This is an optimization exercise on Yosys and OpenROAD, whose aim is small area, not a production implementation.
At most, simulation tests tie the RTL to the original design; equivalence was not proved.
Not every run is shown, and edits may drop behaviour that the tests do not exercise.
No functional check of the RTL was part of runs 6 to 10 and 13.

==> flow/design.v, too long to show whole: its modules and the start of the top module <==
// module cordic_rotation_top: 5382 lines
module cordic_rotation_top(
    input clk, input nreset, input enable,
    input signed [15:0] x_vec_in, input signed [15:0] y_vec_in,
    input [19:0] target_angle,
    output wire signed [15:0] x_vec_out, output wire signed [15:0] y_vec_out,
    output reg done);
  // ...
==> flow/run.sh <==
#!/bin/bash
# synth_recipe.tcl (not shown) runs the flow's synth.tcl, then flattens the netlist and writes it again
# the make line also repeats each setting of config.mk as NAME=value (left out here)
make -C /OpenROAD-flow-scripts/flow DESIGN_CONFIG=/design/flow/config.mk WORK_HOME=/design/flow/orfs CLKGATE_MAP_FILE= SYNTH_SCRIPT=/design/flow/synth_recipe.tcl finish
==> flow/config.mk <==
export PLATFORM = sky130hd
export DESIGN_NAME = cordic_rotation_top
export DESIGN_NICKNAME = cordic_rotation_top
export VERILOG_FILES = /design/flow/design.v
export SDC_FILE = /design/flow/constraint.sdc
export NUM_CORES = 4
export LEC_CHECK = 0
export ABC_AREA = 1
export CAP_MARGIN = 20
export CORE_MARGIN = 2
export CORE_UTILIZATION = 40
export CTS_CLUSTER_DIAMETER = 100
export CTS_CLUSTER_SIZE = 34
export PLACE_DENSITY = 0.6
export SLEW_MARGIN = 20
==> flow/constraint.sdc <==
create_clock -name core_clock -period 6.0 [get_ports {clk}]
set_input_delay 1.2000 -clock core_clock [delete_from_list [all_inputs] [get_ports {clk}]]
set_output_delay 1.2000 -clock core_clock [all_outputs]
set_load 0.01 [all_outputs]
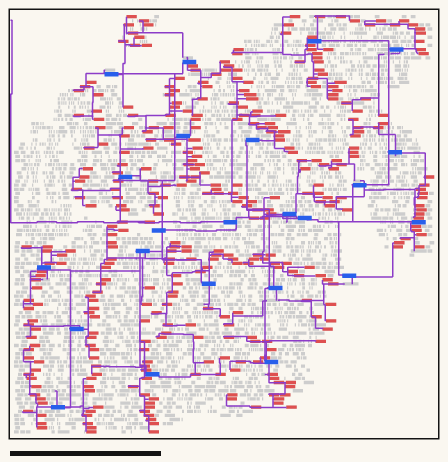
Fig. 1. Clock network drawn from the DEF (run 1).
Scale bar: 100 um.
Blue shows clock drivers, count 23. Purple shows clock wires, length 5140 um. Red shows flip-flops, count 367.
Position of the flops: widely spread. There are 24 routed clock nets.
clock skew: 0.0335 ns
Clock Latency Late Sink: 0.58 ns

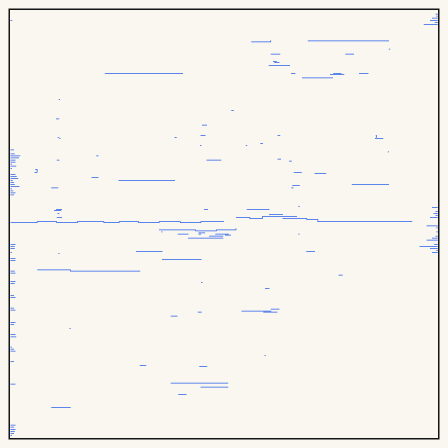
Fig. 2. M3 wires (run 1).
The longest straight run is 62.3 um. The layer holds 2.0% of the routed length. The wires run mostly horizontal. 121 nets have wire on it. The layer carries 1210 um of wire.
drt total wl: 59900 um
via count: 23200

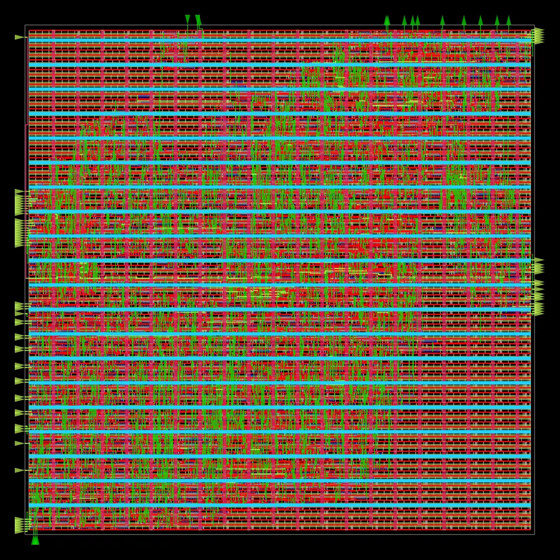
Fig. 3. Top view of the die (run 1).
final std cells w/o fill: 5117
Die ar.: 80200 um^2

==> flow_metrics.tcl, run 1 <==
set metrics [dict create \
    finalCritPeriodShare 0.928 \
    layout_setup_ws_ns 0.430 \
    seqCellArea_um2 7370 \
    slew_violations 0 \
    grt_pass1_wl_um 105000 \
    clock_path_buffers 3 \
    worst-setup-path-type "reg2reg" \
    cts_max_level 1 \
    syn_inst 3862 \
    avgSynthCellArea_um2 8.08 \
    ant_nets 0 \
    final-hold-violation-count 0 \
    layout_commonest_cell "nand2_1" \
    areaGrowthSynthToFinish_pct 13.4 \
    overflow 0 \
    setup_viol 0 \
    crit_path_start_kind "flop" \
    holdCritPathClass "reg2reg" \
    synth-seq-cells 367 \
    yosys-top-cells-area "dfxtp_1 24%, xor2_1 15%, ha_1 14%" \
    slew_headroom 0.559 \
    tightest_slew_ns 0.659 \
    cp.arrival_ns 6.03 \
    netlist-cell-type-count 61 \
    cp_max_fo 5 \
    die-height_um 283 \
    synthesis.area_um2 31200 \
    grt.total_usage 0.152 \
    clock_sinks 367 \
    wl_per_cell_um 11.7 \
    maxCapViolCount 0 \
    outcome "complete, no violations" \
    drive_gt1_frac 0.0836 \
    path_common_cell "a21o_1" \
    core-area_um2 77300 \
    yosysTopAreaCellShare 0.236 \
    worstRegToRegCells 31 \
    drt_iter0_drc 813 \
    yosys_warnings 1 \
    period_needed_ns 5.57 \
    via_per_inst 4.54 \
    clkTransAtPathRegs_ns 0.11 \
    drc 0 \
    pin_count 88 \
]
-- run 1: Yosys cell counts, drive strengths merged, types with 11 or more instances --
cell type	number
a31oi	11
a21o	46
xor2	546
buf	19
inv	625
xnor2	198
or2	44
nor4	12
clkbuf	25
a21oi	162
nand3	143
nor3	21
nand4	21
ha	353
nor2	211
o21ai	160
nand2	657
o21bai	20
fa	143
dfxtp	367
-- run 1: layout make-up --
cell class              instances  area share
multi-input cells            2822       0.610
flip-flops and latches        367       0.208
inverters                     629      0.0668
repair buffers                219      0.0530
well taps                    1040      0.0368
clock buffers                  23      0.0163
clock inverters                17     0.00870
-- run 1: logic make-up after synthesis --
logic type,share of synthesized area
muxes,0.00136
buffers and inverters,0.0815
AOI/OAI and AO/OA,0.0843
DFF,0.236
xor gates and xnor gates,0.210
adders and majority gates,0.233
and+or+nand+nor,0.154
-- run 1: critical path: cells and delay by family (launching register included) --
family                     cells  cell delay, ns
AOI/OAI and AO/OA             15            2.30
xor gates and xnor gates       2            0.33
adders and majority gates      5            1.67
buffers and inverters          4            0.35
DFF                            1            0.38
and+or+nand+nor                5            0.40
-- run 1: metal layers --
metal,global-route usage,part of all wire,vias up
met2,0.279,0.49,206
met4,0.0283,0.018,0
met5,0,0,-
li1,-,-,12500
met3,0.0138,0.020,52
met1,0.193,0.47,10500
-- run 1: repair_timing --
action                                  in CTS  in global routing
buffers inserted                             0                 10
endpoints found under the setup margin       1                 58
pin swaps                                    0                 16
resized for setup                            1                 87
-- run 1: stage by stage --
step	hold slack [ns]	util	TNS (ns)	cell area [um^2]
after detailed placement	0.318	0.441	-0.00496	34100
after CTS	0.345	0.452	0	35000
final	0.338	0.457	0	35400
after global routing	0.354	0.457	-0.102	35400
after floorplan	0.310	-	0	31200
after global placement	0.313	0.441	0	34100
Fig. 4: run 1, routed metal, one color a layer
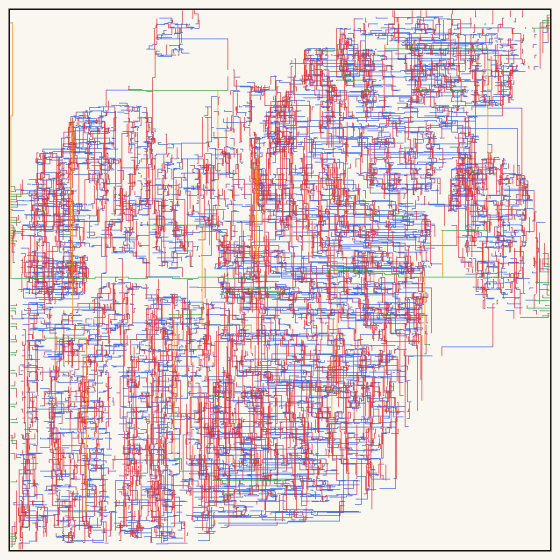

==> run 1 -> run 2 <==
--- a/flow/config.mk
+++ b/flow/config.mk
@@ -12,4 +12,5 @@
 export CTS_CLUSTER_DIAMETER = 100
 export CTS_CLUSTER_SIZE = 34
+export GPL_TIMING_DRIVEN = 0
 export PLACE_DENSITY = 0.6
 export SLEW_MARGIN = 20
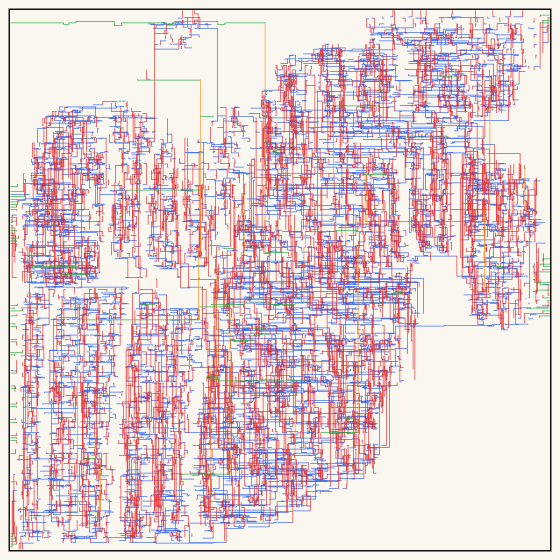
Fig. 5. Routed metal, one color a layer (run 2).
Red shows metal 2, wire length 30.1 mm. Orange shows metal 4, wire length 1240 um. Blue shows metal 1, wire length 26.7 mm. Green shows metal 3, wire length 1250 um.
total track usage: 0.148
per-cell routed wire length: 11.7 um

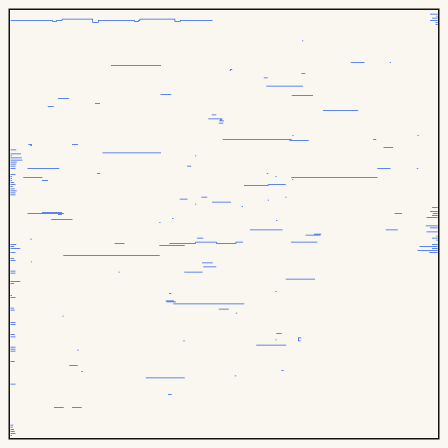
Fig. 6. M3 wires (run 2).
The layer carries 1250 um of wire. The longest straight run is 63.5 um. The wires run mostly horizontal. 131 nets have wire on it. The layer holds 2.1% of the routed length.
drt total wl: 59300 um
met3 global-route usage: 0.0139
via count: 23100

==> flow_metrics.tcl, run 2 <==
set metrics [dict create \
    clkTransAtPathRegs_ns 0.10 \
    via_per_inst 4.58 \
    layout_commonest_cell "nand2_1" \
    critPathSlowestCell "fa_2" \
    clock_path_buffers 3 \
    clock_latency_ns 0.58 \
    maxCapViolCount 0 \
    slew_violations 0 \
    synth_area_leader_cell "dfxtp_1" \
    tightest_slew_ns 0.782 \
    netlist-cell-type-count 61 \
    areaGrowthSynthToFinish_pct 12.8 \
    drive_gt1_frac 0.0835 \
    slew_headroom 0.479 \
    synth_most_common_cell "nand2_1" \
    synth_common_cells "641 x nand2_1, 607 x inv_1, 546 x xor2_1" \
    die-area_um2 80200 \
    holdPathStages 0 \
    cp.arrival_ns 6.11 \
    seqCellArea_um2 7360 \
    endpoint_kind "flop" \
    worstRegToRegCells 31 \
    yosys_warnings 1 \
    dpl.hpwl_um 49700 \
    die-height_um 283 \
    overflow 0 \
    core-area_um2 77300 \
    worst-setup-path-type "reg2reg" \
    finalCritPeriodShare 0.943 \
    synth-seq-cells 367 \
    holdCritPathClass "reg2reg" \
    layout_common_cells "627 x nand2_1, 597 x inv_1, 532 x xor2_1" \
    setup_viol 0 \
    layout_setup_ws_ns 0.341 \
    pin_count 88 \
    whs_ns 0.336 \
    crit_required_ns 6.45 \
    cp_max_fo 10 \
    outcome "complete, no violations" \
    skew_ns 0.0230 \
    yosys-top-cells-area "dfxtp_1 24%, xor2_1 15%, ha_1 14%" \
    cts_max_level 1 \
    synth_edf_count 0 \
    ant_nets 0 \
    finalSetupTns_ns 0 \
    rows 102 \
    synthesis.area_um2 31200 \
    path_common_cell "a21o_1" \
    crit_path_start_kind "flop" \
    avgSynthCellArea_um2 8.08 \
    yosysTopAreaCellShare 0.236 \
    drt_iter0_drc 728 \
    cts_buffers 22 \
    drc 0 \
    grt_pass1_wl_um 103000 \
    syn_inst 3862 \
    fill_cells 7715 \
    period_needed_ns 5.66 \
    clock_sinks 367 \
    final-hold-violation-count 0 \
]
-- run 2: cell counts after synthesis --
Identical to the previous run, type by type.
-- run 2: metal layers --
layer | vias up | GRT usage | wire, um
met5 | - | 0 | 0
met4 | 0 | 0.0339 | 1240
met3 | 61 | 0.0139 | 1250
met2 | 212 | 0.280 | 30100
met1 | 10500 | 0.180 | 26700
li1 | 12400 | - | -
-- run 2: logic make-up (layout without fill, tap and decap cells) --
family | Yosys count | after routing | synth area share
buffers and inverters | 673 | 823 | 0.0815
multiplexers | 4 | 4 | 0.00136
XOR/XNOR | 745 | 745 | 0.210
adder cells (fa/ha/maj) | 496 | 496 | 0.233
AO/OA/AOI/OAI | 453 | 453 | 0.0843
flip-flops | 367 | 367 | 0.236
AND/OR/NAND/NOR | 1124 | 1124 | 0.154
-- run 2: timing repair --
| item | 4_1_cts | 5_1_grt |
|---|---|---|
| setup endpoints to repair | 72 | 87 |
| gates resized for setup | 49 | 188 |
| pin swaps | 6 | 42 |
| buffers inserted | 2 | 26 |
| hold endpoints to repair | 0 | 0 |
-- run 2: metrics by stage --
step,instance area [um^2],utilization,cells
4_1_cts,34300,0.444,5027
3_3_place_gp,33300,0.431,4988
3_5_place_dp,33400,0.431,4988
5_1_grt,35200,0.455,5052
6_report,35200,0.455,5052
2_1_floorplan,31200,-,3862
-- run 2: final cells by class --
type	instances	share of cell area
tap	1040	0.0370
buffer	40	0.00715
clock inverter	16	0.00672
sequential	367	0.209
inverter	629	0.0672
timing repair buffer	114	0.0305
clock buffer	24	0.0167
multi-input combinational	2822	0.625
-- run 2: worst max-delay path, delay by kind of cell, from the launching register on --
kind            cells  cell delay, ns
buf+inv             4            0.38
compound gates     14            2.24
flops               1            0.37
xor+xnor            2            0.28
fa+ha+maj           5            1.64
simple gates        6            0.61
Fig. 7: run 2, clock network drawn from the DEF
Scale bar: 100 um.
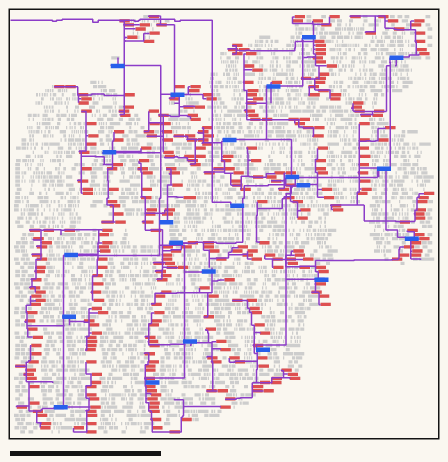

==> run 2 -> run 3 <==
--- a/flow/config.mk
+++ b/flow/config.mk
@@ -9,8 +9,8 @@
 export CAP_MARGIN = 20
 export CORE_MARGIN = 2
-export CORE_UTILIZATION = 40
+export CORE_UTILIZATION = 55
 export CTS_CLUSTER_DIAMETER = 100
 export CTS_CLUSTER_SIZE = 34
 export GPL_TIMING_DRIVEN = 0
-export PLACE_DENSITY = 0.6
+export PLACE_DENSITY = 0.75
 export SLEW_MARGIN = 20
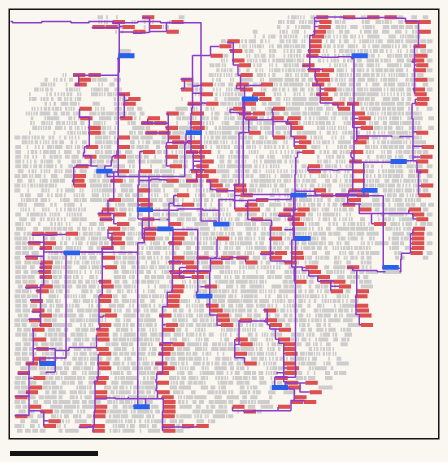
Fig. 8. Clock network drawn from the DEF (run 3).
Scale bar: 50 um.
Purple shows clock wires, length 4100 um. Blue shows clock drivers, count 18. Red shows flip-flops, count 367.
There are 19 routed clock nets.
clock skew: 0.0253 ns
Clock Latency Late Sink: 0.56 ns

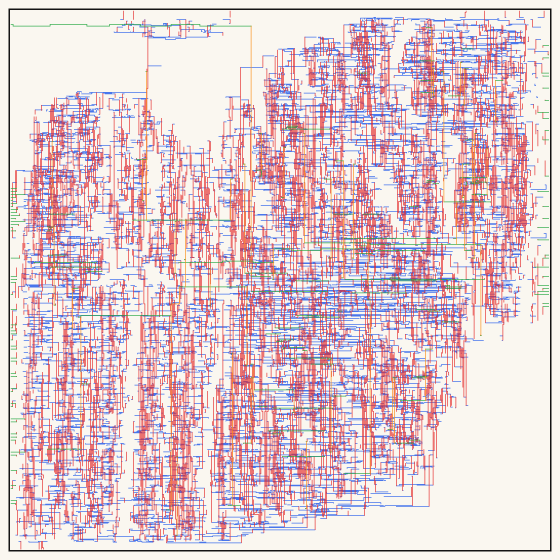
Fig. 9. Routed metal, one color a layer (run 3).
Green shows metal 3, wire length 1460 um. Red shows metal 2, wire length 29.1 mm. Orange shows metal 4, wire length 1610 um. Blue shows metal 1, wire length 25.2 mm.
per-cell routed wire length: 12.1 um
drt total wl: 57400 um

==> flow_metrics.tcl, run 3 <==
set metrics [dict create \
    synth_most_common_cell "nand2_1" \
    place_inst 4704 \
    ant_nets 0 \
    final_cells 4764 \
    setup_viol 0 \
    crit_required_ns 6.44 \
    finalSetupTns_ns 0 \
    syn_inst 3862 \
    yosysTopAreaCellShare 0.236 \
    worstRegToRegCells 30 \
    grt_pass1_wl_um 98900 \
    drive_gt1_frac 0.0831 \
    dpl.hpwl_um 47500 \
    clock_path_buffers 3 \
    avgSynthCellArea_um2 8.08 \
    drt_iter0_drc 739 \
    synth-seq-cells 367 \
    holdPathStages 0 \
    fill_cells 4871 \
    synth_edf_count 0 \
    holdCritPathClass "reg2reg" \
    outcome "complete, no violations" \
    layout_commonest_cell "nand2_1" \
    tightest_slew_ns 0.809 \
    slew_headroom 0.461 \
    pin_count 88 \
    clock_sinks 367 \
    period_needed_ns 5.76 \
    slew_violations 0 \
    yosys_warnings 1 \
    netlist-cell-type-count 61 \
    overflow 0 \
    areaGrowthSynthToFinish_pct 11.3 \
    cts_buffers 18 \
    seqCellArea_um2 7370 \
    core-area_um2 56300 \
    final-hold-violation-count 0 \
    cts_max_level 1 \
    critPathSlowestCell "fa_2" \
    clkTransAtPathRegs_ns 0.11 \
    whs_ns 0.340 \
    crit_path_start_kind "flop" \
    finalCritPeriodShare 0.960 \
    via_per_inst 4.90 \
    rows 87 \
    die-height_um 242 \
]
==> run 3: cell count changes in the layout (fill, tap and decap cells not counted), moves of 3 or more <==
cell and delta:
xor2_2 +4, clkbuf_16 -4, clkinv_8 -5, inv_16 +3
==> run 3: final cells by class <==
cell class | count | share of cell area
repair buffers | 119 | 0.0320
inverters | 629 | 0.0682
plain buffers | 40 | 0.00721
clock inverters | 11 | 0.00559
flip-flops and latches | 367 | 0.212
multi-input cells | 2822 | 0.633
well taps | 756 | 0.0272
clock buffers | 20 | 0.0141
==> run 3: cells by family after synthesis <==
group | after synthesis | share of synthesized area
AO/OA/AOI/OAI | 453 | 0.0843
XOR/XNOR | 745 | 0.210
adder cells (fa/ha/maj) | 496 | 0.233
buffers and inverters | 673 | 0.0815
flip-flops | 367 | 0.236
multiplexers | 4 | 0.00136
AND/OR/NAND/NOR | 1124 | 0.154
==> run 3: critical path, delay by kind of cell (launching register included) <==
| kind | cells | cell delay [ns] |
|---|---|---|
| AOI/OAI and AO/OA | 16 | 2.71 |
| and+or+nand+nor | 4 | 0.28 |
| adders and majority gates | 4 | 1.43 |
| buffers and inverters | 4 | 0.42 |
| xor gates and xnor gates | 2 | 0.42 |
| DFF | 1 | 0.38 |
==> run 3: metal layers <==
metal / wire (um) / GRT usage
met5: 0 / 0
met4: 1610 / 0.0570
met3: 1460 / 0.0162
met2: 29100 / 0.369
met1: 25200 / 0.233
==> run 3: repair_timing <==
item / 4_1_cts / 5_1_grt
endpoints found under the hold margin: 0 / 0
pin swaps: 3 / 59
resized for setup: 51 / 183
endpoints found under the setup margin: 68 / 91
buffers inserted: 4 / 29
==> run 3: stage by stage <==
stage / utilization / cell area [um^2] / setup slack [ns]
2_1_floorplan: - / 31200 / 0.192
3_3_place_gp: 0.586 / 33000 / -0.941
3_5_place_dp: 0.586 / 33000 / -1.00
4_1_cts: 0.602 / 33900 / 0.0106
5_1_grt: 0.617 / 34700 / -0.0917
6_report: 0.617 / 34700 / 0.237
Fig. 10: run 3, M3 wires
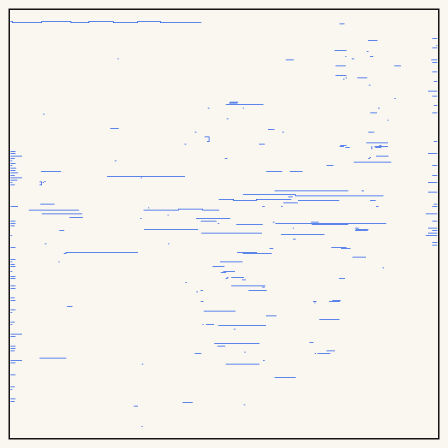

==> run 3 -> run 4 <==
--- a/flow/config.mk
+++ b/flow/config.mk
@@ -8,9 +8,11 @@
 export ABC_AREA = 1
 export CAP_MARGIN = 20
+export CELL_PAD_IN_SITES_DETAIL_PLACEMENT = 0
+export CELL_PAD_IN_SITES_GLOBAL_PLACEMENT = 0
 export CORE_MARGIN = 2
-export CORE_UTILIZATION = 55
+export CORE_UTILIZATION = 50
 export CTS_CLUSTER_DIAMETER = 100
 export CTS_CLUSTER_SIZE = 34
 export GPL_TIMING_DRIVEN = 0
-export PLACE_DENSITY = 0.75
+export PLACE_DENSITY = 0.7
 export SLEW_MARGIN = 20
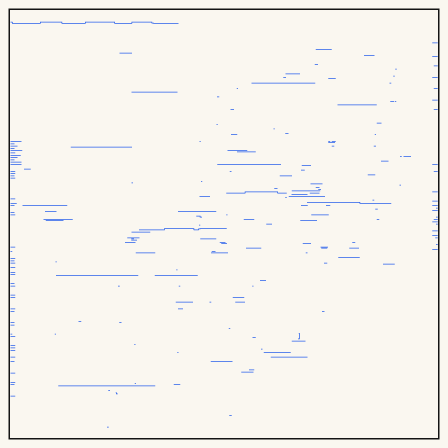
Fig. 11. M3 wires (run 4).
The layer carries 1260 um of wire. The layer holds 2.2% of the routed length. The longest straight run is 57.3 um.
met3 global-route usage: 0.0160
drt total wl: 58700 um
via count: 23400

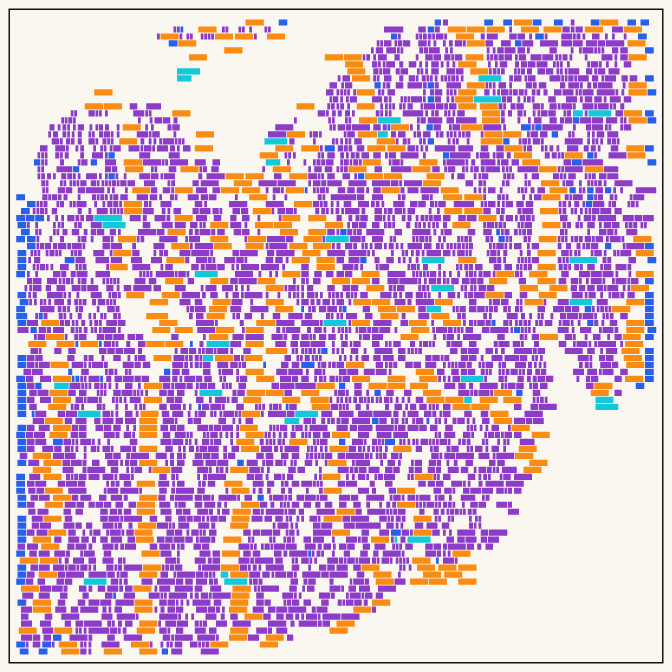
Fig. 12. Placement by cell class (run 4).
Orange shows sequential cells, cells 367, share of their area 22%. Purple shows combinational and other logic, cells 3451, share of their area 72%. Cyan shows clock drivers and dummy loads, cells 36, share of their area 2.3%. Blue shows remaining buffers and delay cells, cells 162, share of their area 4.1%.
fin util: 0.565
Core Region: 61700 um^2

==> flow_metrics.tcl, run 4 <==
set metrics [dict create \
    layout_common_cells "631 x nand2_1, 596 x inv_1, 530 x xor2_1" \
    endpoint_kind "flop" \
    synth_area_leader_cell "dfxtp_1" \
    clock_latency_ns 0.57 \
    synthesis.area_um2 31200 \
    netlist-cell-type-count 61 \
    grt.total_usage 0.184 \
    grt_pass1_wl_um 101000 \
    yosys-top-cells-area "dfxtp_1 24%, xor2_1 15%, ha_1 14%" \
    pin_count 88 \
    setup_viol 0 \
    final-hold-violation-count 0 \
    crit_path_start_kind "flop" \
    crit_required_ns 6.45 \
    drive_gt1_frac 0.0822 \
    avgSynthCellArea_um2 8.08 \
    holdCritPathClass "reg2reg" \
    cp_max_fo 5 \
    finalCritPeriodShare 0.944 \
    via_per_inst 4.82 \
    outcome "complete, no violations" \
    rows 91 \
    synth_common_cells "641 x nand2_1, 607 x inv_1, 546 x xor2_1" \
    dpl.hpwl_um 48200 \
    fill_cells 5688 \
    ant_nets 0 \
    worst-setup-path-type "reg2reg" \
    clkTransAtPathRegs_ns 0.10 \
    synth-seq-cells 367 \
    cts_max_level 1 \
    period_needed_ns 5.67 \
    synth_most_common_cell "nand2_1" \
    worstRegToRegCells 31 \
    layout_commonest_cell "nand2_1" \
    drt_iter0_drc 785 \
    slew_headroom 0.480 \
    areaGrowthSynthToFinish_pct 11.7 \
    cp.arrival_ns 6.12 \
    drc 0 \
]
==> run 4: cell count changes in the layout (fill, tap and decap cells not counted), sizes merged <==
cell	delta
buf	+3
clkinv	+3
clkinvlp	-1
clkbuf	+2
bufinv	+1
==> run 4: per-layer routing <==
metal	up-vias	global-route usage	part of all wire
met4	0	0.0455	0.024
li1	12400	-	-
met2	273	0.350	0.51
met5	-	0	0
met1	10600	0.222	0.45
met3	84	0.0160	0.022
==> run 4: through the flow <==
stage,instance area (um^2),setup TNS [ns],util,cells
finish,34800,0,0.565,4853
global route,34800,-0.196,0.565,4853
CTS,34000,-0.0282,0.551,4820
detailed placement,33100,-25.42,0.536,4785
global placement,33100,-21.87,0.536,4785
floorplan,31200,0,-,3862
==> run 4: area by class of cell <==
class                      count  area, um^2  share of cell area
sequential                   367        7370               0.211
tap                          837        1050              0.0301
multi-input combinational   2822       21900               0.629
inverter                     629        2360              0.0679
clock buffer                  22         529              0.0152
timing repair buffer         122        1130              0.0325
clock inverter                14         243             0.00697
buffer                        40         255             0.00732
==> run 4: repair_timing <==
item | in CTS | in global routing
pin swaps | 4 | 51
hold endpoints to repair | 0 | 0
endpoints found under the setup margin | 65 | 97
setup buffers | 2 | 34
gates resized for setup | 44 | 181
==> run 4: cell families after synthesis <==
group,Yosys count,share of synthesized area
and+or+nand+nor,1124,0.154
xor gates and xnor gates,745,0.210
buffers and inverters,673,0.0815
adders and majority gates,496,0.233
AOI/OAI and AO/OA,453,0.0843
DFF,367,0.236
muxes,4,0.00136
==> run 4: critical path, delay by kind of cell (launching register included) <==
kind	cells	cell delay, ns
adders and majority gates	5	1.62
AOI/OAI and AO/OA	14	2.30
xor gates and xnor gates	2	0.35
DFF	1	0.38
and+or+nand+nor	6	0.55
buffers and inverters	4	0.35
Fig. 13: run 4, critical path on the layout
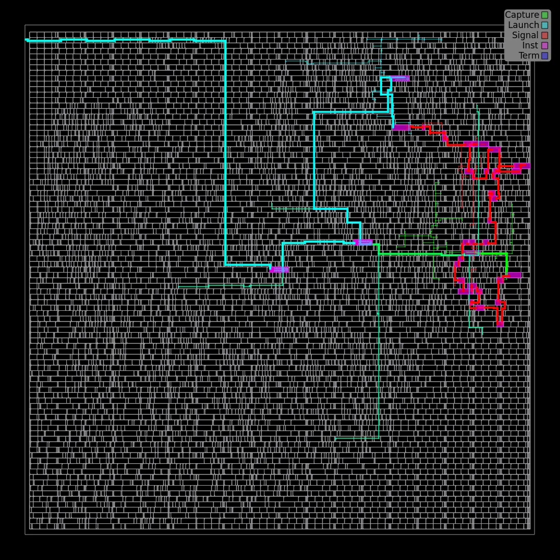

==> run 4 -> run 5 <==
==> flow/flow/run.sh (new file) <==
#!/bin/bash
# Own layout flow: the standard ORFS flow, with one change in synthesis: the ABC
# technology-mapping script (flow/abc_area.script) maps the combinational logic for area
# instead of ORFS's default script. Everything else (registers, flattening, renaming,
# floorplan, placement, CTS, routing) is the standard flow via standard.sh.
set -euo pipefail
W="$(pwd)"
# synthesis script: synth_recipe.tcl with the abc command redirected to our mapping script
{
  head -n 1 synth_recipe.tcl
  cat <<TCL
proc abc {args} {
  set i [lsearch -exact \$args -script]
  if {\$i >= 0} { lset args [expr {\$i+1}] {$W/flow/abc_area.script} }
  yosys abc {*}\$args
}
TCL
  tail -n +2 synth_recipe.tcl
} > "$W/own_synth.tcl"
bash standard.sh SYNTH_SCRIPT="$W/own_synth.tcl" finish > "$W/flow_make.log" 2>&1
==> flow/flow/abc_area.script (new file) <==
strash
dch
amap
topo
stime -c
buffer -c
upsize -c
dnsize -c
==> flow/standard.sh (new file) <==
#!/bin/bash
# synth_recipe.tcl (not shown) runs the flow's synth.tcl, then flattens the netlist and writes it again
# the make line also repeats each setting of config.mk as NAME=value (left out here)
make -C /OpenROAD-flow-scripts/flow DESIGN_CONFIG=/design/flow/config.mk WORK_HOME=/design/flow/orfs CLKGATE_MAP_FILE= SYNTH_SCRIPT=/design/flow/synth_recipe.tcl "${@:-finish}"
--- a/flow/config.mk
+++ b/flow/config.mk
@@ -8,11 +8,9 @@
 export ABC_AREA = 1
 export CAP_MARGIN = 20
-export CELL_PAD_IN_SITES_DETAIL_PLACEMENT = 0
-export CELL_PAD_IN_SITES_GLOBAL_PLACEMENT = 0
 export CORE_MARGIN = 2
-export CORE_UTILIZATION = 50
+export CORE_UTILIZATION = 40
 export CTS_CLUSTER_DIAMETER = 100
 export CTS_CLUSTER_SIZE = 34
 export GPL_TIMING_DRIVEN = 0
-export PLACE_DENSITY = 0.7
+export PLACE_DENSITY = 0.6
 export SLEW_MARGIN = 20
removed: flow/run.sh
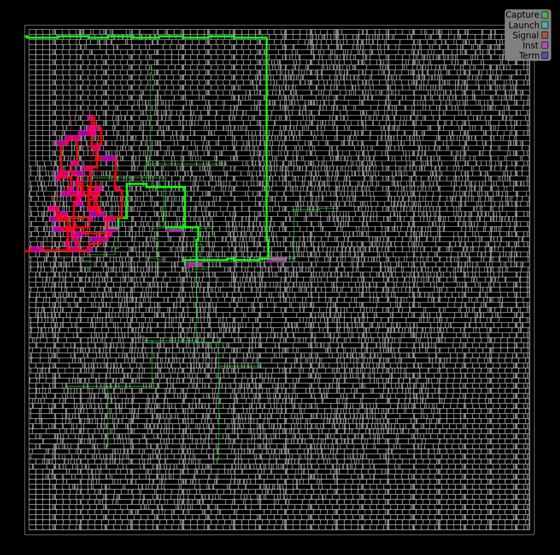
Fig. 14. Critical path on the layout (run 5).
setup TNS: -9.08 ns
final setup margin: -0.935 ns
final worst path period need: 6.93 ns
final std cells w/o fill: 5256

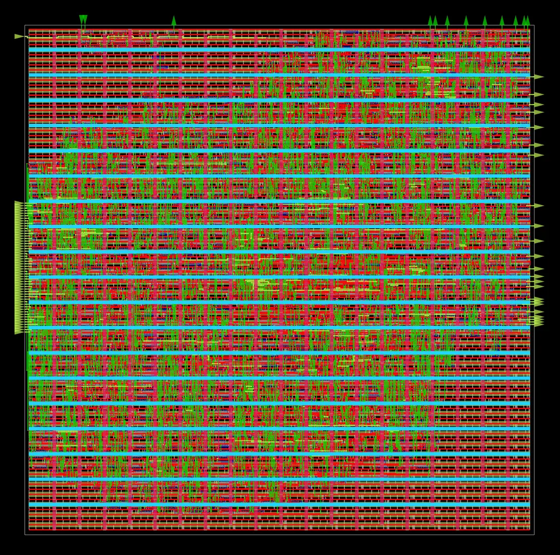
Fig. 15. Top view of the die (run 5).
I/O pin count: 88
std cell rows: 99
die width: 274 um
fin util: 0.503
Final Cell Area: 36500 um^2

==> flow_metrics.tcl, run 5 <==
set metrics [dict create \
    outcome "finished with violations" \
    violatedChecks "setup timing" \
    layout_common_cells "524 x nor2_1, 433 x inv_1, 422 x a21oi_1" \
    holdCritPathClass "reg2reg" \
    cp_num_cells 44 \
    grt_pass1_wl_um 117000 \
    critPathSlowestCell "or4_4" \
    fill_cells 7042 \
    vias 26800 \
    slew_violations 0 \
    finalCritPeriodShare 1.16 \
    setup_viol 18 \
    cp_max_fo 5 \
    crit_path_max_incr_delay_ns 0.45 \
    wl_per_cell_um 13.9 \
    clockRootBuffer "clkbuf_16" \
    crit_path_start_kind "primary input" \
    overflow 0 \
    dpl.hpwl_um 55800 \
    areaGrowthSynthToFinish_pct 24.8 \
    postPlaceCellArea_um2 31700 \
    worst-setup-path-type "in2reg" \
    clock_sinks 367 \
    yosysTopAreaCellShare 0.251 \
    grt_pass1_vias 24600 \
    rrSetupSlack_ns -0.43 \
    slew_headroom 0.363 \
    worstRegToRegCells 42 \
    ant_nets 0 \
    fin_nets 4834 \
    grt_antenna_before_repair 0 \
    synth-seq-cells 367 \
    die-area_um2 75200 \
    yosys-top-cells-area "dfxtp_1 25%, ha_1 15%, fa_1 9.8%" \
    syn_inst 3966 \
    maxCapViolCount 0 \
    synth_most_common_cell "nor2_1" \
    synth_common_cells "597 x nor2_1, 530 x a21oi_1, 470 x inv_1" \
    grt_max_degree 35 \
    cts_tree "done" \
    crit_required_ns 6.52 \
    place_inst 5012 \
    cp.arrival_ns 7.46 \
    avgSynthCellArea_um2 7.37 \
    async_flop_share 0 \
    synth_nets 4517 \
    fmax_mhz 144 \
    cts_max_level 1 \
    totalWireLength_um 72900 \
    path_common_cell "a21oi_4" \
    dr.pass1.iters 5 \
    holdPathStages 0 \
    drc 0 \
    clkTransAtPathRegs_ns 0.12 \
    clock_latency_ns 0.58 \
    n_antenna_cell 0 \
    netlist-cell-type-count 64 \
    core-area_um2 72600 \
    whs_ns 0.325 \
    synth_area_leader_cell "dfxtp_1" \
    layout_commonest_cell "nor2_1" \
    crit_family "simple AND/OR/NAND/NOR gates" \
    start_util 0.403 \
    cts_buffers 21 \
    tightest_slew_ns 0.945 \
    synth_edf_count 0 \
    endpoint_kind "flop" \
    gp_congestion 0.835 \
    via_per_inst 5.09 \
    drt_iter0_drc 1230 \
    layout_setup_ws_ns -0.935 \
    grt.total_usage 0.184 \
    synthesis.area_um2 29200 \
    port_buffers 87 \
    yosysSeqAreaShare 0.251 \
    yosys_warnings 1 \
    drive_gt1_frac 0.190 \
    clock_path_buffers 3 \
    rsz0062_at_grt "yes" \
    final-hold-violation-count 0 \
    synthFlopType "dfxtp_1" \
    skew_ns 0.0348 \
    cp.buffers_inverters 9 \
]
run 5: cell count changes after synthesis, sizes merged, moves of 26 or more:
| cell | change |
|---|---|
| a21oi | +372 |
| a22oi | +26 |
| clkbuf | +36 |
| inv | -147 |
| nand2 | -245 |
| nand3 | -97 |
| nor2 | +391 |
| o21ai | +214 |
| o22ai | +211 |
| xnor2 | -198 |
| xor2 | -539 |
run 5: what timing repair did:
item,in CTS,in global routing
resized for setup,300,431
pin swaps,120,209
gates cloned,0,1
setup endpoints to repair,126,102
hold endpoints to repair,0,0
buffers inserted,116,121
hold buffers,0,0
run 5: final cells by class:
type	instances	area (um^2)	share of cell area
Sequential cell	367	7380	0.202
Tap cell	959	1200	0.0329
Clock buffer	22	539	0.0148
Timing Repair inverter	1	6.26	0.000172
Buffer	65	402	0.0110
Inverter	491	1900	0.0522
Timing Repair Buffer	296	2540	0.0696
Multi-Input combinational cell	3040	22300	0.610
Clock inverter	15	250	0.00686
run 5: layer usage:
metal  vias to the layer above  global-route usage  routed length, um
li1                      14400                   -                  -
met1                     11900               0.239              33200
met2                       398               0.335              36300
met3                        80              0.0137               1940
met4                         0              0.0376               1430
met5                         -                   0                  0
run 5: worst register-to-register path, delay by kind of cell (launching register included):
kind | cells | cell delay [ns]
buf+inv | 5 | 0.58
flops | 1 | 0.39
fa+ha+maj | 4 | 1.34
simple gates | 18 | 1.87
compound gates | 15 | 2.18
run 5: metrics by stage:
stage / utilization / setup slack, ns
finish: 0.503 / -0.935
global placement: 0.436 / -2.86
global route: 0.503 / -1.33
CTS: 0.472 / -0.797
floorplan: - / -1.33
detailed placement: 0.436 / -2.89
run 5: cell families (layout without fill, tap and decap cells):
family,count (synthesis),after routing,share of synthesized area
and+or+nand+nor,1234,1234,0.175
adders and majority gates,496,496,0.249
xor gates and xnor gates,7,7,0.00210
DFF,367,367,0.251
buffers and inverters,559,890,0.0721
AOI/OAI and AO/OA,1303,1303,0.250
Fig. 16: run 5, clock network drawn from the DEF
Scale bar: 100 um.
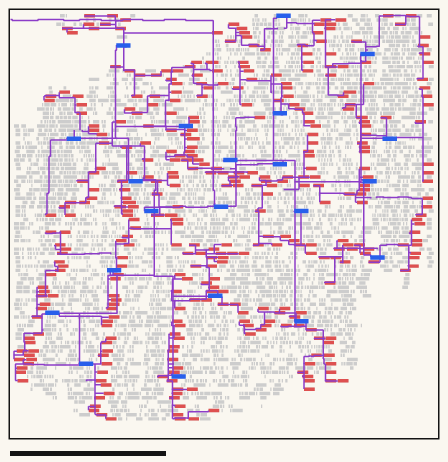

==> run 5 -> run 6 <==
--- a/flow/design.v
+++ b/flow/design.v
@@ -1597,21 +1597,5 @@
     wire [5:0] x12_la;
     wire [5:0] x12_lb;
-    wire [5:0] x12_lo_p;
-    wire [5:0] x12_lo_g;
-    wire [0:0] x12_lo_g0c;
-    wire [0:0] x12_lo_G1;
-    wire [0:0] x12_lo_P1;
-    wire [0:0] x12_lo_G2;
-    wire [0:0] x12_lo_P2;
-    wire [0:0] x12_lo_G3;
-    wire [0:0] x12_lo_P3;
-    wire [0:0] x12_lo_G4;
-    wire [0:0] x12_lo_P4;
-    wire [0:0] x12_lo_G5;
-    wire [0:0] x12_lo_P5;
-    wire [0:0] x12_lo_G6;
-    wire [0:0] x12_lo_P6;
-    wire [0:0] x12_lo_G7;
-    wire [0:0] x12_lo_P7;
+    wire [6:0] x12_lo_c;
     wire [5:0] x12_lo;
     wire [10:0] x12_hi;
@@ -1623,21 +1607,5 @@
     wire [5:0] y12_la;
     wire [5:0] y12_lb;
-    wire [5:0] y12_lo_p;
-    wire [5:0] y12_lo_g;
-    wire [0:0] y12_lo_g0c;
-    wire [0:0] y12_lo_G1;
-    wire [0:0] y12_lo_P1;
-    wire [0:0] y12_lo_G2;
-    wire [0:0] y12_lo_P2;
-    wire [0:0] y12_lo_G3;
-    wire [0:0] y12_lo_P3;
-    wire [0:0] y12_lo_G4;
-    wire [0:0] y12_lo_P4;
-    wire [0:0] y12_lo_G5;
-    wire [0:0] y12_lo_P5;
-    wire [0:0] y12_lo_G6;
-    wire [0:0] y12_lo_P6;
-    wire [0:0] y12_lo_G7;
-    wire [0:0] y12_lo_P7;
+    wire [6:0] y12_lo_c;
     wire [5:0] y12_lo;
     wire [10:0] y12_hi;
@@ -4357,27 +4325,10 @@
     assign x12_la = {1'b0,x11[4:0]};
     assign x12_lb = {1'b0,x12_op};
-    assign x12_lo_p = x12_la ^ x12_lb;
-    assign x12_lo_g = x12_la & x12_lb;
-    assign x12_lo_g0c = x12_lo_g[0] | (x12_lo_p[0] & ~dd11_p6);
-    assign x12_lo_G1 = x12_lo_g[1] | (x12_lo_p[1] & x12_lo_g0c);
-    assign x12_lo_P1 = x12_lo_p[1] & x12_lo_p[0];
-    assign x12_lo_G2 = x12_lo_g[3] | (x12_lo_p[3] & x12_lo_g[2]);
-    assign x12_lo_P2 = x12_lo_p[3] & x12_lo_p[2];
-    assign x12_lo_G3 = x12_lo_g[5] | (x12_lo_p[5] & x12_lo_g[4]);
-    assign x12_lo_P3 = x12_lo_p[5] & x12_lo_p[4];
-    assign x12_lo_G4 = x12_lo_g[2] | (x12_lo_p[2] & x12_lo_G1);
-    assign x12_lo_P4 = x12_lo_p[2] & x12_lo_P1;
-    assign x12_lo_G5 = x12_lo_G2 | (x12_lo_P2 & x12_lo_G1);
-    assign x12_lo_P5 = x12_lo_P2 & x12_lo_P1;
-    assign x12_lo_G6 = x12_lo_g[4] | (x12_lo_p[4] & x12_lo_G5);
-    assign x12_lo_P6 = x12_lo_p[4] & x12_lo_P5;
-    assign x12_lo_G7 = x12_lo_G3 | (x12_lo_P3 & x12_lo_G5);
-    assign x12_lo_P7 = x12_lo_P3 & x12_lo_P5;
-    assign x12_lo[0] = x12_lo_p[0] ^ ~dd11_p6;
-    assign x12_lo[1] = x12_lo_p[1] ^ x12_lo_g0c;
-    assign x12_lo[2] = x12_lo_p[2] ^ x12_lo_G1;
-    assign x12_lo[3] = x12_lo_p[3] ^ x12_lo_G4;
-    assign x12_lo[4] = x12_lo_p[4] ^ x12_lo_G5;
-    assign x12_lo[5] = x12_lo_p[5] ^ x12_lo_G6;
+    assign x12_lo_c[0] = ~dd11_p6;
+    genvar x12_lo_i;
+    for (x12_lo_i=0;x12_lo_i<6;x12_lo_i=x12_lo_i+1) begin : x12_lo_g
+        assign x12_lo[x12_lo_i] = x12_la[x12_lo_i] ^ x12_lb[x12_lo_i] ^ x12_lo_c[x12_lo_i];
+        assign x12_lo_c[x12_lo_i+1] = (x12_la[x12_lo_i] & x12_lb[x12_lo_i]) | (x12_la[x12_lo_i] & x12_lo_c[x12_lo_i]) | (x12_lb[x12_lo_i] & x12_lo_c[x12_lo_i]);
+    end
     assign x12_ao[0] = 1'b1;
     assign x12_oo[0] = 1'b0;
@@ -4420,27 +4371,10 @@
     assign y12_la = {1'b0,y11[4:0]};
     assign y12_lb = {1'b0,y12_op};
-    assign y12_lo_p = y12_la ^ y12_lb;
-    assign y12_lo_g = y12_la & y12_lb;
-    assign y12_lo_g0c = y12_lo_g[0] | (y12_lo_p[0] & dd11_p6);
-    assign y12_lo_G1 = y12_lo_g[1] | (y12_lo_p[1] & y12_lo_g0c);
-    assign y12_lo_P1 = y12_lo_p[1] & y12_lo_p[0];
-    assign y12_lo_G2 = y12_lo_g[3] | (y12_lo_p[3] & y12_lo_g[2]);
-    assign y12_lo_P2 = y12_lo_p[3] & y12_lo_p[2];
-    assign y12_lo_G3 = y12_lo_g[5] | (y12_lo_p[5] & y12_lo_g[4]);
-    assign y12_lo_P3 = y12_lo_p[5] & y12_lo_p[4];
-    assign y12_lo_G4 = y12_lo_g[2] | (y12_lo_p[2] & y12_lo_G1);
-    assign y12_lo_P4 = y12_lo_p[2] & y12_lo_P1;
-    assign y12_lo_G5 = y12_lo_G2 | (y12_lo_P2 & y12_lo_G1);
-    assign y12_lo_P5 = y12_lo_P2 & y12_lo_P1;
-    assign y12_lo_G6 = y12_lo_g[4] | (y12_lo_p[4] & y12_lo_G5);
-    assign y12_lo_P6 = y12_lo_p[4] & y12_lo_P5;
-    assign y12_lo_G7 = y12_lo_G3 | (y12_lo_P3 & y12_lo_G5);
-    assign y12_lo_P7 = y12_lo_P3 & y12_lo_P5;
-    assign y12_lo[0] = y12_lo_p[0] ^ dd11_p6;
-    assign y12_lo[1] = y12_lo_p[1] ^ y12_lo_g0c;
-    assign y12_lo[2] = y12_lo_p[2] ^ y12_lo_G1;
-    assign y12_lo[3] = y12_lo_p[3] ^ y12_lo_G4;
-    assign y12_lo[4] = y12_lo_p[4] ^ y12_lo_G5;
-    assign y12_lo[5] = y12_lo_p[5] ^ y12_lo_G6;
+    assign y12_lo_c[0] = dd11_p6;
+    genvar y12_lo_i;
+    for (y12_lo_i=0;y12_lo_i<6;y12_lo_i=y12_lo_i+1) begin : y12_lo_g
+        assign y12_lo[y12_lo_i] = y12_la[y12_lo_i] ^ y12_lb[y12_lo_i] ^ y12_lo_c[y12_lo_i];
+        assign y12_lo_c[y12_lo_i+1] = (y12_la[y12_lo_i] & y12_lb[y12_lo_i]) | (y12_la[y12_lo_i] & y12_lo_c[y12_lo_i]) | (y12_lb[y12_lo_i] & y12_lo_c[y12_lo_i]);
+    end
     assign y12_ao[0] = 1'b1;
     assign y12_oo[0] = 1'b0;
==> flow/run.sh (new file) <==
#!/bin/bash
# synth_recipe.tcl (not shown) runs the flow's synth.tcl, then flattens the netlist and writes it again
# the make line also repeats each setting of config.mk as NAME=value (left out here)
make -C /OpenROAD-flow-scripts/flow DESIGN_CONFIG=/design/flow/config.mk WORK_HOME=/design/flow/orfs CLKGATE_MAP_FILE= SYNTH_SCRIPT=/design/flow/synth_recipe.tcl finish
removed: flow/flow/run.sh
removed: flow/flow/abc_area.script
removed: flow/standard.sh
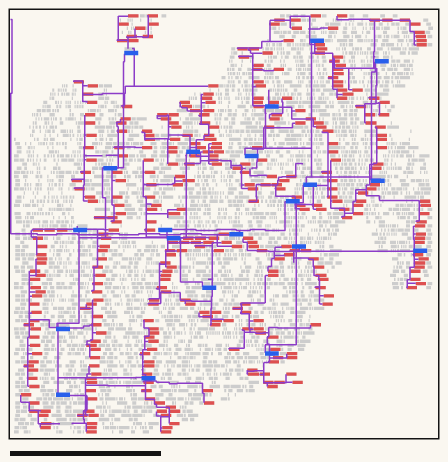
Fig. 17. Clock network drawn from the DEF (run 6).
Scale bar: 100 um.
Red shows flip-flops, count 367. Purple shows clock wires, length 4830 um. Blue shows clock drivers, count 21.
Position of the flops: widely spread. There are 22 routed clock nets.
clock skew: 0.0233 ns
Clock Latency Late Sink: 0.58 ns

==> flow_metrics.tcl, run 6 <==
set metrics [dict create \
    vias 23200 \
    cp_max_fo 8 \
    crit_required_ns 6.49 \
    rrSetupSlack_ns 0.27 \
    gp_congestion 0.866 \
    overflow 0 \
    rows 102 \
    netlist-cell-type-count 56 \
    synth_common_cells "659 x nand2_1, 623 x inv_1, 540 x xor2_1" \
    yosys_warnings 1 \
    synth-seq-cells 367 \
    grt_pass1_vias 22500 \
    synth_most_common_cell "nand2_1" \
    slew_violations 0 \
    cts_max_level 1 \
    finalCritPeriodShare 0.954 \
    fill_cells 7581 \
    avgSynthCellArea_um2 8.02 \
    synth_edf_count 0 \
    dr.pass1.iters 5 \
    tightest_slew_ns 0.774 \
    pin_count 88 \
    yosysTopAreaCellShare 0.236 \
    cts_tree "done" \
    grt_antenna_before_repair 0 \
    cp.arrival_ns 6.22 \
    dp_slack_ns -1.12 \
    outcome "complete, no violations" \
    critPathSlowestCell "fa_2" \
    crit_family "simple AND/OR/NAND/NOR gates" \
    syn_inst 3873 \
    endpoint_kind "flop" \
    drive_gt1_frac 0.0933 \
    clkTransAtPathRegs_ns 0.11 \
    dpl.hpwl_um 49100 \
    die_w_um 283 \
    worstRegToRegCells 36 \
    layout_commonest_cell "nand2_1" \
    synthesis.area_um2 31100 \
    synth_nets 4422 \
    drt_iter0_drc 722 \
    clock_sinks 367 \
    die-area_um2 79900 \
    cp.buffers_inverters 8 \
    layout_setup_ws_ns 0.274 \
    maxCapViolCount 0 \
    grt_pass1_wl_um 102000 \
    holdPathStages 0 \
    clock_path_buffers 3 \
    async_flop_share 0 \
    drc 0 \
    grt.total_usage 0.152 \
    layout_common_cells "644 x nand2_1, 612 x inv_1, 522 x xor2_1" \
    core-area_um2 77200 \
    period_needed_ns 5.73 \
    holdCritPathClass "reg2reg" \
    worst-setup-path-type "reg2reg" \
    n_antenna_cell 0 \
    wl_per_cell_um 11.7 \
    cts_buffers 21 \
    setup_viol 0 \
    grt_max_degree 35 \
    crit_path_start_kind "flop" \
    path_common_cell "nor2_4" \
    yosys-top-cells-area "dfxtp_1 24%, xor2_1 15%, ha_1 14%" \
    synth_area_leader_cell "dfxtp_1" \
    crit_path_max_incr_delay_ns 0.43 \
    fmax_mhz 175 \
    synthFlopType "dfxtp_1" \
    final-hold-violation-count 0 \
    totalWireLength_um 59700 \
    port_buffers 85 \
    yosysSeqAreaShare 0.236 \
    ant_nets 0 \
    via_per_inst 4.56 \
    clockRootBuffer "clkbuf_16" \
    rsz0062_at_grt "yes" \
    cp_num_cells 36 \
    start_util 0.402 \
    fin_nets 4585 \
    slew_headroom 0.482 \
    die-height_um 283 \
    areaGrowthSynthToFinish_pct 13.9 \
]
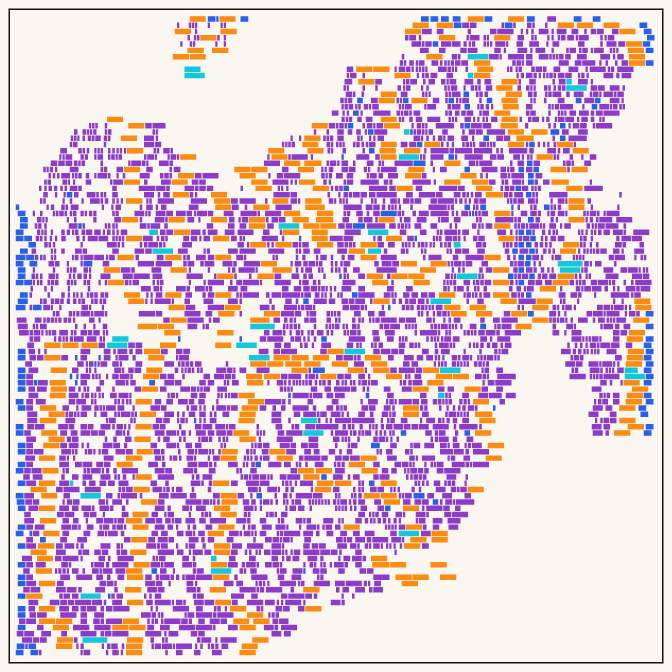
Fig. 18. Placement by cell class (run 6).
Blue shows remaining buffers and delay cells, cells 188, share of their area 4.7%. Cyan shows clock drivers and dummy loads, cells 37, share of their area 2.3%. Orange shows sequential cells, cells 367, share of their area 22%. Purple shows combinational and other logic, cells 3458, share of their area 71%.
sequential cell area share: 0.208
Final Cell Area: 35400 um^2

## run 6: cell count changes after synthesis, sizes merged, moves of 210 or more
cell	previous run	this run
xor2	7	541
nor2	602	217
a21oi	534	152
nand2	412	669
o22ai	221	6
o21ai	374	164
## run 6: repair_timing
item	4_1_cts	5_1_grt
setup buffers	23	37
resized for setup	81	203
endpoints found under the setup margin	76	92
hold buffers	0	0
pin swaps	18	64
## run 6: kinds of logic (layout without fill, tap and decap cells)
kind of cell | count (synthesis) | in the layout | share of synthesized area
simple gates | 1147 | 1147 | 0.155
fa+ha+maj | 494 | 494 | 0.234
compound gates | 430 | 430 | 0.0790
mux | 4 | 4 | 0.00133
flops | 367 | 367 | 0.236
xor+xnor | 746 | 746 | 0.211
buf+inv | 685 | 862 | 0.0836
## run 6: final cells by class
class	count	area, um^2	share of cell area
buffer	43	267	0.00753
clock buffer	21	526	0.0148
tap	1040	1300	0.0368
inverter	637	2400	0.0678
sequential	367	7370	0.208
clock inverter	16	246	0.00696
multi-input combinational	2821	22000	0.620
timing repair buffer	145	1320	0.0373
## run 6: layer usage
layer | part of all wire | vias to the layer above | GRT usage
li1 | - | 12400 | -
met1 | 0.44 | 10500 | 0.184
met2 | 0.51 | 227 | 0.288
met3 | 0.022 | 68 | 0.0134
met4 | 0.022 | 0 | 0.0338
met5 | 0 | - | 0
## run 6: metrics by stage
step / instance area, um^2 / cells / setup TNS, ns / hold slack (ns) / util
3_3_place_gp: 33200 / 4998 / -32.37 / 0.313 / 0.430
2_1_floorplan: 31100 / 3873 / 0 / 0.310 / -
4_1_cts: 34400 / 5055 / 0 / 0.342 / 0.446
5_1_grt: 35400 / 5090 / -0.471 / 0.346 / 0.458
6_report: 35400 / 5090 / 0 / 0.339 / 0.458
3_5_place_dp: 33200 / 4998 / -35.79 / 0.315 / 0.430
Fig. 19: run 6, top view of the die
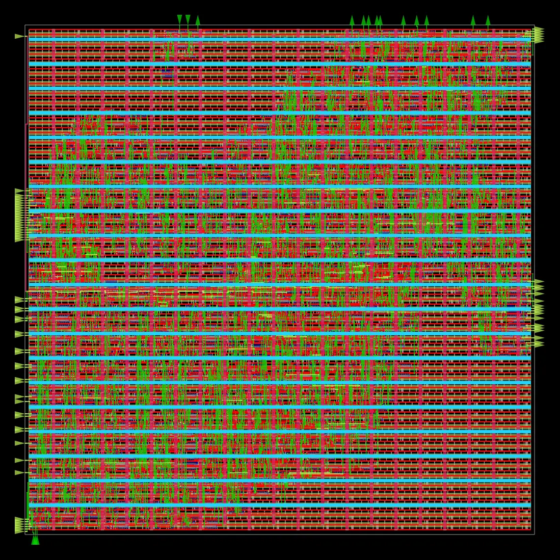

## Run 7: large edit since run 6, in outline
flow/design.v: 5317 -> 5095 lines; modules unchanged: 0
  cordic_rotation_top: edited, 5316 -> 5094 lines
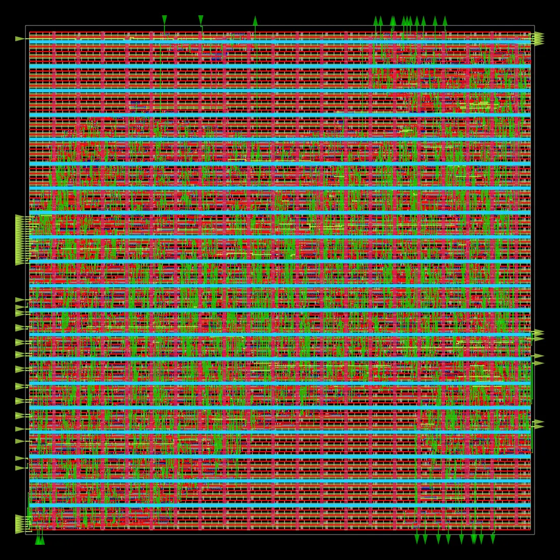
Fig. 20. Top view of the die (run 7).
std cell rows: 102
Die ar.: 80600 um^2
drt total wl: 60100 um
fin util: 0.460
die width: 284 um

==> flow_metrics.tcl, run 7 <==
set metrics [dict create \
    wl_per_cell_um 11.8 \
    maxCapViolCount 0 \
    multi_input_area_um2 22200 \
    slew_violations 0 \
    n_antenna_cell 0 \
    cts_max_level 1 \
    setup_viol 0 \
    crit_family "simple AND/OR/NAND/NOR gates" \
    outcome "complete, no violations" \
    synth-seq-cells 367 \
    place_inst 5003 \
    yosys_warnings 1 \
    clkTransAtPathRegs_ns 0.09 \
    finalCritPeriodShare 0.947 \
    via_per_inst 4.54 \
    postPlaceCellArea_um2 33500 \
    areaGrowthSynthToFinish_pct 13.9 \
    drive_gt1_frac 0.0942 \
    synth_edf_count 0 \
    skew_ns 0.0165 \
    core-area_um2 77500 \
    worst-setup-path-type "reg2reg" \
    pin_count 88 \
    seqCellArea_um2 7370 \
    dpl.hpwl_um 50400 \
    fin_nets 4590 \
    endpoint_kind "flop" \
    grt.total_usage 0.149 \
    fill_cells 7757 \
    period_needed_ns 5.68 \
    cp_max_fo 9 \
    yosysSeqAreaShare 0.235 \
    avgSynthCellArea_um2 8.08 \
    grt_antenna_before_repair 0 \
    clock_path_buffers 3 \
    synth_nets 4433 \
    worstRegToRegCells 40 \
    yosysTopAreaCellShare 0.235 \
    fin_area_um2 35700 \
    holdPathStages 0 \
    layout_commonest_cell "inv_1" \
    grt_pass1_vias 22600 \
    fmax_mhz 176 \
    synth_area_leader_cell "dfxtp_1" \
    yosys-top-cells-area "dfxtp_1 23%, xor2_1 15%, ha_1 14%" \
    grt_max_degree 26 \
    start_util 0.404 \
    cts_buffers 27 \
    port_buffers 85 \
    synthFlopType "dfxtp_1" \
    crit_path_start_kind "flop" \
    crit_required_ns 6.47 \
    async_flop_share 0 \
    tightest_slew_ns 0.780 \
    rrSetupSlack_ns 0.32 \
    clockRootBuffer "clkbuf_16" \
    cts_tree "done" \
    cp_num_cells 40 \
    critPathSlowestCell "fa_2" \
    syn_inst 3878 \
    cts_hold_buf 0 \
    synth_common_cells "623 x inv_1, 617 x nand2_1, 554 x xor2_1" \
    final_cells 5095 \
    final-hold-violation-count 0 \
    synthesis.area_um2 31300 \
    whs_ns 0.325 \
]
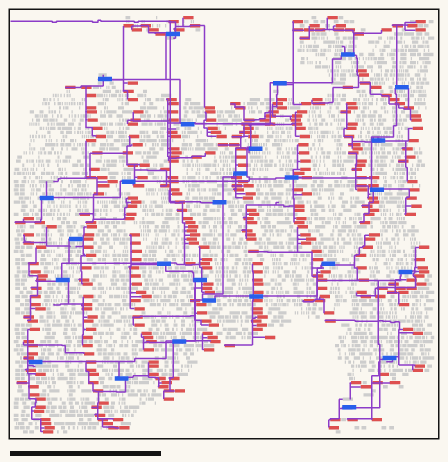
Fig. 21. Clock network drawn from the DEF (run 7).
Scale bar: 100 um.
Red shows flip-flops, count 367. Blue shows clock drivers, count 27. Purple shows clock wires, length 5170 um.
There are 28 routed clock nets.
Clock Latency Late Sink: 0.60 ns

## run 7: cell types whose count changed in the layout (fill, tap and decap cells not counted), moves of 9 or more
cell / before / now
nand2_1: 644 / 597
buf_4: 63 / 52
fa_2: 25 / 15
inv_2: 19 / 28
a21oi_1: 126 / 137
nand4_1: 22 / 42
nor3_1: 15 / 29
nand2_2: 19 / 32
fa_1: 120 / 130
o21ai_0: 123 / 136
nand3_1: 147 / 135
## run 7: kinds of logic (layout without fill, tap and decap cells)
logic type                 count (synthesis)  after routing  synth area share
and+or+nand+nor                         1125           1125             0.155
buffers and inverters                    683            860            0.0826
DFF                                      367            367             0.235
xor gates and xnor gates                 753            753             0.211
muxes                                      2              2          0.000679
AOI/OAI and AO/OA                        448            448            0.0823
adders and majority gates                500            500             0.234
## run 7: cell type report
class                      count  area share
multi-input combinational   2828       0.622
clock inverter                21     0.00789
tap                         1040      0.0365
timing repair buffer         132      0.0339
inverter                     636      0.0671
clock buffer                  28      0.0190
sequential                   367       0.207
buffer                        43     0.00751
## run 7: what timing repair did
action,in CTS,in global routing
endpoints found under the hold margin,0,0
pin swaps,15,54
gates resized for setup,84,179
setup endpoints to repair,83,99
setup buffers,12,35
## run 7: through the flow
stage                     setup WS, ns  setup TNS [ns]
after floorplan                  0.128               0
after global placement           -1.13          -38.61
after detailed placement         -1.14          -41.52
after CTS                      0.00154               0
after global routing           -0.0912          -0.321
final                            0.318               0
## run 7: worst register-to-register path: cells and delay by family, from the launching register on
family                     cells  cell delay, ns
AOI/OAI and AO/OA              2            0.21
xor gates and xnor gates       1            0.13
adders and majority gates      5            1.81
buffers and inverters          8            0.68
DFF                            1            0.32
and+or+nand+nor               24            2.41
## run 7: layer usage
layer | vias up | GRT usage | wire length [um]
li1 | 12500 | - | -
met2 | 207 | 0.302 | 32800
met5 | - | 0 | 0
met1 | 10400 | 0.160 | 24500
met4 | 0 | 0.0405 | 1410
met3 | 85 | 0.0153 | 1430
Fig. 22: run 7, M3 wires
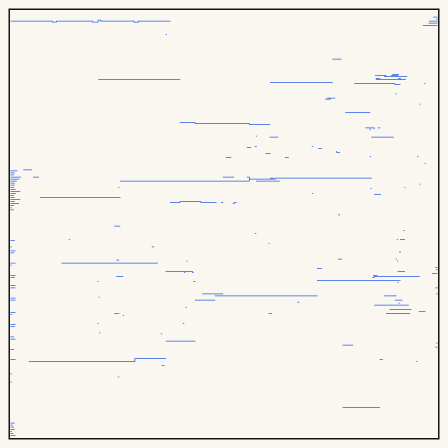

## Run 8: large edit since run 7, in outline
flow/design.v: 5095 -> 4712 lines; modules unchanged: 0
  cordic_rotation_top: edited, 5094 -> 4711 lines
--- a/flow/config.mk
+++ b/flow/config.mk
@@ -12,5 +12,4 @@
 export CTS_CLUSTER_DIAMETER = 100
 export CTS_CLUSTER_SIZE = 34
-export GPL_TIMING_DRIVEN = 0
 export PLACE_DENSITY = 0.6
 export SLEW_MARGIN = 20
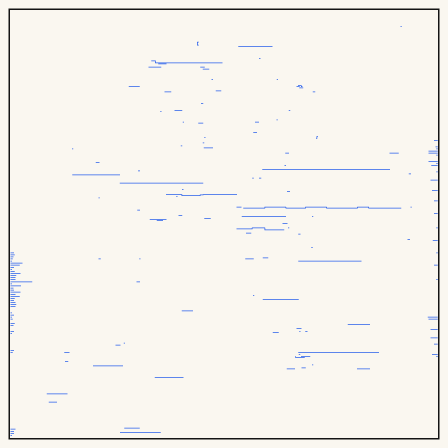
Fig. 23. M3 wires (run 8).
The longest straight run is 83.5 um. The layer holds 1.7% of the routed length. The wires run mostly horizontal. The layer carries 1060 um of wire.
via count: 24400
met3 global-route usage: 0.0132

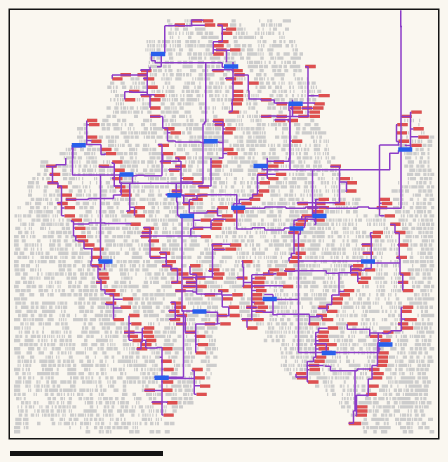
Fig. 24. Clock network drawn from the DEF (run 8).
Scale bar: 100 um.
Purple shows clock wires, length 4160 um. Blue shows clock drivers, count 20. Red shows flip-flops, count 326.
There are 21 routed clock nets.
Clock Latency Late Sink: 0.58 ns
clock skew: 0.0490 ns

==> flow_metrics.tcl, run 8 <==
set metrics [dict create \
    outcome "finished with violations" \
    violatedChecks "setup timing" \
    totalWireLength_um 62200 \
    die_w_um 280 \
    synth_edf_count 0 \
    cts_max_level 1 \
    grt_max_degree 35 \
    cts_tree "done" \
    crit_required_ns 4.80 \
    gp_congestion 0.820 \
    fin_nets 4882 \
    dr.pass1.iters 5 \
    rrSetupSlack_ns 0.23 \
    holdPathStages 0 \
    slew_headroom 0.555 \
    grt_pass1_vias 23600 \
    overflow 0 \
    fin_area_um2 37600 \
    layout_common_cells "615 x inv_1, 576 x nand2_1, 554 x xor2_1" \
    syn_inst 3902 \
    cp.arrival_ns 4.84 \
    crit_path_start_kind "flop" \
    slew_violations 0 \
    drive_gt1_frac 0.195 \
    pin_count 88 \
    layout_setup_ws_ns -0.0398 \
    path_common_cell "a21oi_2" \
    yosys_warnings 1 \
    cts_hold_buf 0 \
    grt_antenna_before_repair 0 \
    finalCritPeriodShare 1.01 \
    synth_nets 4420 \
    synth_most_common_cell "inv_1" \
    endpoint_kind "primary output" \
    period_needed_ns 6.04 \
    die-area_um2 78700 \
    whs_ns 0.342 \
    start_util 0.403 \
    cts_buffers 20 \
    grt_pass1_wl_um 105000 \
    crit_path_max_incr_delay_ns 0.37 \
    netlist-cell-type-count 53 \
    yosys-top-cells-area "dfxtp_1 21%, xor2_1 16%, ha_1 14%" \
    avgSynthCellArea_um2 7.83 \
    dpl.hpwl_um 51700 \
    async_flop_share 0 \
    maxCapViolCount 0 \
    layout_commonest_cell "inv_1" \
    synth_area_leader_cell "dfxtp_1" \
    worst-setup-path-type "reg2out" \
    ant_nets 0 \
    clockRootBuffer "clkbuf_16" \
    via_per_inst 4.55 \
    clkTransAtPathRegs_ns 0.12 \
    dp_slack_ns -0.730 \
    rsz0062_at_grt "yes" \
    tightest_slew_ns 0.662 \
    postPlaceCellArea_um2 35000 \
    final_cells 5355 \
    rows 101 \
    die-height_um 280 \
    grt.total_usage 0.156 \
    wl_per_cell_um 11.6 \
    yosysSeqAreaShare 0.213 \
    areaGrowthSynthToFinish_pct 22.9 \
    fmax_mhz 166 \
    worstRegToRegCells 41 \
    cp_max_fo 2 \
    critPathSlowestCell "dfxtp_4" \
    setup_viol 1 \
    synthesis.area_um2 30600 \
    core-area_um2 75800 \
    synthFlopType "dfxtp_1" \
    drt_iter0_drc 653 \
    synth_common_cells "634 x inv_1, 607 x nand2_1, 569 x xor2_1" \
    drc 0 \
    yosysTopAreaCellShare 0.213 \
    clock_sinks 326 \
    n_antenna_cell 0 \
    final-hold-violation-count 0 \
    synth-seq-cells 326 \
    port_buffers 87 \
    place_inst 5228 \
    clock_path_buffers 3 \
    holdCritPathClass "reg2reg" \
]
==> run 8: area by class of cell <==
type                            count  area (um^2)
Sequential cell                   326         6560
Inverter                          650         2450
Tap cell                          978         1220
Clock inverter                     13          231
Timing Repair Buffer              523         4190
Fill cell                        7245        38200
Multi-Input combinational cell   2843        22400
Clock buffer                       22          529
==> run 8: worst max-delay path, delay by kind of cell, from the launching register on <==
family / cells / cell delay, ns
adders and majority gates: 3 / 0.78
DFF: 1 / 0.37
and+or+nand+nor: 2 / 0.18
AOI/OAI and AO/OA: 17 / 2.41
buffers and inverters: 3 / 0.24
xor gates and xnor gates: 2 / 0.34
==> run 8: stage by stage <==
stage	utilization	setup TNS [ns]
floorplan	-	0
global placement	0.461	-10.84
detailed placement	0.461	-13.99
CTS	0.478	-0.518
global route	0.496	-4.09
finish	0.496	-0.0398
==> run 8: routing by layer <==
layer  vias to the layer above  part of all wire  wire length (um)  track usage
met5                         -                 0                 0            0
met4                         0             0.023              1420       0.0363
met3                        75             0.017              1060       0.0132
met2                       197              0.54             33800        0.317
met1                     10900              0.42             26000        0.173
li1                      13100                 -                 -            -
==> run 8: timing repair <==
| action | CTS | global route |
|---|---|---|
| resized for setup | 97 | 285 |
| pin swaps | 45 | 148 |
| buffers inserted | 52 | 40 |
| gates cloned | 0 | 1 |
| setup endpoints to repair | 35 | 97 |
==> run 8: kinds of logic (layout without fill, tap and decap cells) <==
group / after synthesis / after routing / share of synthesized area
AO/OA/AOI/OAI: 493 / 493 / 0.0917
XOR/XNOR: 769 / 769 / 0.220
adder cells (fa/ha/maj): 463 / 463 / 0.222
buffers and inverters: 733 / 1208 / 0.0946
flip-flops: 326 / 326 / 0.213
multiplexers: 4 / 4 / 0.00143
AND/OR/NAND/NOR: 1114 / 1114 / 0.157
Fig. 25: run 8, placement by cell class
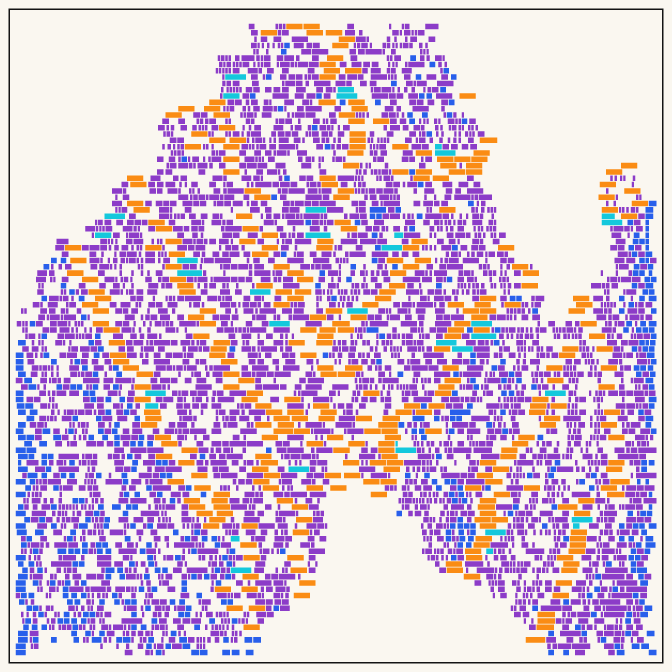

## Run 9: large edit since run 8, in outline
flow/design.v: 4712 -> 4624 lines; modules unchanged: 0
  cordic_rotation_top: edited, 4711 -> 4623 lines
--- a/flow/config.mk
+++ b/flow/config.mk
@@ -12,4 +12,5 @@
 export CTS_CLUSTER_DIAMETER = 100
 export CTS_CLUSTER_SIZE = 34
+export GPL_TIMING_DRIVEN = 0
 export PLACE_DENSITY = 0.6
 export SLEW_MARGIN = 20
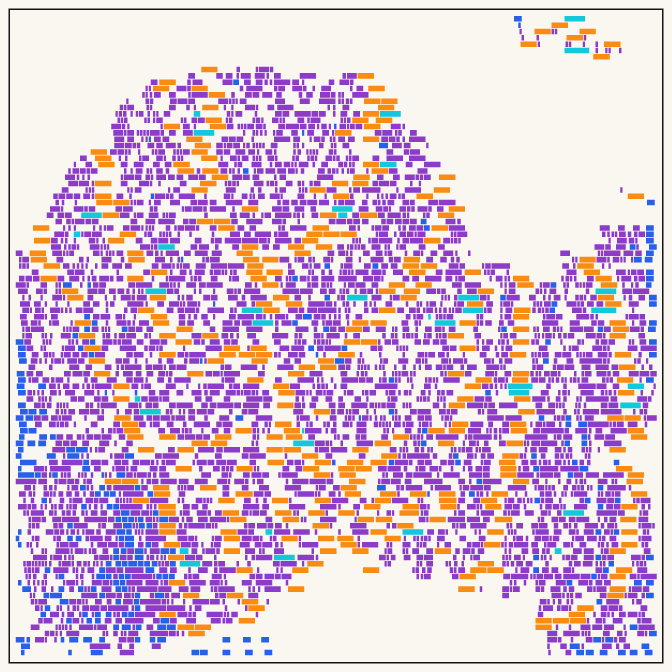
Fig. 26. Placement by cell class (run 9).
Orange shows sequential cells, cells 332, share of their area 19%. Blue shows remaining buffers and delay cells, cells 277, share of their area 6.8%. Purple shows combinational and other logic, cells 3351, share of their area 72%. Cyan shows clock drivers and dummy loads, cells 36, share of their area 2.2%.
Core Region: 75700 um^2
Final Cell Area: 35900 um^2

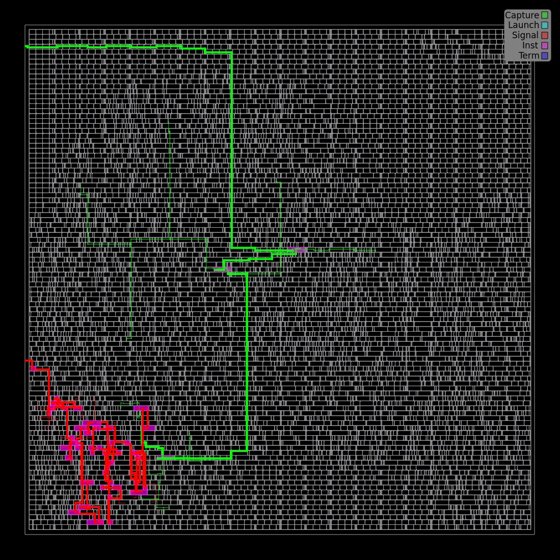
Fig. 27. Critical path on the layout (run 9).
fin util: 0.474
setup TNS: -7.62 ns
final worst path period need: 6.84 ns

==> flow_metrics.tcl, run 9 <==
set metrics [dict create \
    rows 101 \
    die_w_um 280 \
    synth_most_common_cell "nand2_1" \
    synthFlopType "dfxtp_1" \
    grt.total_usage 0.157 \
    cts_max_level 1 \
    synth_nets 4255 \
    critPathSlowestCell "fa_2" \
    grt_pass1_vias 22700 \
    clock_path_buffers 3 \
    violatedChecks "setup timing" \
    yosysTopAreaCellShare 0.218 \
    clkTransAtPathRegs_ns 0.12 \
    drt_iter0_drc 713 \
    skew_ns 0.0359 \
    avgSynthCellArea_um2 8.18 \
    yosysSeqAreaShare 0.218 \
    dpl.hpwl_um 50400 \
    layout_setup_ws_ns -0.836 \
    cts_hold_buf 0 \
    setup_viol 11 \
    place_inst 4785 \
    finalCritPeriodShare 1.14 \
    die-height_um 280 \
    cp.arrival_ns 7.28 \
    fin_nets 4515 \
    crit_path_start_kind "primary input" \
    endpoint_kind "flop" \
    synth_area_leader_cell "dfxtp_1" \
    slew_violations 0 \
    holdPathStages 0 \
    vias 22800 \
    fmax_mhz 146 \
    grt_pass1_wl_um 103000 \
    dp_slack_ns -3.01 \
    maxCapViolCount 0 \
    synth_common_cells "656 x nand2_1, 591 x xor2_1, 562 x inv_1" \
    tightest_slew_ns 1.01 \
    n_antenna_cell 0 \
    worstRegToRegCells 29 \
    dr.pass1.iters 5 \
    layout_commonest_cell "nand2_1" \
    synth_edf_count 0 \
    areaGrowthSynthToFinish_pct 17.9 \
    cts_tree "done" \
    ant_nets 0 \
    yosys_warnings 1 \
    netlist-cell-type-count 60 \
    clock_latency_ns 0.59 \
    async_flop_share 0 \
    crit_path_max_incr_delay_ns 0.42 \
    start_util 0.402 \
    grt_antenna_before_repair 0 \
    outcome "finished with violations" \
    grt_max_degree 35 \
    rsz0062_at_grt "yes" \
    die-area_um2 78300 \
    cp_max_fo 7 \
    syn_inst 3722 \
    worst-setup-path-type "in2reg" \
    path_common_cell "nand2_2" \
    rrSetupSlack_ns 0.25 \
]
==> run 9: cell families (layout without fill, tap and decap cells) <==
group	Yosys count	after routing	synth area share
buffers and inverters	631	905	0.0808
muxes	8	8	0.00279
and+or+nand+nor	1126	1126	0.172
xor gates and xnor gates	791	791	0.228
AOI/OAI and AO/OA	356	356	0.0667
DFF	332	332	0.218
adders and majority gates	478	478	0.231
==> run 9: worst max-delay path, delay by kind of cell <==
kind	cells	cell delay (ns)
XOR/XNOR	1	0.26
AND/OR/NAND/NOR	24	2.32
AO/OA/AOI/OAI	6	0.95
adder cells (fa/ha/maj)	5	1.51
buffers and inverters	9	1.03
==> run 9: through the flow <==
stage                     TNS (ns)  hold WS, ns  cell area, um^2
after CTS                    -5.96        0.300            34700
after detailed placement    -65.50        0.319            32800
after global routing        -14.18        0.309            35900
after global placement      -61.66        0.313            32800
after floorplan             -11.51        0.310            30700
final                        -7.62        0.300            35900
==> run 9: layout make-up <==
class                           count  area, um^2
Clock buffer                       23         533
Timing Repair Buffer              243        2090
Multi-Input combinational cell   2759       22600
Sequential cell                   332        6660
Clock inverter                     13         215
Fill cell                        7361       39800
Buffer                             34         263
Tap cell                          978        1220
Inverter                          592        2270
==> run 9: timing repair <==
action / 4_1_cts / 5_1_grt
buffers inserted: 110 / 55
endpoints found under the setup margin: 83 / 96
resized for setup: 211 / 203
pin swaps: 81 / 103
gates cloned: 0 / 0
==> run 9: layer usage <==
metal / GRT usage / share of wire
met2: 0.322 / 0.54
met4: 0.0352 / 0.026
met5: 0 / 0
met3: 0.0141 / 0.017
met1: 0.171 / 0.41
Fig. 28: run 9, routed metal, one color a layer
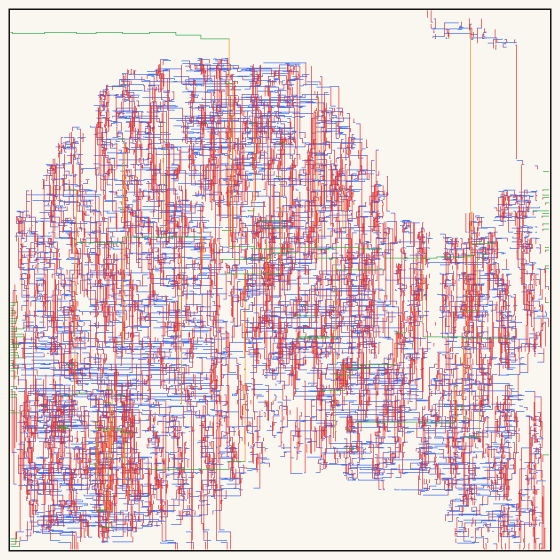

--- run 10: outline of the changes from run 9 ---
flow/design.v: 4624 -> 5038 lines; modules unchanged: 0
  cordic_rotation_top: edited, 4623 -> 5037 lines
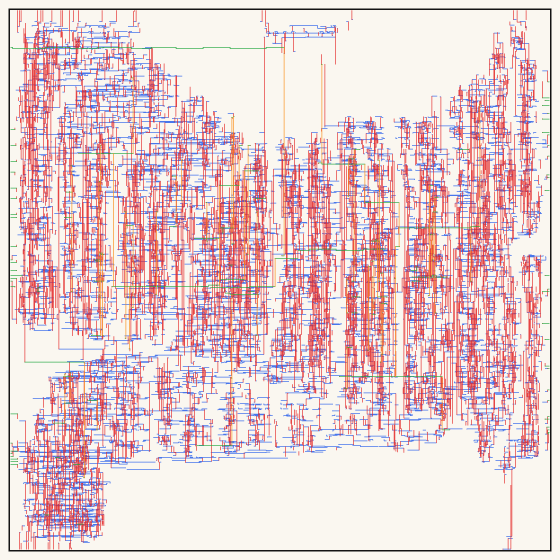
Fig. 29. Routed metal, one color a layer (run 10).
Blue shows metal 1, wire length 22.0 mm. Green shows metal 3, wire length 869 um. Orange shows metal 4, wire length 2080 um. Red shows metal 2, wire length 33.6 mm.
total track usage: 0.149
via count: 22100

==> flow_metrics.tcl, run 10 <==
set metrics [dict create \
    outcome "finished with violations" \
    violatedChecks "setup timing" \
    layout_commonest_cell "xor2_1" \
    cp_max_fo 4 \
    cts_max_level 1 \
    yosysTopAreaCellShare 0.224 \
    wl_met3_um 869 \
    met2_length_um 33600 \
    skew_ns 0.0194 \
    crit_path_max_incr_delay_ns 0.39 \
    rsz0062_at_grt "yes" \
    syn_inst 3596 \
    overflow 0 \
    crit_required_ns 6.45 \
    multi_input_area_um2 22600 \
    die-height_um 276 \
    critPathSlowestCell "dfxtp_4" \
    rrSetupSlack_ns -0.20 \
    cts_tree "done" \
    synth_nets 4122 \
    maxCapViolCount 0 \
    areaGrowthSynthToFinish_pct 21.5 \
    synth_common_cells "588 x xor2_1, 551 x nand2_1, 542 x inv_1" \
    n_antenna_cell 0 \
    wl_per_cell_um 12.0 \
    dr.pass1.iters 5 \
    final-hold-violation-count 0 \
    cts_hold_buf 0 \
    via_per_inst 4.53 \
    path_common_cell "nand2_2" \
    synth_edf_count 0 \
    period_needed_ns 6.20 \
    clock_latency_ns 0.56 \
    pin_count 88 \
    cp.arrival_ns 6.65 \
    finalCritPeriodShare 1.03 \
    endpoint_kind "flop" \
    die-area_um2 76400 \
    final_util 0.493 \
    holdCritPathClass "reg2reg" \
    setup_viol 10 \
    layout_setup_ws_ns -0.201 \
    layout_common_cells "553 x xor2_1, 518 x inv_1, 500 x nand2_1" \
    clkTransAtPathRegs_ns 0.11 \
    core-area_um2 73200 \
    ant_nets 0 \
    port_buffers 86 \
    async_flop_share 0 \
    cts_buffers 21 \
]
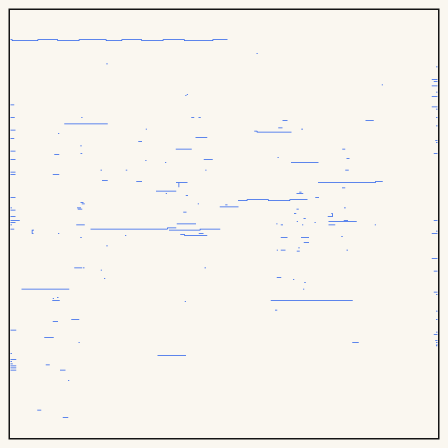
Fig. 30. M3 wires (run 10).
The layer holds 1.5% of the routed length. The wires run mostly horizontal. 107 nets have wire on it. The longest straight run is 52.7 um. The layer carries 869 um of wire.
met3 global-route usage: 0.0130
drt total wl: 58600 um

-- run 10: changes by cell type in the layout (fill, tap and decap cells not counted), sizes merged, moves of 12 or more --
cell / previous run / this run
or2: 39 / 51
nand3: 163 / 147
nand2: 705 / 590
buf: 196 / 233
nand4: 22 / 10
inv: 592 / 573
clkbuf: 38 / 50
nor2: 162 / 196
-- run 10: kinds of logic (layout without fill, tap and decap cells) --
logic type      count (synthesis)  count (layout)  share of synthesized area
compound gates                352             352                     0.0675
xor+xnor                      798             798                      0.236
fa+ha+maj                     471             471                      0.234
buf+inv                       607             930                     0.0790
flops                         332             332                      0.224
mux                            15              15                    0.00586
simple gates                 1021            1021                      0.153
-- run 10: layout make-up --
cell class	instances	area share
sequential	332	0.185
buffer	33	0.00784
clock inverter	15	0.00701
tap	959	0.0333
inverter	566	0.0598
clock buffer	22	0.0147
multi-input combinational	2657	0.626
timing repair buffer	294	0.0668
-- run 10: stage by stage --
step                hold slack, ns  setup slack [ns]
floorplan                    0.310           -0.0831
finish                       0.341            -0.201
global route                 0.346            -0.534
global placement             0.312             -2.01
CTS                          0.346            -0.243
detailed placement           0.317             -1.96
-- run 10: repair_timing --
item                       in CTS  in global routing
buffers inserted              115                 94
setup endpoints to repair     122                100
pin swaps                      91                158
resized for setup             195                289
-- run 10: worst max-delay path, delay by kind of cell (launching register included) --
kind	cells	cell delay [ns]
buffers and inverters	4	0.40
adders and majority gates	4	1.35
xor gates and xnor gates	4	0.60
DFF	1	0.39
AOI/OAI and AO/OA	9	1.19
and+or+nand+nor	18	1.92
muxes	1	0.21
-- run 10: layer usage --
layer / vias up / GRT usage
met4: 0 / 0.0489
met5: - / 0
li1: 11800 / -
met3: 107 / 0.0130
met2: 189 / 0.319
met1: 10000 / 0.146
Fig. 31: run 10, critical path on the layout
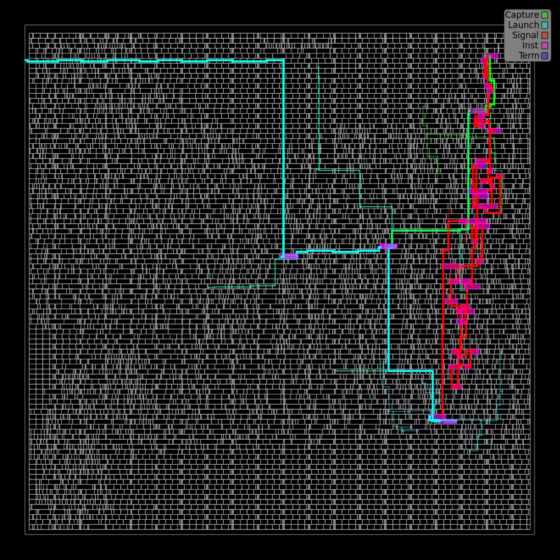

## Run 11: large edit since run 10, in outline
flow/design.v: 5038 -> 4943 lines; modules unchanged: 0
  cordic_rotation_top: edited, 5037 -> 4942 lines
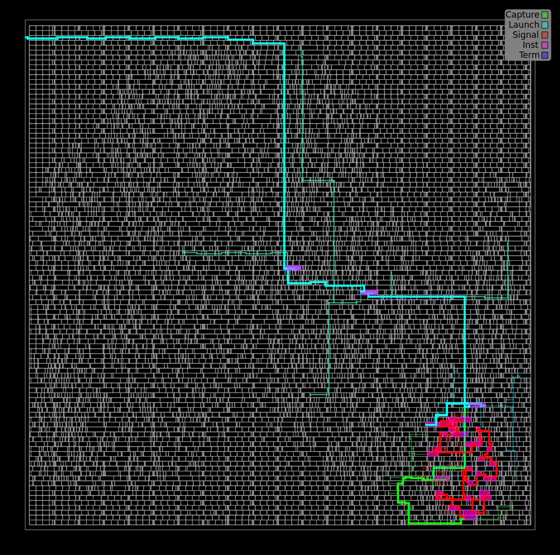
Fig. 32. Critical path on the layout (run 11).
final setup margin: 0.237 ns
setup TNS: 0 ns
final std cells w/o fill: 5052
fin util: 0.455

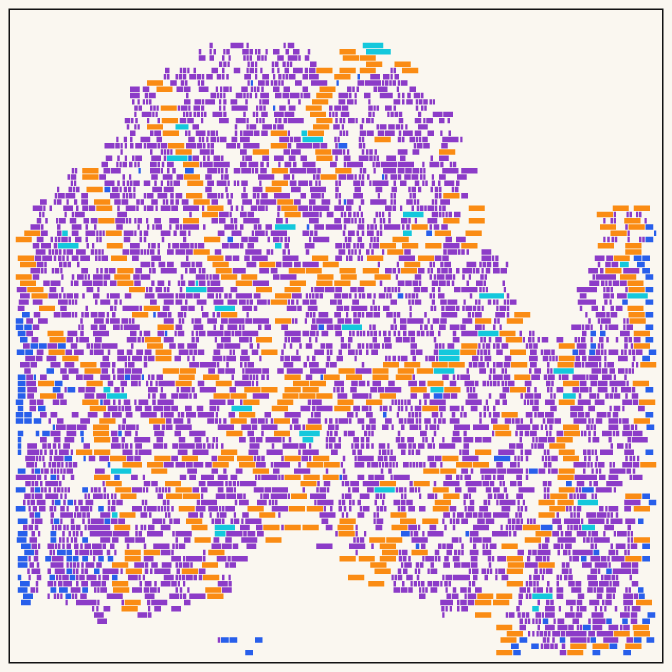
Fig. 33. Placement by cell class (run 11).
Cyan shows clock drivers and dummy loads, cells 40, share of their area 2.4%. Blue shows remaining buffers and delay cells, cells 176, share of their area 4.4%. Purple shows combinational and other logic, cells 3429, share of their area 72%. Orange shows sequential cells, cells 367, share of their area 22%.
Final Cell Area: 35200 um^2
sequential cell area share: 0.209
Core Region: 77300 um^2

==> flow_metrics.tcl, run 11 <==
set metrics [dict create \
    outcome "complete, no violations" \
    cp_num_cells 29 \
    cp.buffers_inverters 2 \
    holdCritPathClass "reg2reg" \
    layout_commonest_cell "nand2_1" \
    dpl.hpwl_um 51500 \
    slew_headroom 0.426 \
    synth_most_common_cell "nand2_1" \
    drt_iter0_drc 684 \
    grt_pass1_vias 22200 \
    synth_area_leader_cell "dfxtp_1" \
    crit_family "compound AO/OA/AOI/OAI gates" \
    clock_latency_ns 0.58 \
    syn_inst 3841 \
    cts_tree "done" \
    slew_violations 0 \
    rsz0062_at_grt "yes" \
    worstRegToRegCells 29 \
    critPathSlowestCell "fa_1" \
    areaGrowthSynthToFinish_pct 12.8 \
    grt_pass1_wl_um 103000 \
    postPlaceCellArea_um2 33400 \
    fin_nets 4552 \
    wl_per_cell_um 12.0 \
    drive_gt1_frac 0.0927 \
    synthesis.area_um2 31200 \
    dr.pass1.iters 5 \
    final-hold-violation-count 0 \
    cts_buffers 22 \
    gp_congestion 0.836 \
    netlist-cell-type-count 56 \
    drc 0 \
    setup_viol 0 \
    die-area_um2 80300 \
    clock_sinks 367 \
    finalCritPeriodShare 0.961 \
    grt_antenna_before_repair 1 \
    totalWireLength_um 60600 \
    grt_max_degree 32 \
    cp_max_fo 10 \
    fmax_mhz 174 \
    vias 22800 \
    cp.arrival_ns 6.28 \
    clockRootBuffer "clkbuf_16" \
    pin_count 88 \
    seqCellArea_um2 7350 \
    dp_slack_ns -1.53 \
    clock_path_buffers 3 \
    start_util 0.404 \
    skew_ns 0.0315 \
    yosysTopAreaCellShare 0.235 \
    die-height_um 283 \
    synth_common_cells "724 x nand2_1, 609 x inv_1, 540 x xor2_1" \
    fill_cells 7671 \
    holdPathStages 0 \
    yosys_warnings 1 \
    rrSetupSlack_ns 0.24 \
    overflow 0 \
    n_antenna_cell 0 \
    endpoint_kind "flop" \
    async_flop_share 0 \
    grt.total_usage 0.151 \
    synth_edf_count 0 \
    period_needed_ns 5.76 \
    clkTransAtPathRegs_ns 0.10 \
    layout_common_cells "710 x nand2_1, 600 x inv_1, 521 x xor2_1" \
]
==> run 11: cell count changes in the layout (fill, tap and decap cells not counted), moves of 32 or more <==
| cell | change |
|---|---|
| buf_4 | -146 |
| dfxtp_1 | +40 |
| ha_1 | +35 |
| inv_1 | +82 |
| nand2_1 | +210 |
| nand3_1 | +71 |
| xor2_1 | -32 |
==> run 11: worst reg2reg max path, delay by kind of cell, from the launching register on <==
family	cells	cell delay (ns)
AOI/OAI and AO/OA	15	2.59
adders and majority gates	4	1.32
and+or+nand+nor	6	0.76
DFF	1	0.37
buffers and inverters	2	0.28
xor gates and xnor gates	1	0.23
muxes	1	0.18
==> run 11: logic make-up after synthesis <==
group,after synthesis,synth area share
xor+xnor,726,0.204
buf+inv,672,0.0830
fa+ha+maj,501,0.236
simple gates,1239,0.179
mux,6,0.00204
flops,367,0.235
compound gates,330,0.0610
==> run 11: layout make-up <==
class                   instances  share of cell area
well taps                    1040              0.0370
clock inverters                14             0.00558
multi-input cells            2802               0.621
flip-flops and latches        367               0.209
plain buffers                  43             0.00807
inverters                     627              0.0671
clock buffers                  26              0.0172
repair buffers                133              0.0347
==> run 11: timing repair <==
action / in CTS / in global routing
hold buffers: 0 / 0
endpoints found under the setup margin: 54 / 52
gates resized for setup: 45 / 150
buffers inserted: 12 / 35
pin swaps: 8 / 58
cloned: 0 / 0
==> run 11: through the flow <==
step                      instances  hold WS (ns)   util  setup TNS (ns)
after floorplan                3841         0.310      -               0
after global placement         4967         0.310  0.432          -23.81
after detailed placement       4967         0.313  0.432          -25.96
after CTS                      5017         0.336  0.445          -0.256
after global routing           5052         0.340  0.455          -0.264
final                          5052         0.335  0.455               0
==> run 11: layer usage <==
metal  part of all wire  vias up  track usage
li1                   -    12300            -
met1               0.44    10300        0.179
met2               0.52      209        0.292
met3              0.022       51       0.0149
met4              0.016        0       0.0259
met5                  0        -            0
Fig. 34: run 11, M3 wires
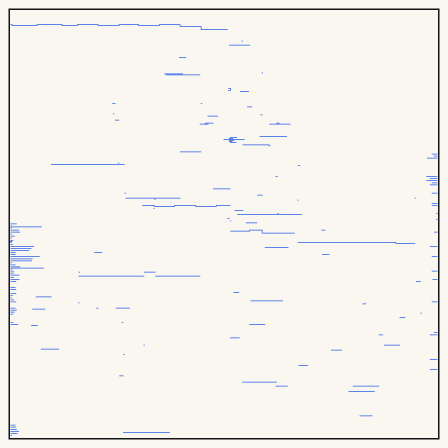

==> run 11 -> run 12 <==
--- a/flow/config.mk
+++ b/flow/config.mk
@@ -9,8 +9,8 @@
 export CAP_MARGIN = 20
 export CORE_MARGIN = 2
-export CORE_UTILIZATION = 40
+export CORE_UTILIZATION = 55
 export CTS_CLUSTER_DIAMETER = 100
-export CTS_CLUSTER_SIZE = 34
+export CTS_CLUSTER_SIZE = 30
 export GPL_TIMING_DRIVEN = 0
-export PLACE_DENSITY = 0.6
+export PLACE_DENSITY = 0.75
 export SLEW_MARGIN = 20
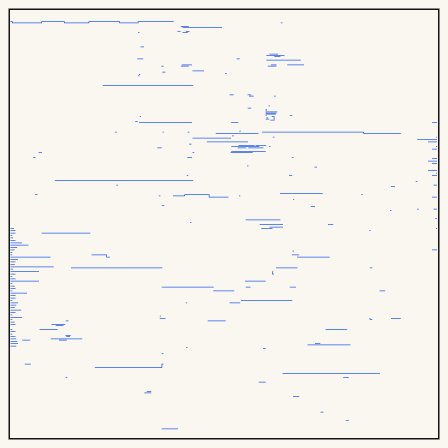
Fig. 35. M3 wires (run 12).
158 nets have wire on it. The wires run mostly horizontal. The layer holds 2.5% of the routed length. The layer carries 1470 um of wire.
via count: 23200
drt total wl: 59700 um
met3 global-route usage: 0.0184

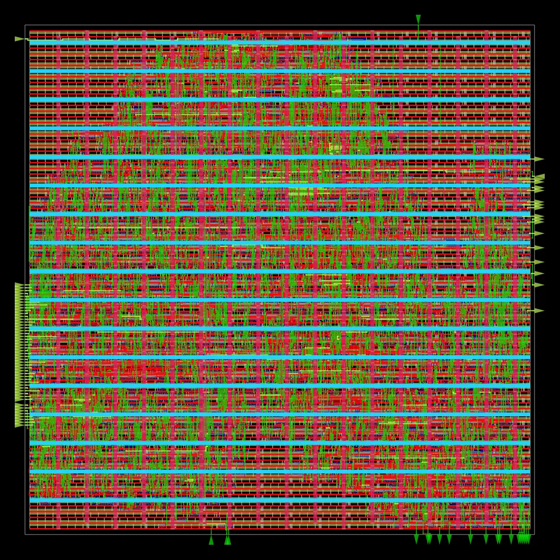
Fig. 36. Top view of the die (run 12).
Die ar.: 58700 um^2
Final Cell Area: 34500 um^2
die width: 242 um
Die Y: 242 um
final std cells w/o fill: 4749

==> flow_metrics.tcl, run 12 <==
set metrics [dict create \
    fmax_mhz 171 \
    via_per_inst 4.89 \
    seqCellArea_um2 7360 \
    yosysSeqAreaShare 0.235 \
    fin_nets 4540 \
    whs_ns 0.342 \
    synthFlopType "dfxtp_1" \
    worstRegToRegCells 29 \
    finalCritPeriodShare 0.976 \
    clock_sinks 367 \
    ant_nets 0 \
    cp_max_fo 6 \
    place_inst 4683 \
    overflow 0 \
    port_buffers 86 \
    rsz0062_at_grt "yes" \
    path_common_cell "nor2_1" \
    cp.arrival_ns 6.34 \
    holdPathStages 0 \
    cts_tree "done" \
    layout_common_cells "715 x nand2_1, 603 x inv_1, 532 x xor2_1" \
    clockRootBuffer "clkbuf_16" \
    crit_path_start_kind "primary input" \
    cts_buffers 20 \
    outcome "complete, no violations" \
    rrSetupSlack_ns 0.21 \
    fill_cells 4800 \
    rows 87 \
    tightest_slew_ns 1.06 \
    yosys-top-cells-area "dfxtp_1 24%, xor2_1 15%, ha_1 14%" \
    grt.total_usage 0.204 \
    drive_gt1_frac 0.0824 \
    synth_nets 4397 \
    avgSynthCellArea_um2 8.13 \
    grt_max_degree 31 \
    core-area_um2 56300 \
    cts_hold_buf 0 \
    drt_iter0_drc 948 \
    worst-setup-path-type "in2reg" \
    yosys_warnings 1 \
    synth_edf_count 0 \
    areaGrowthSynthToFinish_pct 10.7 \
    multi_input_area_um2 21700 \
    n_antenna_cell 0 \
    synth-seq-cells 367 \
    grt_pass1_vias 23100 \
    dpl.hpwl_um 49800 \
    synth_common_cells "724 x nand2_1, 609 x inv_1, 540 x xor2_1" \
    layout_commonest_cell "nand2_1" \
    slew_headroom 0.292 \
    pin_count 88 \
    async_flop_share 0 \
    crit_required_ns 6.48 \
    setup_viol 0 \
    cts_max_level 1 \
    clkTransAtPathRegs_ns 0.11 \
    yosysTopAreaCellShare 0.235 \
    dr.pass1.iters 5 \
    netlist-cell-type-count 56 \
    grt_antenna_before_repair 0 \
    period_needed_ns 5.85 \
    synth_area_leader_cell "dfxtp_1" \
    critPathSlowestCell "o21ai_4" \
    drc 0 \
    clock_latency_ns 0.57 \
    slew_violations 0 \
    syn_inst 3841 \
    wl_per_cell_um 12.6 \
    crit_path_max_incr_delay_ns 0.35 \
    maxCapViolCount 0 \
    holdCritPathClass "reg2reg" \
    final_util 0.614 \
    clock_path_buffers 3 \
]
[run 12: cell counts after synthesis]
Identical to the previous run, type by type.
[run 12: repair_timing]
item                                    4_1_cts  5_1_grt
pin swaps                                     7       32
resized for setup                            52      112
endpoints found under the setup margin       52       54
cloned                                        0        1
setup buffers                                10       28
[run 12: metrics by stage]
| stage | setup WS, ns | setup TNS [ns] | cell area [um^2] |
|---|---|---|---|
| CTS | -0.168 | -0.168 | 34000 |
| global route | -0.320 | -0.550 | 34500 |
| detailed placement | -1.55 | -23.46 | 33100 |
| global placement | -1.47 | -20.19 | 33100 |
| floorplan | 0.0221 | 0 | 31300 |
| finish | 0.145 | 0 | 34500 |
[run 12: cell families after synthesis]
logic type               share of synthesized area
AO/OA/AOI/OAI                               0.0610
XOR/XNOR                                     0.204
adder cells (fa/ha/maj)                      0.236
buffers and inverters                       0.0830
flip-flops                                   0.235
multiplexers                               0.00204
AND/OR/NAND/NOR                              0.179
[run 12: layout make-up]
cell class | instances | area share
multi-input cells | 2802 | 0.629
well taps | 756 | 0.0274
flip-flops and latches | 367 | 0.213
inverters | 627 | 0.0683
clock buffers | 21 | 0.0152
clock inverters | 10 | 0.00503
repair buffers | 125 | 0.0342
plain buffers | 41 | 0.00782
[run 12: per-layer routing]
layer  track usage  part of all wire  up-vias
met5             0                 0        -
li1              -                 -    12300
met2         0.397              0.52      285
met4        0.0630             0.028        0
met1         0.232              0.43    10600
met3        0.0184             0.025       84
[run 12: critical path: cells and delay by family]
kind | cells | cell delay (ns)
simple gates | 22 | 2.23
compound gates | 8 | 1.42
fa+ha+maj | 3 | 0.64
buf+inv | 5 | 0.53
xor+xnor | 1 | 0.27
Fig. 37: run 12, critical path on the layout
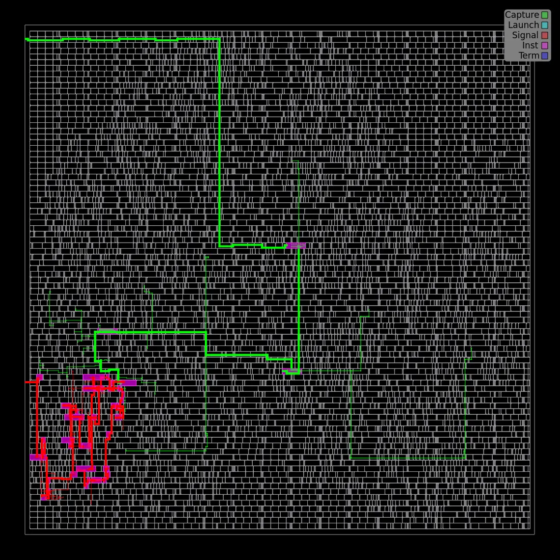

--- run 13: outline of the changes from run 12 ---
flow/design.v: 4943 -> 3938 lines; modules unchanged: 0
  cordic_rotation_top: edited, 4942 -> 3937 lines
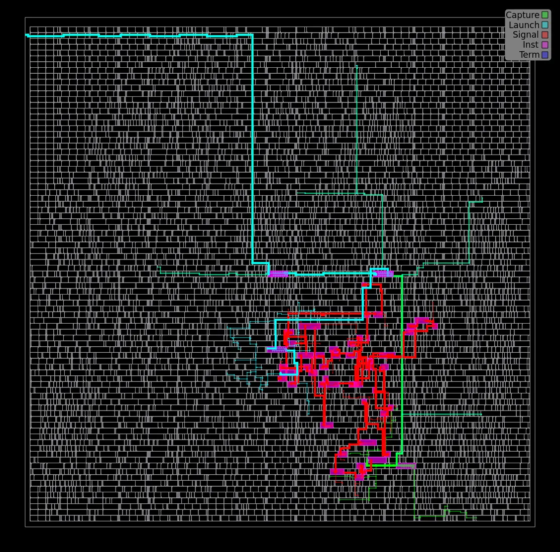
Fig. 38. Critical path on the layout (run 13).
setup TNS: -0.0155 ns
fin util: 0.662
final std cells w/o fill: 4931

==> flow_metrics.tcl, run 13 <==
set metrics [dict create \
    outcome "finished with violations" \
    violatedChecks "setup timing" \
    overflow 0 \
    drc 0 \
    cts_tree "done" \
    clock_path_buffers 3 \
    synth_nets 4377 \
    synth_common_cells "883 x nand2_1, 603 x inv_1, 568 x xor2_1" \
    via_per_inst 5.01 \
    crit_path_start_kind "flop" \
    yosysTopAreaCellShare 0.218 \
    setup_viol 1 \
    crit_path_max_incr_delay_ns 0.42 \
    dr.pass1.iters 7 \
    grt_max_degree 31 \
    synth_edf_count 0 \
    async_flop_share 0 \
    clock_sinks 329 \
    layout_setup_ws_ns -0.0155 \
    cts_hold_buf 0 \
    grt_pass1_vias 22500 \
    cts_buffers 18 \
    netlist-cell-type-count 71 \
    holdCritPathClass "reg2reg" \
    fin_nets 4642 \
    grt_pass1_wl_um 100000 \
    holdPathStages 0 \
    rsz0062_at_grt "yes" \
    cp_num_cells 48 \
    rows 85 \
    die_w_um 238 \
    fill_cells 4304 \
    worst-setup-path-type "reg2reg" \
    crit_required_ns 6.47 \
    synth_area_leader_cell "dfxtp_1" \
    endpoint_kind "flop" \
    synthFlopType "dfxtp_1" \
    final-hold-violation-count 0 \
    pin_count 88 \
    syn_inst 3959 \
    grt.total_usage 0.208 \
    layout_commonest_cell "nand2_1" \
    rrSetupSlack_ns -0.02 \
]
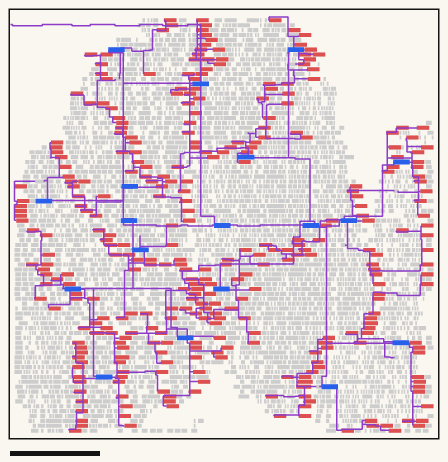
Fig. 39. Clock network drawn from the DEF (run 13).
Scale bar: 50 um.
Red shows flip-flops, count 329. Purple shows clock wires, length 4040 um. Blue shows clock drivers, count 18.
There are 19 routed clock nets.
clock skew: 0.0367 ns

==> run 13: metal layers <==
layer,track usage,vias up,wire [um],part of all wire
met5,0,-,0,0
met1,0.242,11400,26700,0.41
met2,0.403,434,34100,0.53
li1,-,12800,-,-
met3,0.0201,127,1940,0.030
met4,0.0564,0,2130,0.033
==> run 13: cells by family (layout without fill, tap and decap cells) <==
| group | count (synthesis) | in the layout | synth area share |
|---|---|---|---|
| compound gates | 330 | 330 | 0.0639 |
| xor+xnor | 779 | 780 | 0.230 |
| fa+ha+maj | 364 | 364 | 0.175 |
| buf+inv | 673 | 947 | 0.0857 |
| flops | 329 | 329 | 0.218 |
| mux | 4 | 4 | 0.00141 |
| simple gates | 1480 | 1481 | 0.226 |
==> run 13: timing repair <==
action,in CTS,in global routing
pin swaps,14,214
cloned,0,5
endpoints found under the setup margin,54,91
gates resized for setup,61,457
setup buffers,12,144
==> run 13: final cells by class <==
class                   instances  area [um^2]  area share
plain buffers                  37          264     0.00739
clock buffers                  19          475      0.0133
clock inverters                12          191     0.00536
inverters                     634         2440      0.0682
multi-input cells            2959        22700       0.636
flip-flops and latches        329         6620       0.185
well taps                     696          871      0.0244
repair buffers                245         2140      0.0600
==> run 13: worst reg2reg max path: cells and delay by family (launching register included) <==
| kind | cells | cell delay (ns) |
|---|---|---|
| compound gates | 1 | 0.18 |
| xor+xnor | 2 | 0.36 |
| buf+inv | 6 | 0.53 |
| flops | 1 | 0.42 |
| simple gates | 39 | 4.45 |
==> run 13: per-stage QoR <==
stage	setup slack, ns	cells	utilization	hold slack (ns)
6_report	-0.0155	4931	0.662	0.341
5_1_grt	-0.384	4931	0.662	0.356
4_1_cts	-0.00413	4782	0.609	0.341
3_5_place_dp	-1.49	4741	0.591	0.314
3_3_place_gp	-1.39	4741	0.591	0.311
2_1_floorplan	0.0337	3959	-	0.310
Fig. 40: run 13, top view of the die
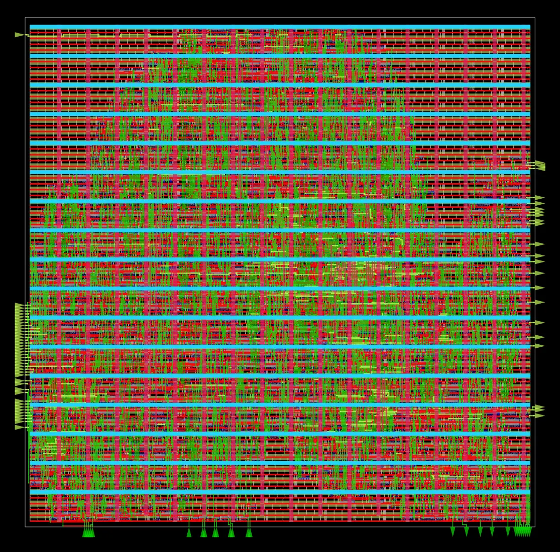

==> run 13 -> run 14 <==
--- a/flow/design.v
+++ b/flow/design.v
@@ -374,4 +374,5 @@
     wire [5:0] q10s;
     wire [5:0] q10;
+    reg [5:0] q10_p5;
     wire [0:0] dd10;
     wire [4:0] q11_k;
@@ -380,5 +381,4 @@
     wire [4:0] q11s;
     wire [4:0] q11;
-    reg [4:0] q11_p5;
     wire [0:0] dd11;
     wire [3:0] q12_k;
@@ -387,4 +387,5 @@
     wire [3:0] q12s;
     wire [3:0] q12;
+    reg [3:0] q12_p6;
     wire [0:0] dd12;
     wire [3:0] q13_k;
@@ -399,5 +400,5 @@
     wire [3:0] q14s;
     wire [3:0] q14;
-    reg [3:0] q14_p6;
+    reg [3:0] q14_p7;
     wire [0:0] dd14;
     wire [15:0] nx;
@@ -1413,5 +1414,7 @@
     wire [8:0] y10_ta;
     wire [15:0] y10;
-    reg [0:0] dd10_p5;
+    reg [15:0] x10_p6;
+    reg [15:0] y10_p6;
+    reg [0:0] dd10_p6;
     wire [5:0] x11_op;
     wire [6:0] x11_la;
@@ -1434,6 +1437,4 @@
     wire [9:0] y11_ta;
     wire [15:0] y11;
-    reg [15:0] x11_p6;
-    reg [15:0] y11_p6;
     reg [0:0] dd11_p6;
     wire [4:0] x12_op;
@@ -1457,5 +1458,7 @@
     wire [10:0] y12_ta;
     wire [15:0] y12;
-    reg [0:0] dd12_p6;
+    reg [15:0] x12_p7;
+    reg [15:0] y12_p7;
+    reg [0:0] dd12_p7;
     wire [3:0] x13_op;
     wire [4:0] x13_la;
@@ -1478,5 +1481,5 @@
     wire [11:0] y13_ta;
     wire [15:0] y13;
-    reg [0:0] dd13_p6;
+    reg [0:0] dd13_p7;
     wire [2:0] x14_op;
     wire [3:0] x14_la;
@@ -1499,7 +1502,7 @@
     wire [12:0] y14_ta;
     wire [15:0] y14;
-    reg [15:0] x14_p7;
-    reg [15:0] y14_p7;
-    reg [0:0] dd14_p7;
+    reg [15:0] x14_p8;
+    reg [15:0] y14_p8;
+    reg [0:0] dd14_p8;
     wire [1:0] x15_op;
     wire [2:0] x15_la;
@@ -1533,5 +1536,5 @@
     wire [23:0] mx155;
     wire [15:0] mxo;
-    reg [15:0] mxo_p8;
+    reg [15:0] mxo_p9;
     wire [23:0] mya;
     wire [23:0] myb;
@@ -1545,6 +1548,6 @@
     wire [23:0] my155;
     wire [15:0] myo;
-    reg [15:0] myo_p8;
-    reg [7:0] vld;
+    reg [15:0] myo_p9;
+    reg [8:0] vld;
     assign t_ge4 = $signed(target_angle) >= $signed(20'h04000);
     assign t_geC = $signed(target_angle) >= $signed(20'h0C000);
@@ -2000,7 +2003,7 @@
     end
     assign q10 = q10s;
-    assign dd10 = q10[5];
-    assign q11_k = q10[5] ? 5'd10 : 5'd22;
-    assign q11_r = q10[4:0];
+    assign dd10 = q10_p5[5];
+    assign q11_k = q10_p5[5] ? 5'd10 : 5'd22;
+    assign q11_r = q10_p5[4:0];
     assign q11s_c[0] = 1'b0;
     genvar q11s_i;
@@ -2010,7 +2013,7 @@
     end
     assign q11 = q11s;
-    assign dd11 = q11_p5[4];
-    assign q12_k = q11_p5[4] ? 4'd5 : 4'd11;
-    assign q12_r = q11_p5[3:0];
+    assign dd11 = q11[4];
+    assign q12_k = q11[4] ? 4'd5 : 4'd11;
+    assign q12_r = q11[3:0];
     assign q12s_c[0] = 1'b0;
     genvar q12s_i;
@@ -2020,7 +2023,7 @@
     end
     assign q12 = q12s;
-    assign dd12 = q12[3];
-    assign q13_k = q12[3] ? 4'd2 : 4'd14;
-    assign q13_r = q12[3:0];
+    assign dd12 = q12_p6[3];
+    assign q13_k = q12_p6[3] ? 4'd2 : 4'd14;
+    assign q13_r = q12_p6[3:0];
     assign q13s_c[0] = 1'b0;
     genvar q13s_i;
@@ -2040,5 +2043,5 @@
     end
     assign q14 = q14s;
-    assign dd14 = q14_p6[3];
+    assign dd14 = q14_p7[3];
     assign nx = x_vec_in ^ {16{negv}};
     assign ny = y_vec_in ^ {16{negv}};
@@ -3375,9 +3378,9 @@
     assign y10_hi = y9[15:7] ^ y10_ta;
     assign y10 = {y10_hi,y10_lo[6:0]};
-    assign x11_op = y10[15:10] ^ {6{~dd10_p5}};
-    assign x11_la = {1'b0,x10[5:0]};
+    assign x11_op = y10_p6[15:10] ^ {6{~dd10_p6}};
+    assign x11_la = {1'b0,x10_p6[5:0]};
     assign x11_lb = {1'b0,x11_op};
     assign x11_lo_p = x11_la ^ x11_lb;
-    assign x11_lo_c[0] = ~dd10_p5;
+    assign x11_lo_c[0] = ~dd10_p6;
     assign x11_lo_c[1] = x11_lo_p[0] ? x11_lo_c[0] : x11_la[0];
     assign x11_lo[0] = x11_lo_p[0] ^ x11_lo_c[0];
@@ -3394,5 +3397,5 @@
     assign x11_lo_c[7] = x11_lo_p[6] ? x11_lo_c[6] : x11_la[6];
     assign x11_lo[6] = x11_lo_p[6] ^ x11_lo_c[6];
-    assign x11_u = x10[15:6] ^ {10{x11_op[5]}};
+    assign x11_u = x10_p6[15:6] ^ {10{x11_op[5]}};
     assign x11_ta[0] = x11_op[5] ^ x11_lo[6];
     assign x11_ta[1] = x11_ta[0] & x11_u[0];
@@ -3405,11 +3408,11 @@
     assign x11_ta[8] = x11_ta[7] & x11_u[7];
     assign x11_ta[9] = x11_ta[8] & x11_u[8];
-    assign x11_hi = x10[15:6] ^ x11_ta;
+    assign x11_hi = x10_p6[15:6] ^ x11_ta;
     assign x11 = {x11_hi,x11_lo[5:0]};
-    assign y11_op = x10[15:10] ^ {6{dd10_p5}};
-    assign y11_la = {1'b0,y10[5:0]};
+    assign y11_op = x10_p6[15:10] ^ {6{dd10_p6}};
+    assign y11_la = {1'b0,y10_p6[5:0]};
     assign y11_lb = {1'b0,y11_op};
     assign y11_lo_p = y11_la ^ y11_lb;
-    assign y11_lo_c[0] = dd10_p5;
+    assign y11_lo_c[0] = dd10_p6;
     assign y11_lo_c[1] = y11_lo_p[0] ? y11_lo_c[0] : y11_la[0];
     assign y11_lo[0] = y11_lo_p[0] ^ y11_lo_c[0];
@@ -3426,5 +3429,5 @@
     assign y11_lo_c[7] = y11_lo_p[6] ? y11_lo_c[6] : y11_la[6];
     assign y11_lo[6] = y11_lo_p[6] ^ y11_lo_c[6];
-    assign y11_u = y10[15:6] ^ {10{y11_op[5]}};
+    assign y11_u = y10_p6[15:6] ^ {10{y11_op[5]}};
     assign y11_ta[0] = y11_op[5] ^ y11_lo[6];
     assign y11_ta[1] = y11_ta[0] & y11_u[0];
@@ -3437,8 +3440,8 @@
     assign y11_ta[8] = y11_ta[7] & y11_u[7];
     assign y11_ta[9] = y11_ta[8] & y11_u[8];
-    assign y11_hi = y10[15:6] ^ y11_ta;
+    assign y11_hi = y10_p6[15:6] ^ y11_ta;
     assign y11 = {y11_hi,y11_lo[5:0]};
-    assign x12_op = y11_p6[15:11] ^ {5{~dd11_p6}};
-    assign x12_la = {1'b0,x11_p6[4:0]};
+    assign x12_op = y11[15:11] ^ {5{~dd11_p6}};
+    assign x12_la = {1'b0,x11[4:0]};
     assign x12_lb = {1'b0,x12_op};
     assign x12_lo_p = x12_la ^ x12_lb;
@@ -3456,5 +3459,5 @@
     assign x12_lo_c[6] = x12_lo_p[5] ? x12_lo_c[5] : x12_la[5];
     assign x12_lo[5] = x12_lo_p[5] ^ x12_lo_c[5];
-    assign x12_u = x11_p6[15:5] ^ {11{x12_op[4]}};
+    assign x12_u = x11[15:5] ^ {11{x12_op[4]}};
     assign x12_ta[0] = x12_op[4] ^ x12_lo[5];
     assign x12_ta[1] = x12_ta[0] & x12_u[0];
@@ -3468,8 +3471,8 @@
     assign x12_ta[9] = x12_ta[8] & x12_u[8];
     assign x12_ta[10] = x12_ta[9] & x12_u[9];
-    assign x12_hi = x11_p6[15:5] ^ x12_ta;
+    assign x12_hi = x11[15:5] ^ x12_ta;
     assign x12 = {x12_hi,x12_lo[4:0]};
-    assign y12_op = x11_p6[15:11] ^ {5{dd11_p6}};
-    assign y12_la = {1'b0,y11_p6[4:0]};
+    assign y12_op = x11[15:11] ^ {5{dd11_p6}};
+    assign y12_la = {1'b0,y11[4:0]};
     assign y12_lb = {1'b0,y12_op};
     assign y12_lo_p = y12_la ^ y12_lb;
@@ -3487,5 +3490,5 @@
     assign y12_lo_c[6] = y12_lo_p[5] ? y12_lo_c[5] : y12_la[5];
     assign y12_lo[5] = y12_lo_p[5] ^ y12_lo_c[5];
-    assign y12_u = y11_p6[15:5] ^ {11{y12_op[4]}};
+    assign y12_u = y11[15:5] ^ {11{y12_op[4]}};
     assign y12_ta[0] = y12_op[4] ^ y12_lo[5];
     assign y12_ta[1] = y12_ta[0] & y12_u[0];
@@ -3499,11 +3502,11 @@
     assign y12_ta[9] = y12_ta[8] & y12_u[8];
     assign y12_ta[10] = y12_ta[9] & y12_u[9];
-    assign y12_hi = y11_p6[15:5] ^ y12_ta;
+    assign y12_hi = y11[15:5] ^ y12_ta;
     assign y12 = {y12_hi,y12_lo[4:0]};
-    assign x13_op = y12[15:12] ^ {4{~dd12_p6}};
-    assign x13_la = {1'b0,x12[3:0]};
+    assign x13_op = y12_p7[15:12] ^ {4{~dd12_p7}};
+    assign x13_la = {1'b0,x12_p7[3:0]};
     assign x13_lb = {1'b0,x13_op};
     assign x13_lo_p = x13_la ^ x13_lb;
-    assign x13_lo_c[0] = ~dd12_p6;
+    assign x13_lo_c[0] = ~dd12_p7;
     assign x13_lo_c[1] = x13_lo_p[0] ? x13_lo_c[0] : x13_la[0];
     assign x13_lo[0] = x13_lo_p[0] ^ x13_lo_c[0];
@@ -3516,5 +3519,5 @@
     assign x13_lo_c[5] = x13_lo_p[4] ? x13_lo_c[4] : x13_la[4];
     assign x13_lo[4] = x13_lo_p[4] ^ x13_lo_c[4];
-    assign x13_u = x12[15:4] ^ {12{x13_op[3]}};
+    assign x13_u = x12_p7[15:4] ^ {12{x13_op[3]}};
     assign x13_ta[0] = x13_op[3] ^ x13_lo[4];
     assign x13_ta[1] = x13_ta[0] & x13_u[0];
@@ -3529,11 +3532,11 @@
     assign x13_ta[10] = x13_ta[9] & x13_u[9];
     assign x13_ta[11] = x13_ta[10] & x13_u[10];
-    assign x13_hi = x12[15:4] ^ x13_ta;
+    assign x13_hi = x12_p7[15:4] ^ x13_ta;
     assign x13 = {x13_hi,x13_lo[3:0]};
-    assign y13_op = x12[15:12] ^ {4{dd12_p6}};
-    assign y13_la = {1'b0,y12[3:0]};
+    assign y13_op = x12_p7[15:12] ^ {4{dd12_p7}};
+    assign y13_la = {1'b0,y12_p7[3:0]};
     assign y13_lb = {1'b0,y13_op};
     assign y13_lo_p = y13_la ^ y13_lb;
-    assign y13_lo_c[0] = dd12_p6;
+    assign y13_lo_c[0] = dd12_p7;
     assign y13_lo_c[1] = y13_lo_p[0] ? y13_lo_c[0] : y13_la[0];
     assign y13_lo[0] = y13_lo_p[0] ^ y13_lo_c[0];
@@ -3546,5 +3549,5 @@
     assign y13_lo_c[5] = y13_lo_p[4] ? y13_lo_c[4] : y13_la[4];
     assign y13_lo[4] = y13_lo_p[4] ^ y13_lo_c[4];
-    assign y13_u = y12[15:4] ^ {12{y13_op[3]}};
+    assign y13_u = y12_p7[15:4] ^ {12{y13_op[3]}};
     assign y13_ta[0] = y13_op[3] ^ y13_lo[4];
     assign y13_ta[1] = y13_ta[0] & y13_u[0];
@@ -3559,11 +3562,11 @@
     assign y13_ta[10] = y13_ta[9] & y13_u[9];
     assign y13_ta[11] = y13_ta[10] & y13_u[10];
-    assign y13_hi = y12[15:4] ^ y13_ta;
+    assign y13_hi = y12_p7[15:4] ^ y13_ta;
     assign y13 = {y13_hi,y13_lo[3:0]};
-    assign x14_op = y13[15:13] ^ {3{~dd13_p6}};
+    assign x14_op = y13[15:13] ^ {3{~dd13_p7}};
     assign x14_la = {1'b0,x13[2:0]};
     assign x14_lb = {1'b0,x14_op};
     assign x14_lo_p = x14_la ^ x14_lb;
-    assign x14_lo_c[0] = ~dd13_p6;
+    assign x14_lo_c[0] = ~dd13_p7;
     assign x14_lo_c[1] = x14_lo_p[0] ? x14_lo_c[0] : x14_la[0];
     assign x14_lo[0] = x14_lo_p[0] ^ x14_lo_c[0];
@@ -3590,9 +3593,9 @@
     assign x14_hi = x13[15:3] ^ x14_ta;
     assign x14 = {x14_hi,x14_lo[2:0]};
-    assign y14_op = x13[15:13] ^ {3{dd13_p6}};
+    assign y14_op = x13[15:13] ^ {3{dd13_p7}};
     assign y14_la = {1'b0,y13[2:0]};
     assign y14_lb = {1'b0,y14_op};
     assign y14_lo_p = y14_la ^ y14_lb;
-    assign y14_lo_c[0] = dd13_p6;
+    assign y14_lo_c[0] = dd13_p7;
     assign y14_lo_c[1] = y14_lo_p[0] ? y14_lo_c[0] : y14_la[0];
     assign y14_lo[0] = y14_lo_p[0] ^ y14_lo_c[0];
@@ -3619,9 +3622,9 @@
     assign y14_hi = y13[15:3] ^ y14_ta;
     assign y14 = {y14_hi,y14_lo[2:0]};
-    assign x15_op = y14_p7[15:14] ^ {2{~dd14_p7}};
-    assign x15_la = {1'b0,x14_p7[1:0]};
+    assign x15_op = y14_p8[15:14] ^ {2{~dd14_p8}};
+    assign x15_la = {1'b0,x14_p8[1:0]};
     assign x15_lb = {1'b0,x15_op};
     assign x15_lo_p = x15_la ^ x15_lb;
-    assign x15_lo_c[0] = ~dd14_p7;
+    assign x15_lo_c[0] = ~dd14_p8;
     assign x15_lo_c[1] = x15_lo_p[0] ? x15_lo_c[0] : x15_la[0];
     assign x15_lo[0] = x15_lo_p[0] ^ x15_lo_c[0];
@@ -3630,5 +3633,5 @@
     assign x15_lo_c[3] = x15_lo_p[2] ? x15_lo_c[2] : x15_la[2];
     assign x15_lo[2] = x15_lo_p[2] ^ x15_lo_c[2];
-    assign x15_u = x14_p7[15:2] ^ {14{x15_op[1]}};
+    assign x15_u = x14_p8[15:2] ^ {14{x15_op[1]}};
     assign x15_ta[0] = x15_op[1] ^ x15_lo[2];
     assign x15_ta[1] = x15_ta[0] & x15_u[0];
@@ -3645,11 +3648,11 @@
     assign x15_ta[12] = x15_ta[11] & x15_u[11];
     assign x15_ta[13] = x15_ta[12] & x15_u[12];
-    assign x15_hi = x14_p7[15:2] ^ x15_ta;
+    assign x15_hi = x14_p8[15:2] ^ x15_ta;
     assign x15 = {x15_hi,x15_lo[1:0]};
-    assign y15_op = x14_p7[15:14] ^ {2{dd14_p7}};
-    assign y15_la = {1'b0,y14_p7[1:0]};
+    assign y15_op = x14_p8[15:14] ^ {2{dd14_p8}};
+    assign y15_la = {1'b0,y14_p8[1:0]};
     assign y15_lb = {1'b0,y15_op};
     assign y15_lo_p = y15_la ^ y15_lb;
-    assign y15_lo_c[0] = dd14_p7;
+    assign y15_lo_c[0] = dd14_p8;
     assign y15_lo_c[1] = y15_lo_p[0] ? y15_lo_c[0] : y15_la[0];
     assign y15_lo[0] = y15_lo_p[0] ^ y15_lo_c[0];
@@ -3658,5 +3661,5 @@
     assign y15_lo_c[3] = y15_lo_p[2] ? y15_lo_c[2] : y15_la[2];
     assign y15_lo[2] = y15_lo_p[2] ^ y15_lo_c[2];
-    assign y15_u = y14_p7[15:2] ^ {14{y15_op[1]}};
+    assign y15_u = y14_p8[15:2] ^ {14{y15_op[1]}};
     assign y15_ta[0] = y15_op[1] ^ y15_lo[2];
     assign y15_ta[1] = y15_ta[0] & y15_u[0];
@@ -3673,5 +3676,5 @@
     assign y15_ta[12] = y15_ta[11] & y15_u[11];
     assign y15_ta[13] = y15_ta[12] & y15_u[12];
-    assign y15_hi = y14_p7[15:2] ^ y15_ta;
+    assign y15_hi = y14_p8[15:2] ^ y15_ta;
     assign y15 = {y15_hi,y15_lo[1:0]};
     assign mxa = {{8{x15[15]}},x15};
@@ -3885,6 +3888,6 @@
     assign my155[23] = my155_p[23] ^ my155_c[23];
     assign myo = my155[23:8];
-    assign x_vec_out = mxo_p8;
-    assign y_vec_out = myo_p8;
+    assign x_vec_out = mxo_p9;
+    assign y_vec_out = myo_p9;
     always @(posedge clk) begin
         q2_p1 <= q2;
@@ -3892,6 +3895,7 @@
         q6_p3 <= q6;
         q8_p4 <= q8;
-        q11_p5 <= q11;
-        q14_p6 <= q14;
+        q10_p5 <= q10;
+        q12_p6 <= q12;
+        q14_p7 <= q14;
         xn_p1 <= xn;
         yn_p1 <= yn;
@@ -3914,15 +3918,17 @@
         dd8_p5 <= dd8;
         dd9_p5 <= dd9;
-        dd10_p5 <= dd10;
-        x11_p6 <= x11;
-        y11_p6 <= y11;
+        x10_p6 <= x10;
+        y10_p6 <= y10;
+        dd10_p6 <= dd10;
         dd11_p6 <= dd11;
-        dd12_p6 <= dd12;
-        dd13_p6 <= dd13;
-        x14_p7 <= x14;
-        y14_p7 <= y14;
-        dd14_p7 <= dd14;
-        mxo_p8 <= mxo;
-        myo_p8 <= myo;
+        x12_p7 <= x12;
+        y12_p7 <= y12;
+        dd12_p7 <= dd12;
+        dd13_p7 <= dd13;
+        x14_p8 <= x14;
+        y14_p8 <= y14;
+        dd14_p8 <= dd14;
+        mxo_p9 <= mxo;
+        myo_p9 <= myo;
     end
     always @(posedge clk) begin
@@ -3934,5 +3940,6 @@
         vld[5] <= nreset & vld[4];
         vld[6] <= nreset & vld[5];
-        done <= nreset & vld[6];
+        vld[7] <= nreset & vld[6];
+        done <= nreset & vld[7];
     end
 endmodule
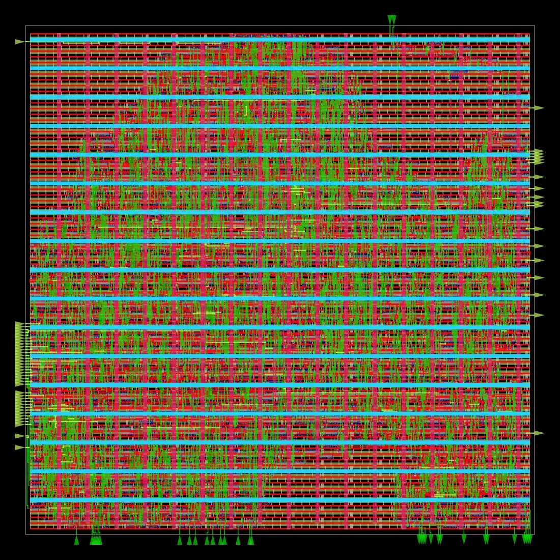
Fig. 41. Top view of the die (run 14).
Die Y: 241 um
drt total wl: 58600 um
std cell rows: 86
die width: 241 um
Final Cell Area: 33800 um^2

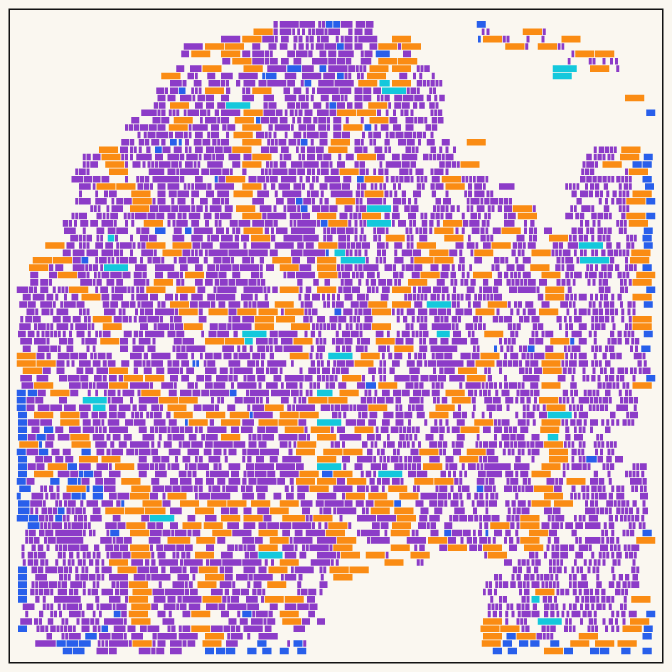
Fig. 42. Placement by cell class (run 14).
Orange shows sequential cells, cells 367, share of their area 22%. Purple shows combinational and other logic, cells 3533, share of their area 72%. Blue shows remaining buffers and delay cells, cells 142, share of their area 3.9%. Cyan shows clock drivers and dummy loads, cells 30, share of their area 1.9%.
Core Region: 55200 um^2
fin util: 0.612

==> flow_metrics.tcl, run 14 <==
set metrics [dict create \
    worstRegToRegCells 29 \
    areaGrowthSynthToFinish_pct 9.79 \
    via_per_inst 4.84 \
    synthesis.area_um2 30800 \
    period_needed_ns 5.67 \
    cp_max_fo 10 \
    crit_path_start_kind "flop" \
    finalCritPeriodShare 0.945 \
    final_cells 4820 \
    layout_commonest_cell "nand2_1" \
    synth_area_leader_cell "dfxtp_1" \
    tightest_slew_ns 0.867 \
    grt_antenna_before_repair 0 \
    endpoint_kind "flop" \
    clkTransAtPathRegs_ns 0.11 \
    clock_sinks 367 \
    synth-seq-cells 367 \
    path_common_cell "nand2_1" \
    synthFlopType "dfxtp_1" \
    wl_per_cell_um 12.2 \
    final-hold-violation-count 0 \
    clock_latency_ns 0.55 \
    postPlaceCellArea_um2 32600 \
    critPathSlowestCell "fa_1" \
    grt_pass1_vias 22500 \
    slew_violations 0 \
    fmax_mhz 176 \
    rsz0062_at_grt "yes" \
    vias 23300 \
    n_antenna_cell 0 \
    cts_buffers 18 \
    synth_edf_count 0 \
    dpl.hpwl_um 49200 \
    crit_required_ns 6.44 \
    ant_nets 0 \
    cp.arrival_ns 6.11 \
    outcome "complete, no violations" \
    cts_max_level 1 \
    whs_ns 0.341 \
    cts_tree "done" \
    place_inst 4774 \
]
==> run 14: stage by stage <==
stage	setup TNS, ns	utilization
3_5_place_dp	-35.38	0.590
4_1_cts	0	0.605
2_1_floorplan	0	-
5_1_grt	-0.261	0.612
6_report	0	0.612
3_3_place_gp	-31.62	0.590
==> run 14: layer usage <==
metal  part of all wire  track usage  vias up
met5                  0            0        -
met4              0.031       0.0661        0
met3              0.021       0.0174       89
met2               0.53        0.410      235
met1               0.42        0.227    10500
li1                   -            -    12500
==> run 14: area by class of cell <==
type | instances | area, um^2
Buffer | 38 | 260
Clock buffer | 21 | 503
Clock inverter | 9 | 125
Fill cell | 4812 | 21400
Inverter | 593 | 2230
Multi-Input combinational cell | 2940 | 21400
Sequential cell | 367 | 7360
Tap cell | 748 | 936
Timing Repair Buffer | 104 | 1010
==> run 14: cell families after synthesis <==
logic type	synth area share
buffers and inverters	0.0793
muxes	0.00248
and+or+nand+nor	0.219
adders and majority gates	0.172
DFF	0.239
xor gates and xnor gates	0.228
AOI/OAI and AO/OA	0.0601
==> run 14: worst max-delay path, delay by kind of cell, from the launching register on <==
kind / cells / cell delay (ns)
adder cells (fa/ha/maj): 4 / 1.56
AO/OA/AOI/OAI: 8 / 1.36
AND/OR/NAND/NOR: 10 / 0.95
XOR/XNOR: 3 / 0.58
flip-flops: 1 / 0.40
buffers and inverters: 3 / 0.39
multiplexers: 1 / 0.28
==> run 14: repair_timing <==
action	CTS	global route
setup endpoints to repair	49	37
gates resized for setup	48	87
cloned	0	0
setup buffers	3	15
pin swaps	2	14

what the ideal ports hide:
Ports are ideal in the flow. The routed layouts listed here were re-timed in OpenROAD. Step 1 assumes that a clkbuf_16 drives the clock port and a buf_2 every other input. Step 2 times the ports against the registers' clock, not the clock port: input delays grow and output delays shrink by t, the midpoint of the rising clock arrivals with the driver on. Three values: no drivers, after step 1, after step 2; two values: the first two.
| run | shift t [ns] | setup WS [ns] | clock arrival spread, ns | slew at the worst register clock pin (ns) | worst slew at a driven data input, ns |
|---|---|---|---|---|---|
| run 1 | 0.627 | 0.430 / 0.430 / 0.045 | 0.038 / 0.039 | 0.12 / 0.12 | 0.04 |
| run 2 | 0.635 | 0.341 / 0.341 / -0.215 | 0.024 / 0.024 | 0.10 / 0.10 | 0.04 |
| run 3 | 0.610 | 0.237 / 0.237 / -0.229 | 0.030 / 0.030 | 0.12 / 0.12 | 0.03 |
| run 4 | 0.617 | 0.335 / 0.335 / -0.238 | 0.028 / 0.028 | 0.11 / 0.11 | 0.03 |
| run 5 | 0.625 | -0.935 / -0.934 / -1.559 | 0.038 / 0.038 | 0.12 / 0.12 | 0.06 |
| run 6 | 0.623 | 0.274 / 0.274 / -0.238 | 0.033 / 0.033 | 0.12 / 0.12 | 0.04 |
| run 7 | 0.644 | 0.318 / 0.318 / -0.229 | 0.023 / 0.022 | 0.10 / 0.10 | 0.05 |
| run 8 | 0.615 | -0.040 / -0.098 / -0.179 | 0.053 / 0.053 | 0.12 / 0.12 | 0.06 |
| run 9 | 0.631 | -0.836 / -0.832 / -1.463 | 0.040 / 0.040 | 0.12 / 0.12 | 0.11 |
| run 10 | 0.615 | -0.201 / -0.201 / -0.329 | 0.022 / 0.021 | 0.11 / 0.11 | 0.04 |
| run 11 | 0.635 | 0.237 / 0.237 / -0.358 | 0.036 / 0.036 | 0.11 / 0.11 | 0.06 |
| run 12 | 0.614 | 0.145 / 0.177 / -0.437 | 0.037 / 0.036 | 0.11 / 0.11 | 0.10 |
| run 13 | 0.608 | -0.015 / -0.015 / -0.363 | 0.038 / 0.038 | 0.11 / 0.11 | 0.07 |
| run 14 | 0.604 | 0.328 / 0.328 / -0.209 | 0.023 / 0.024 | 0.12 / 0.12 | 0.07 |
With both steps, setup timing fails in 8 of these runs, where it was met with ideal ports. For run 9, which loses most, drivers alone change the setup slack by +0.004 ns; drivers and shift together by -0.627 ns.
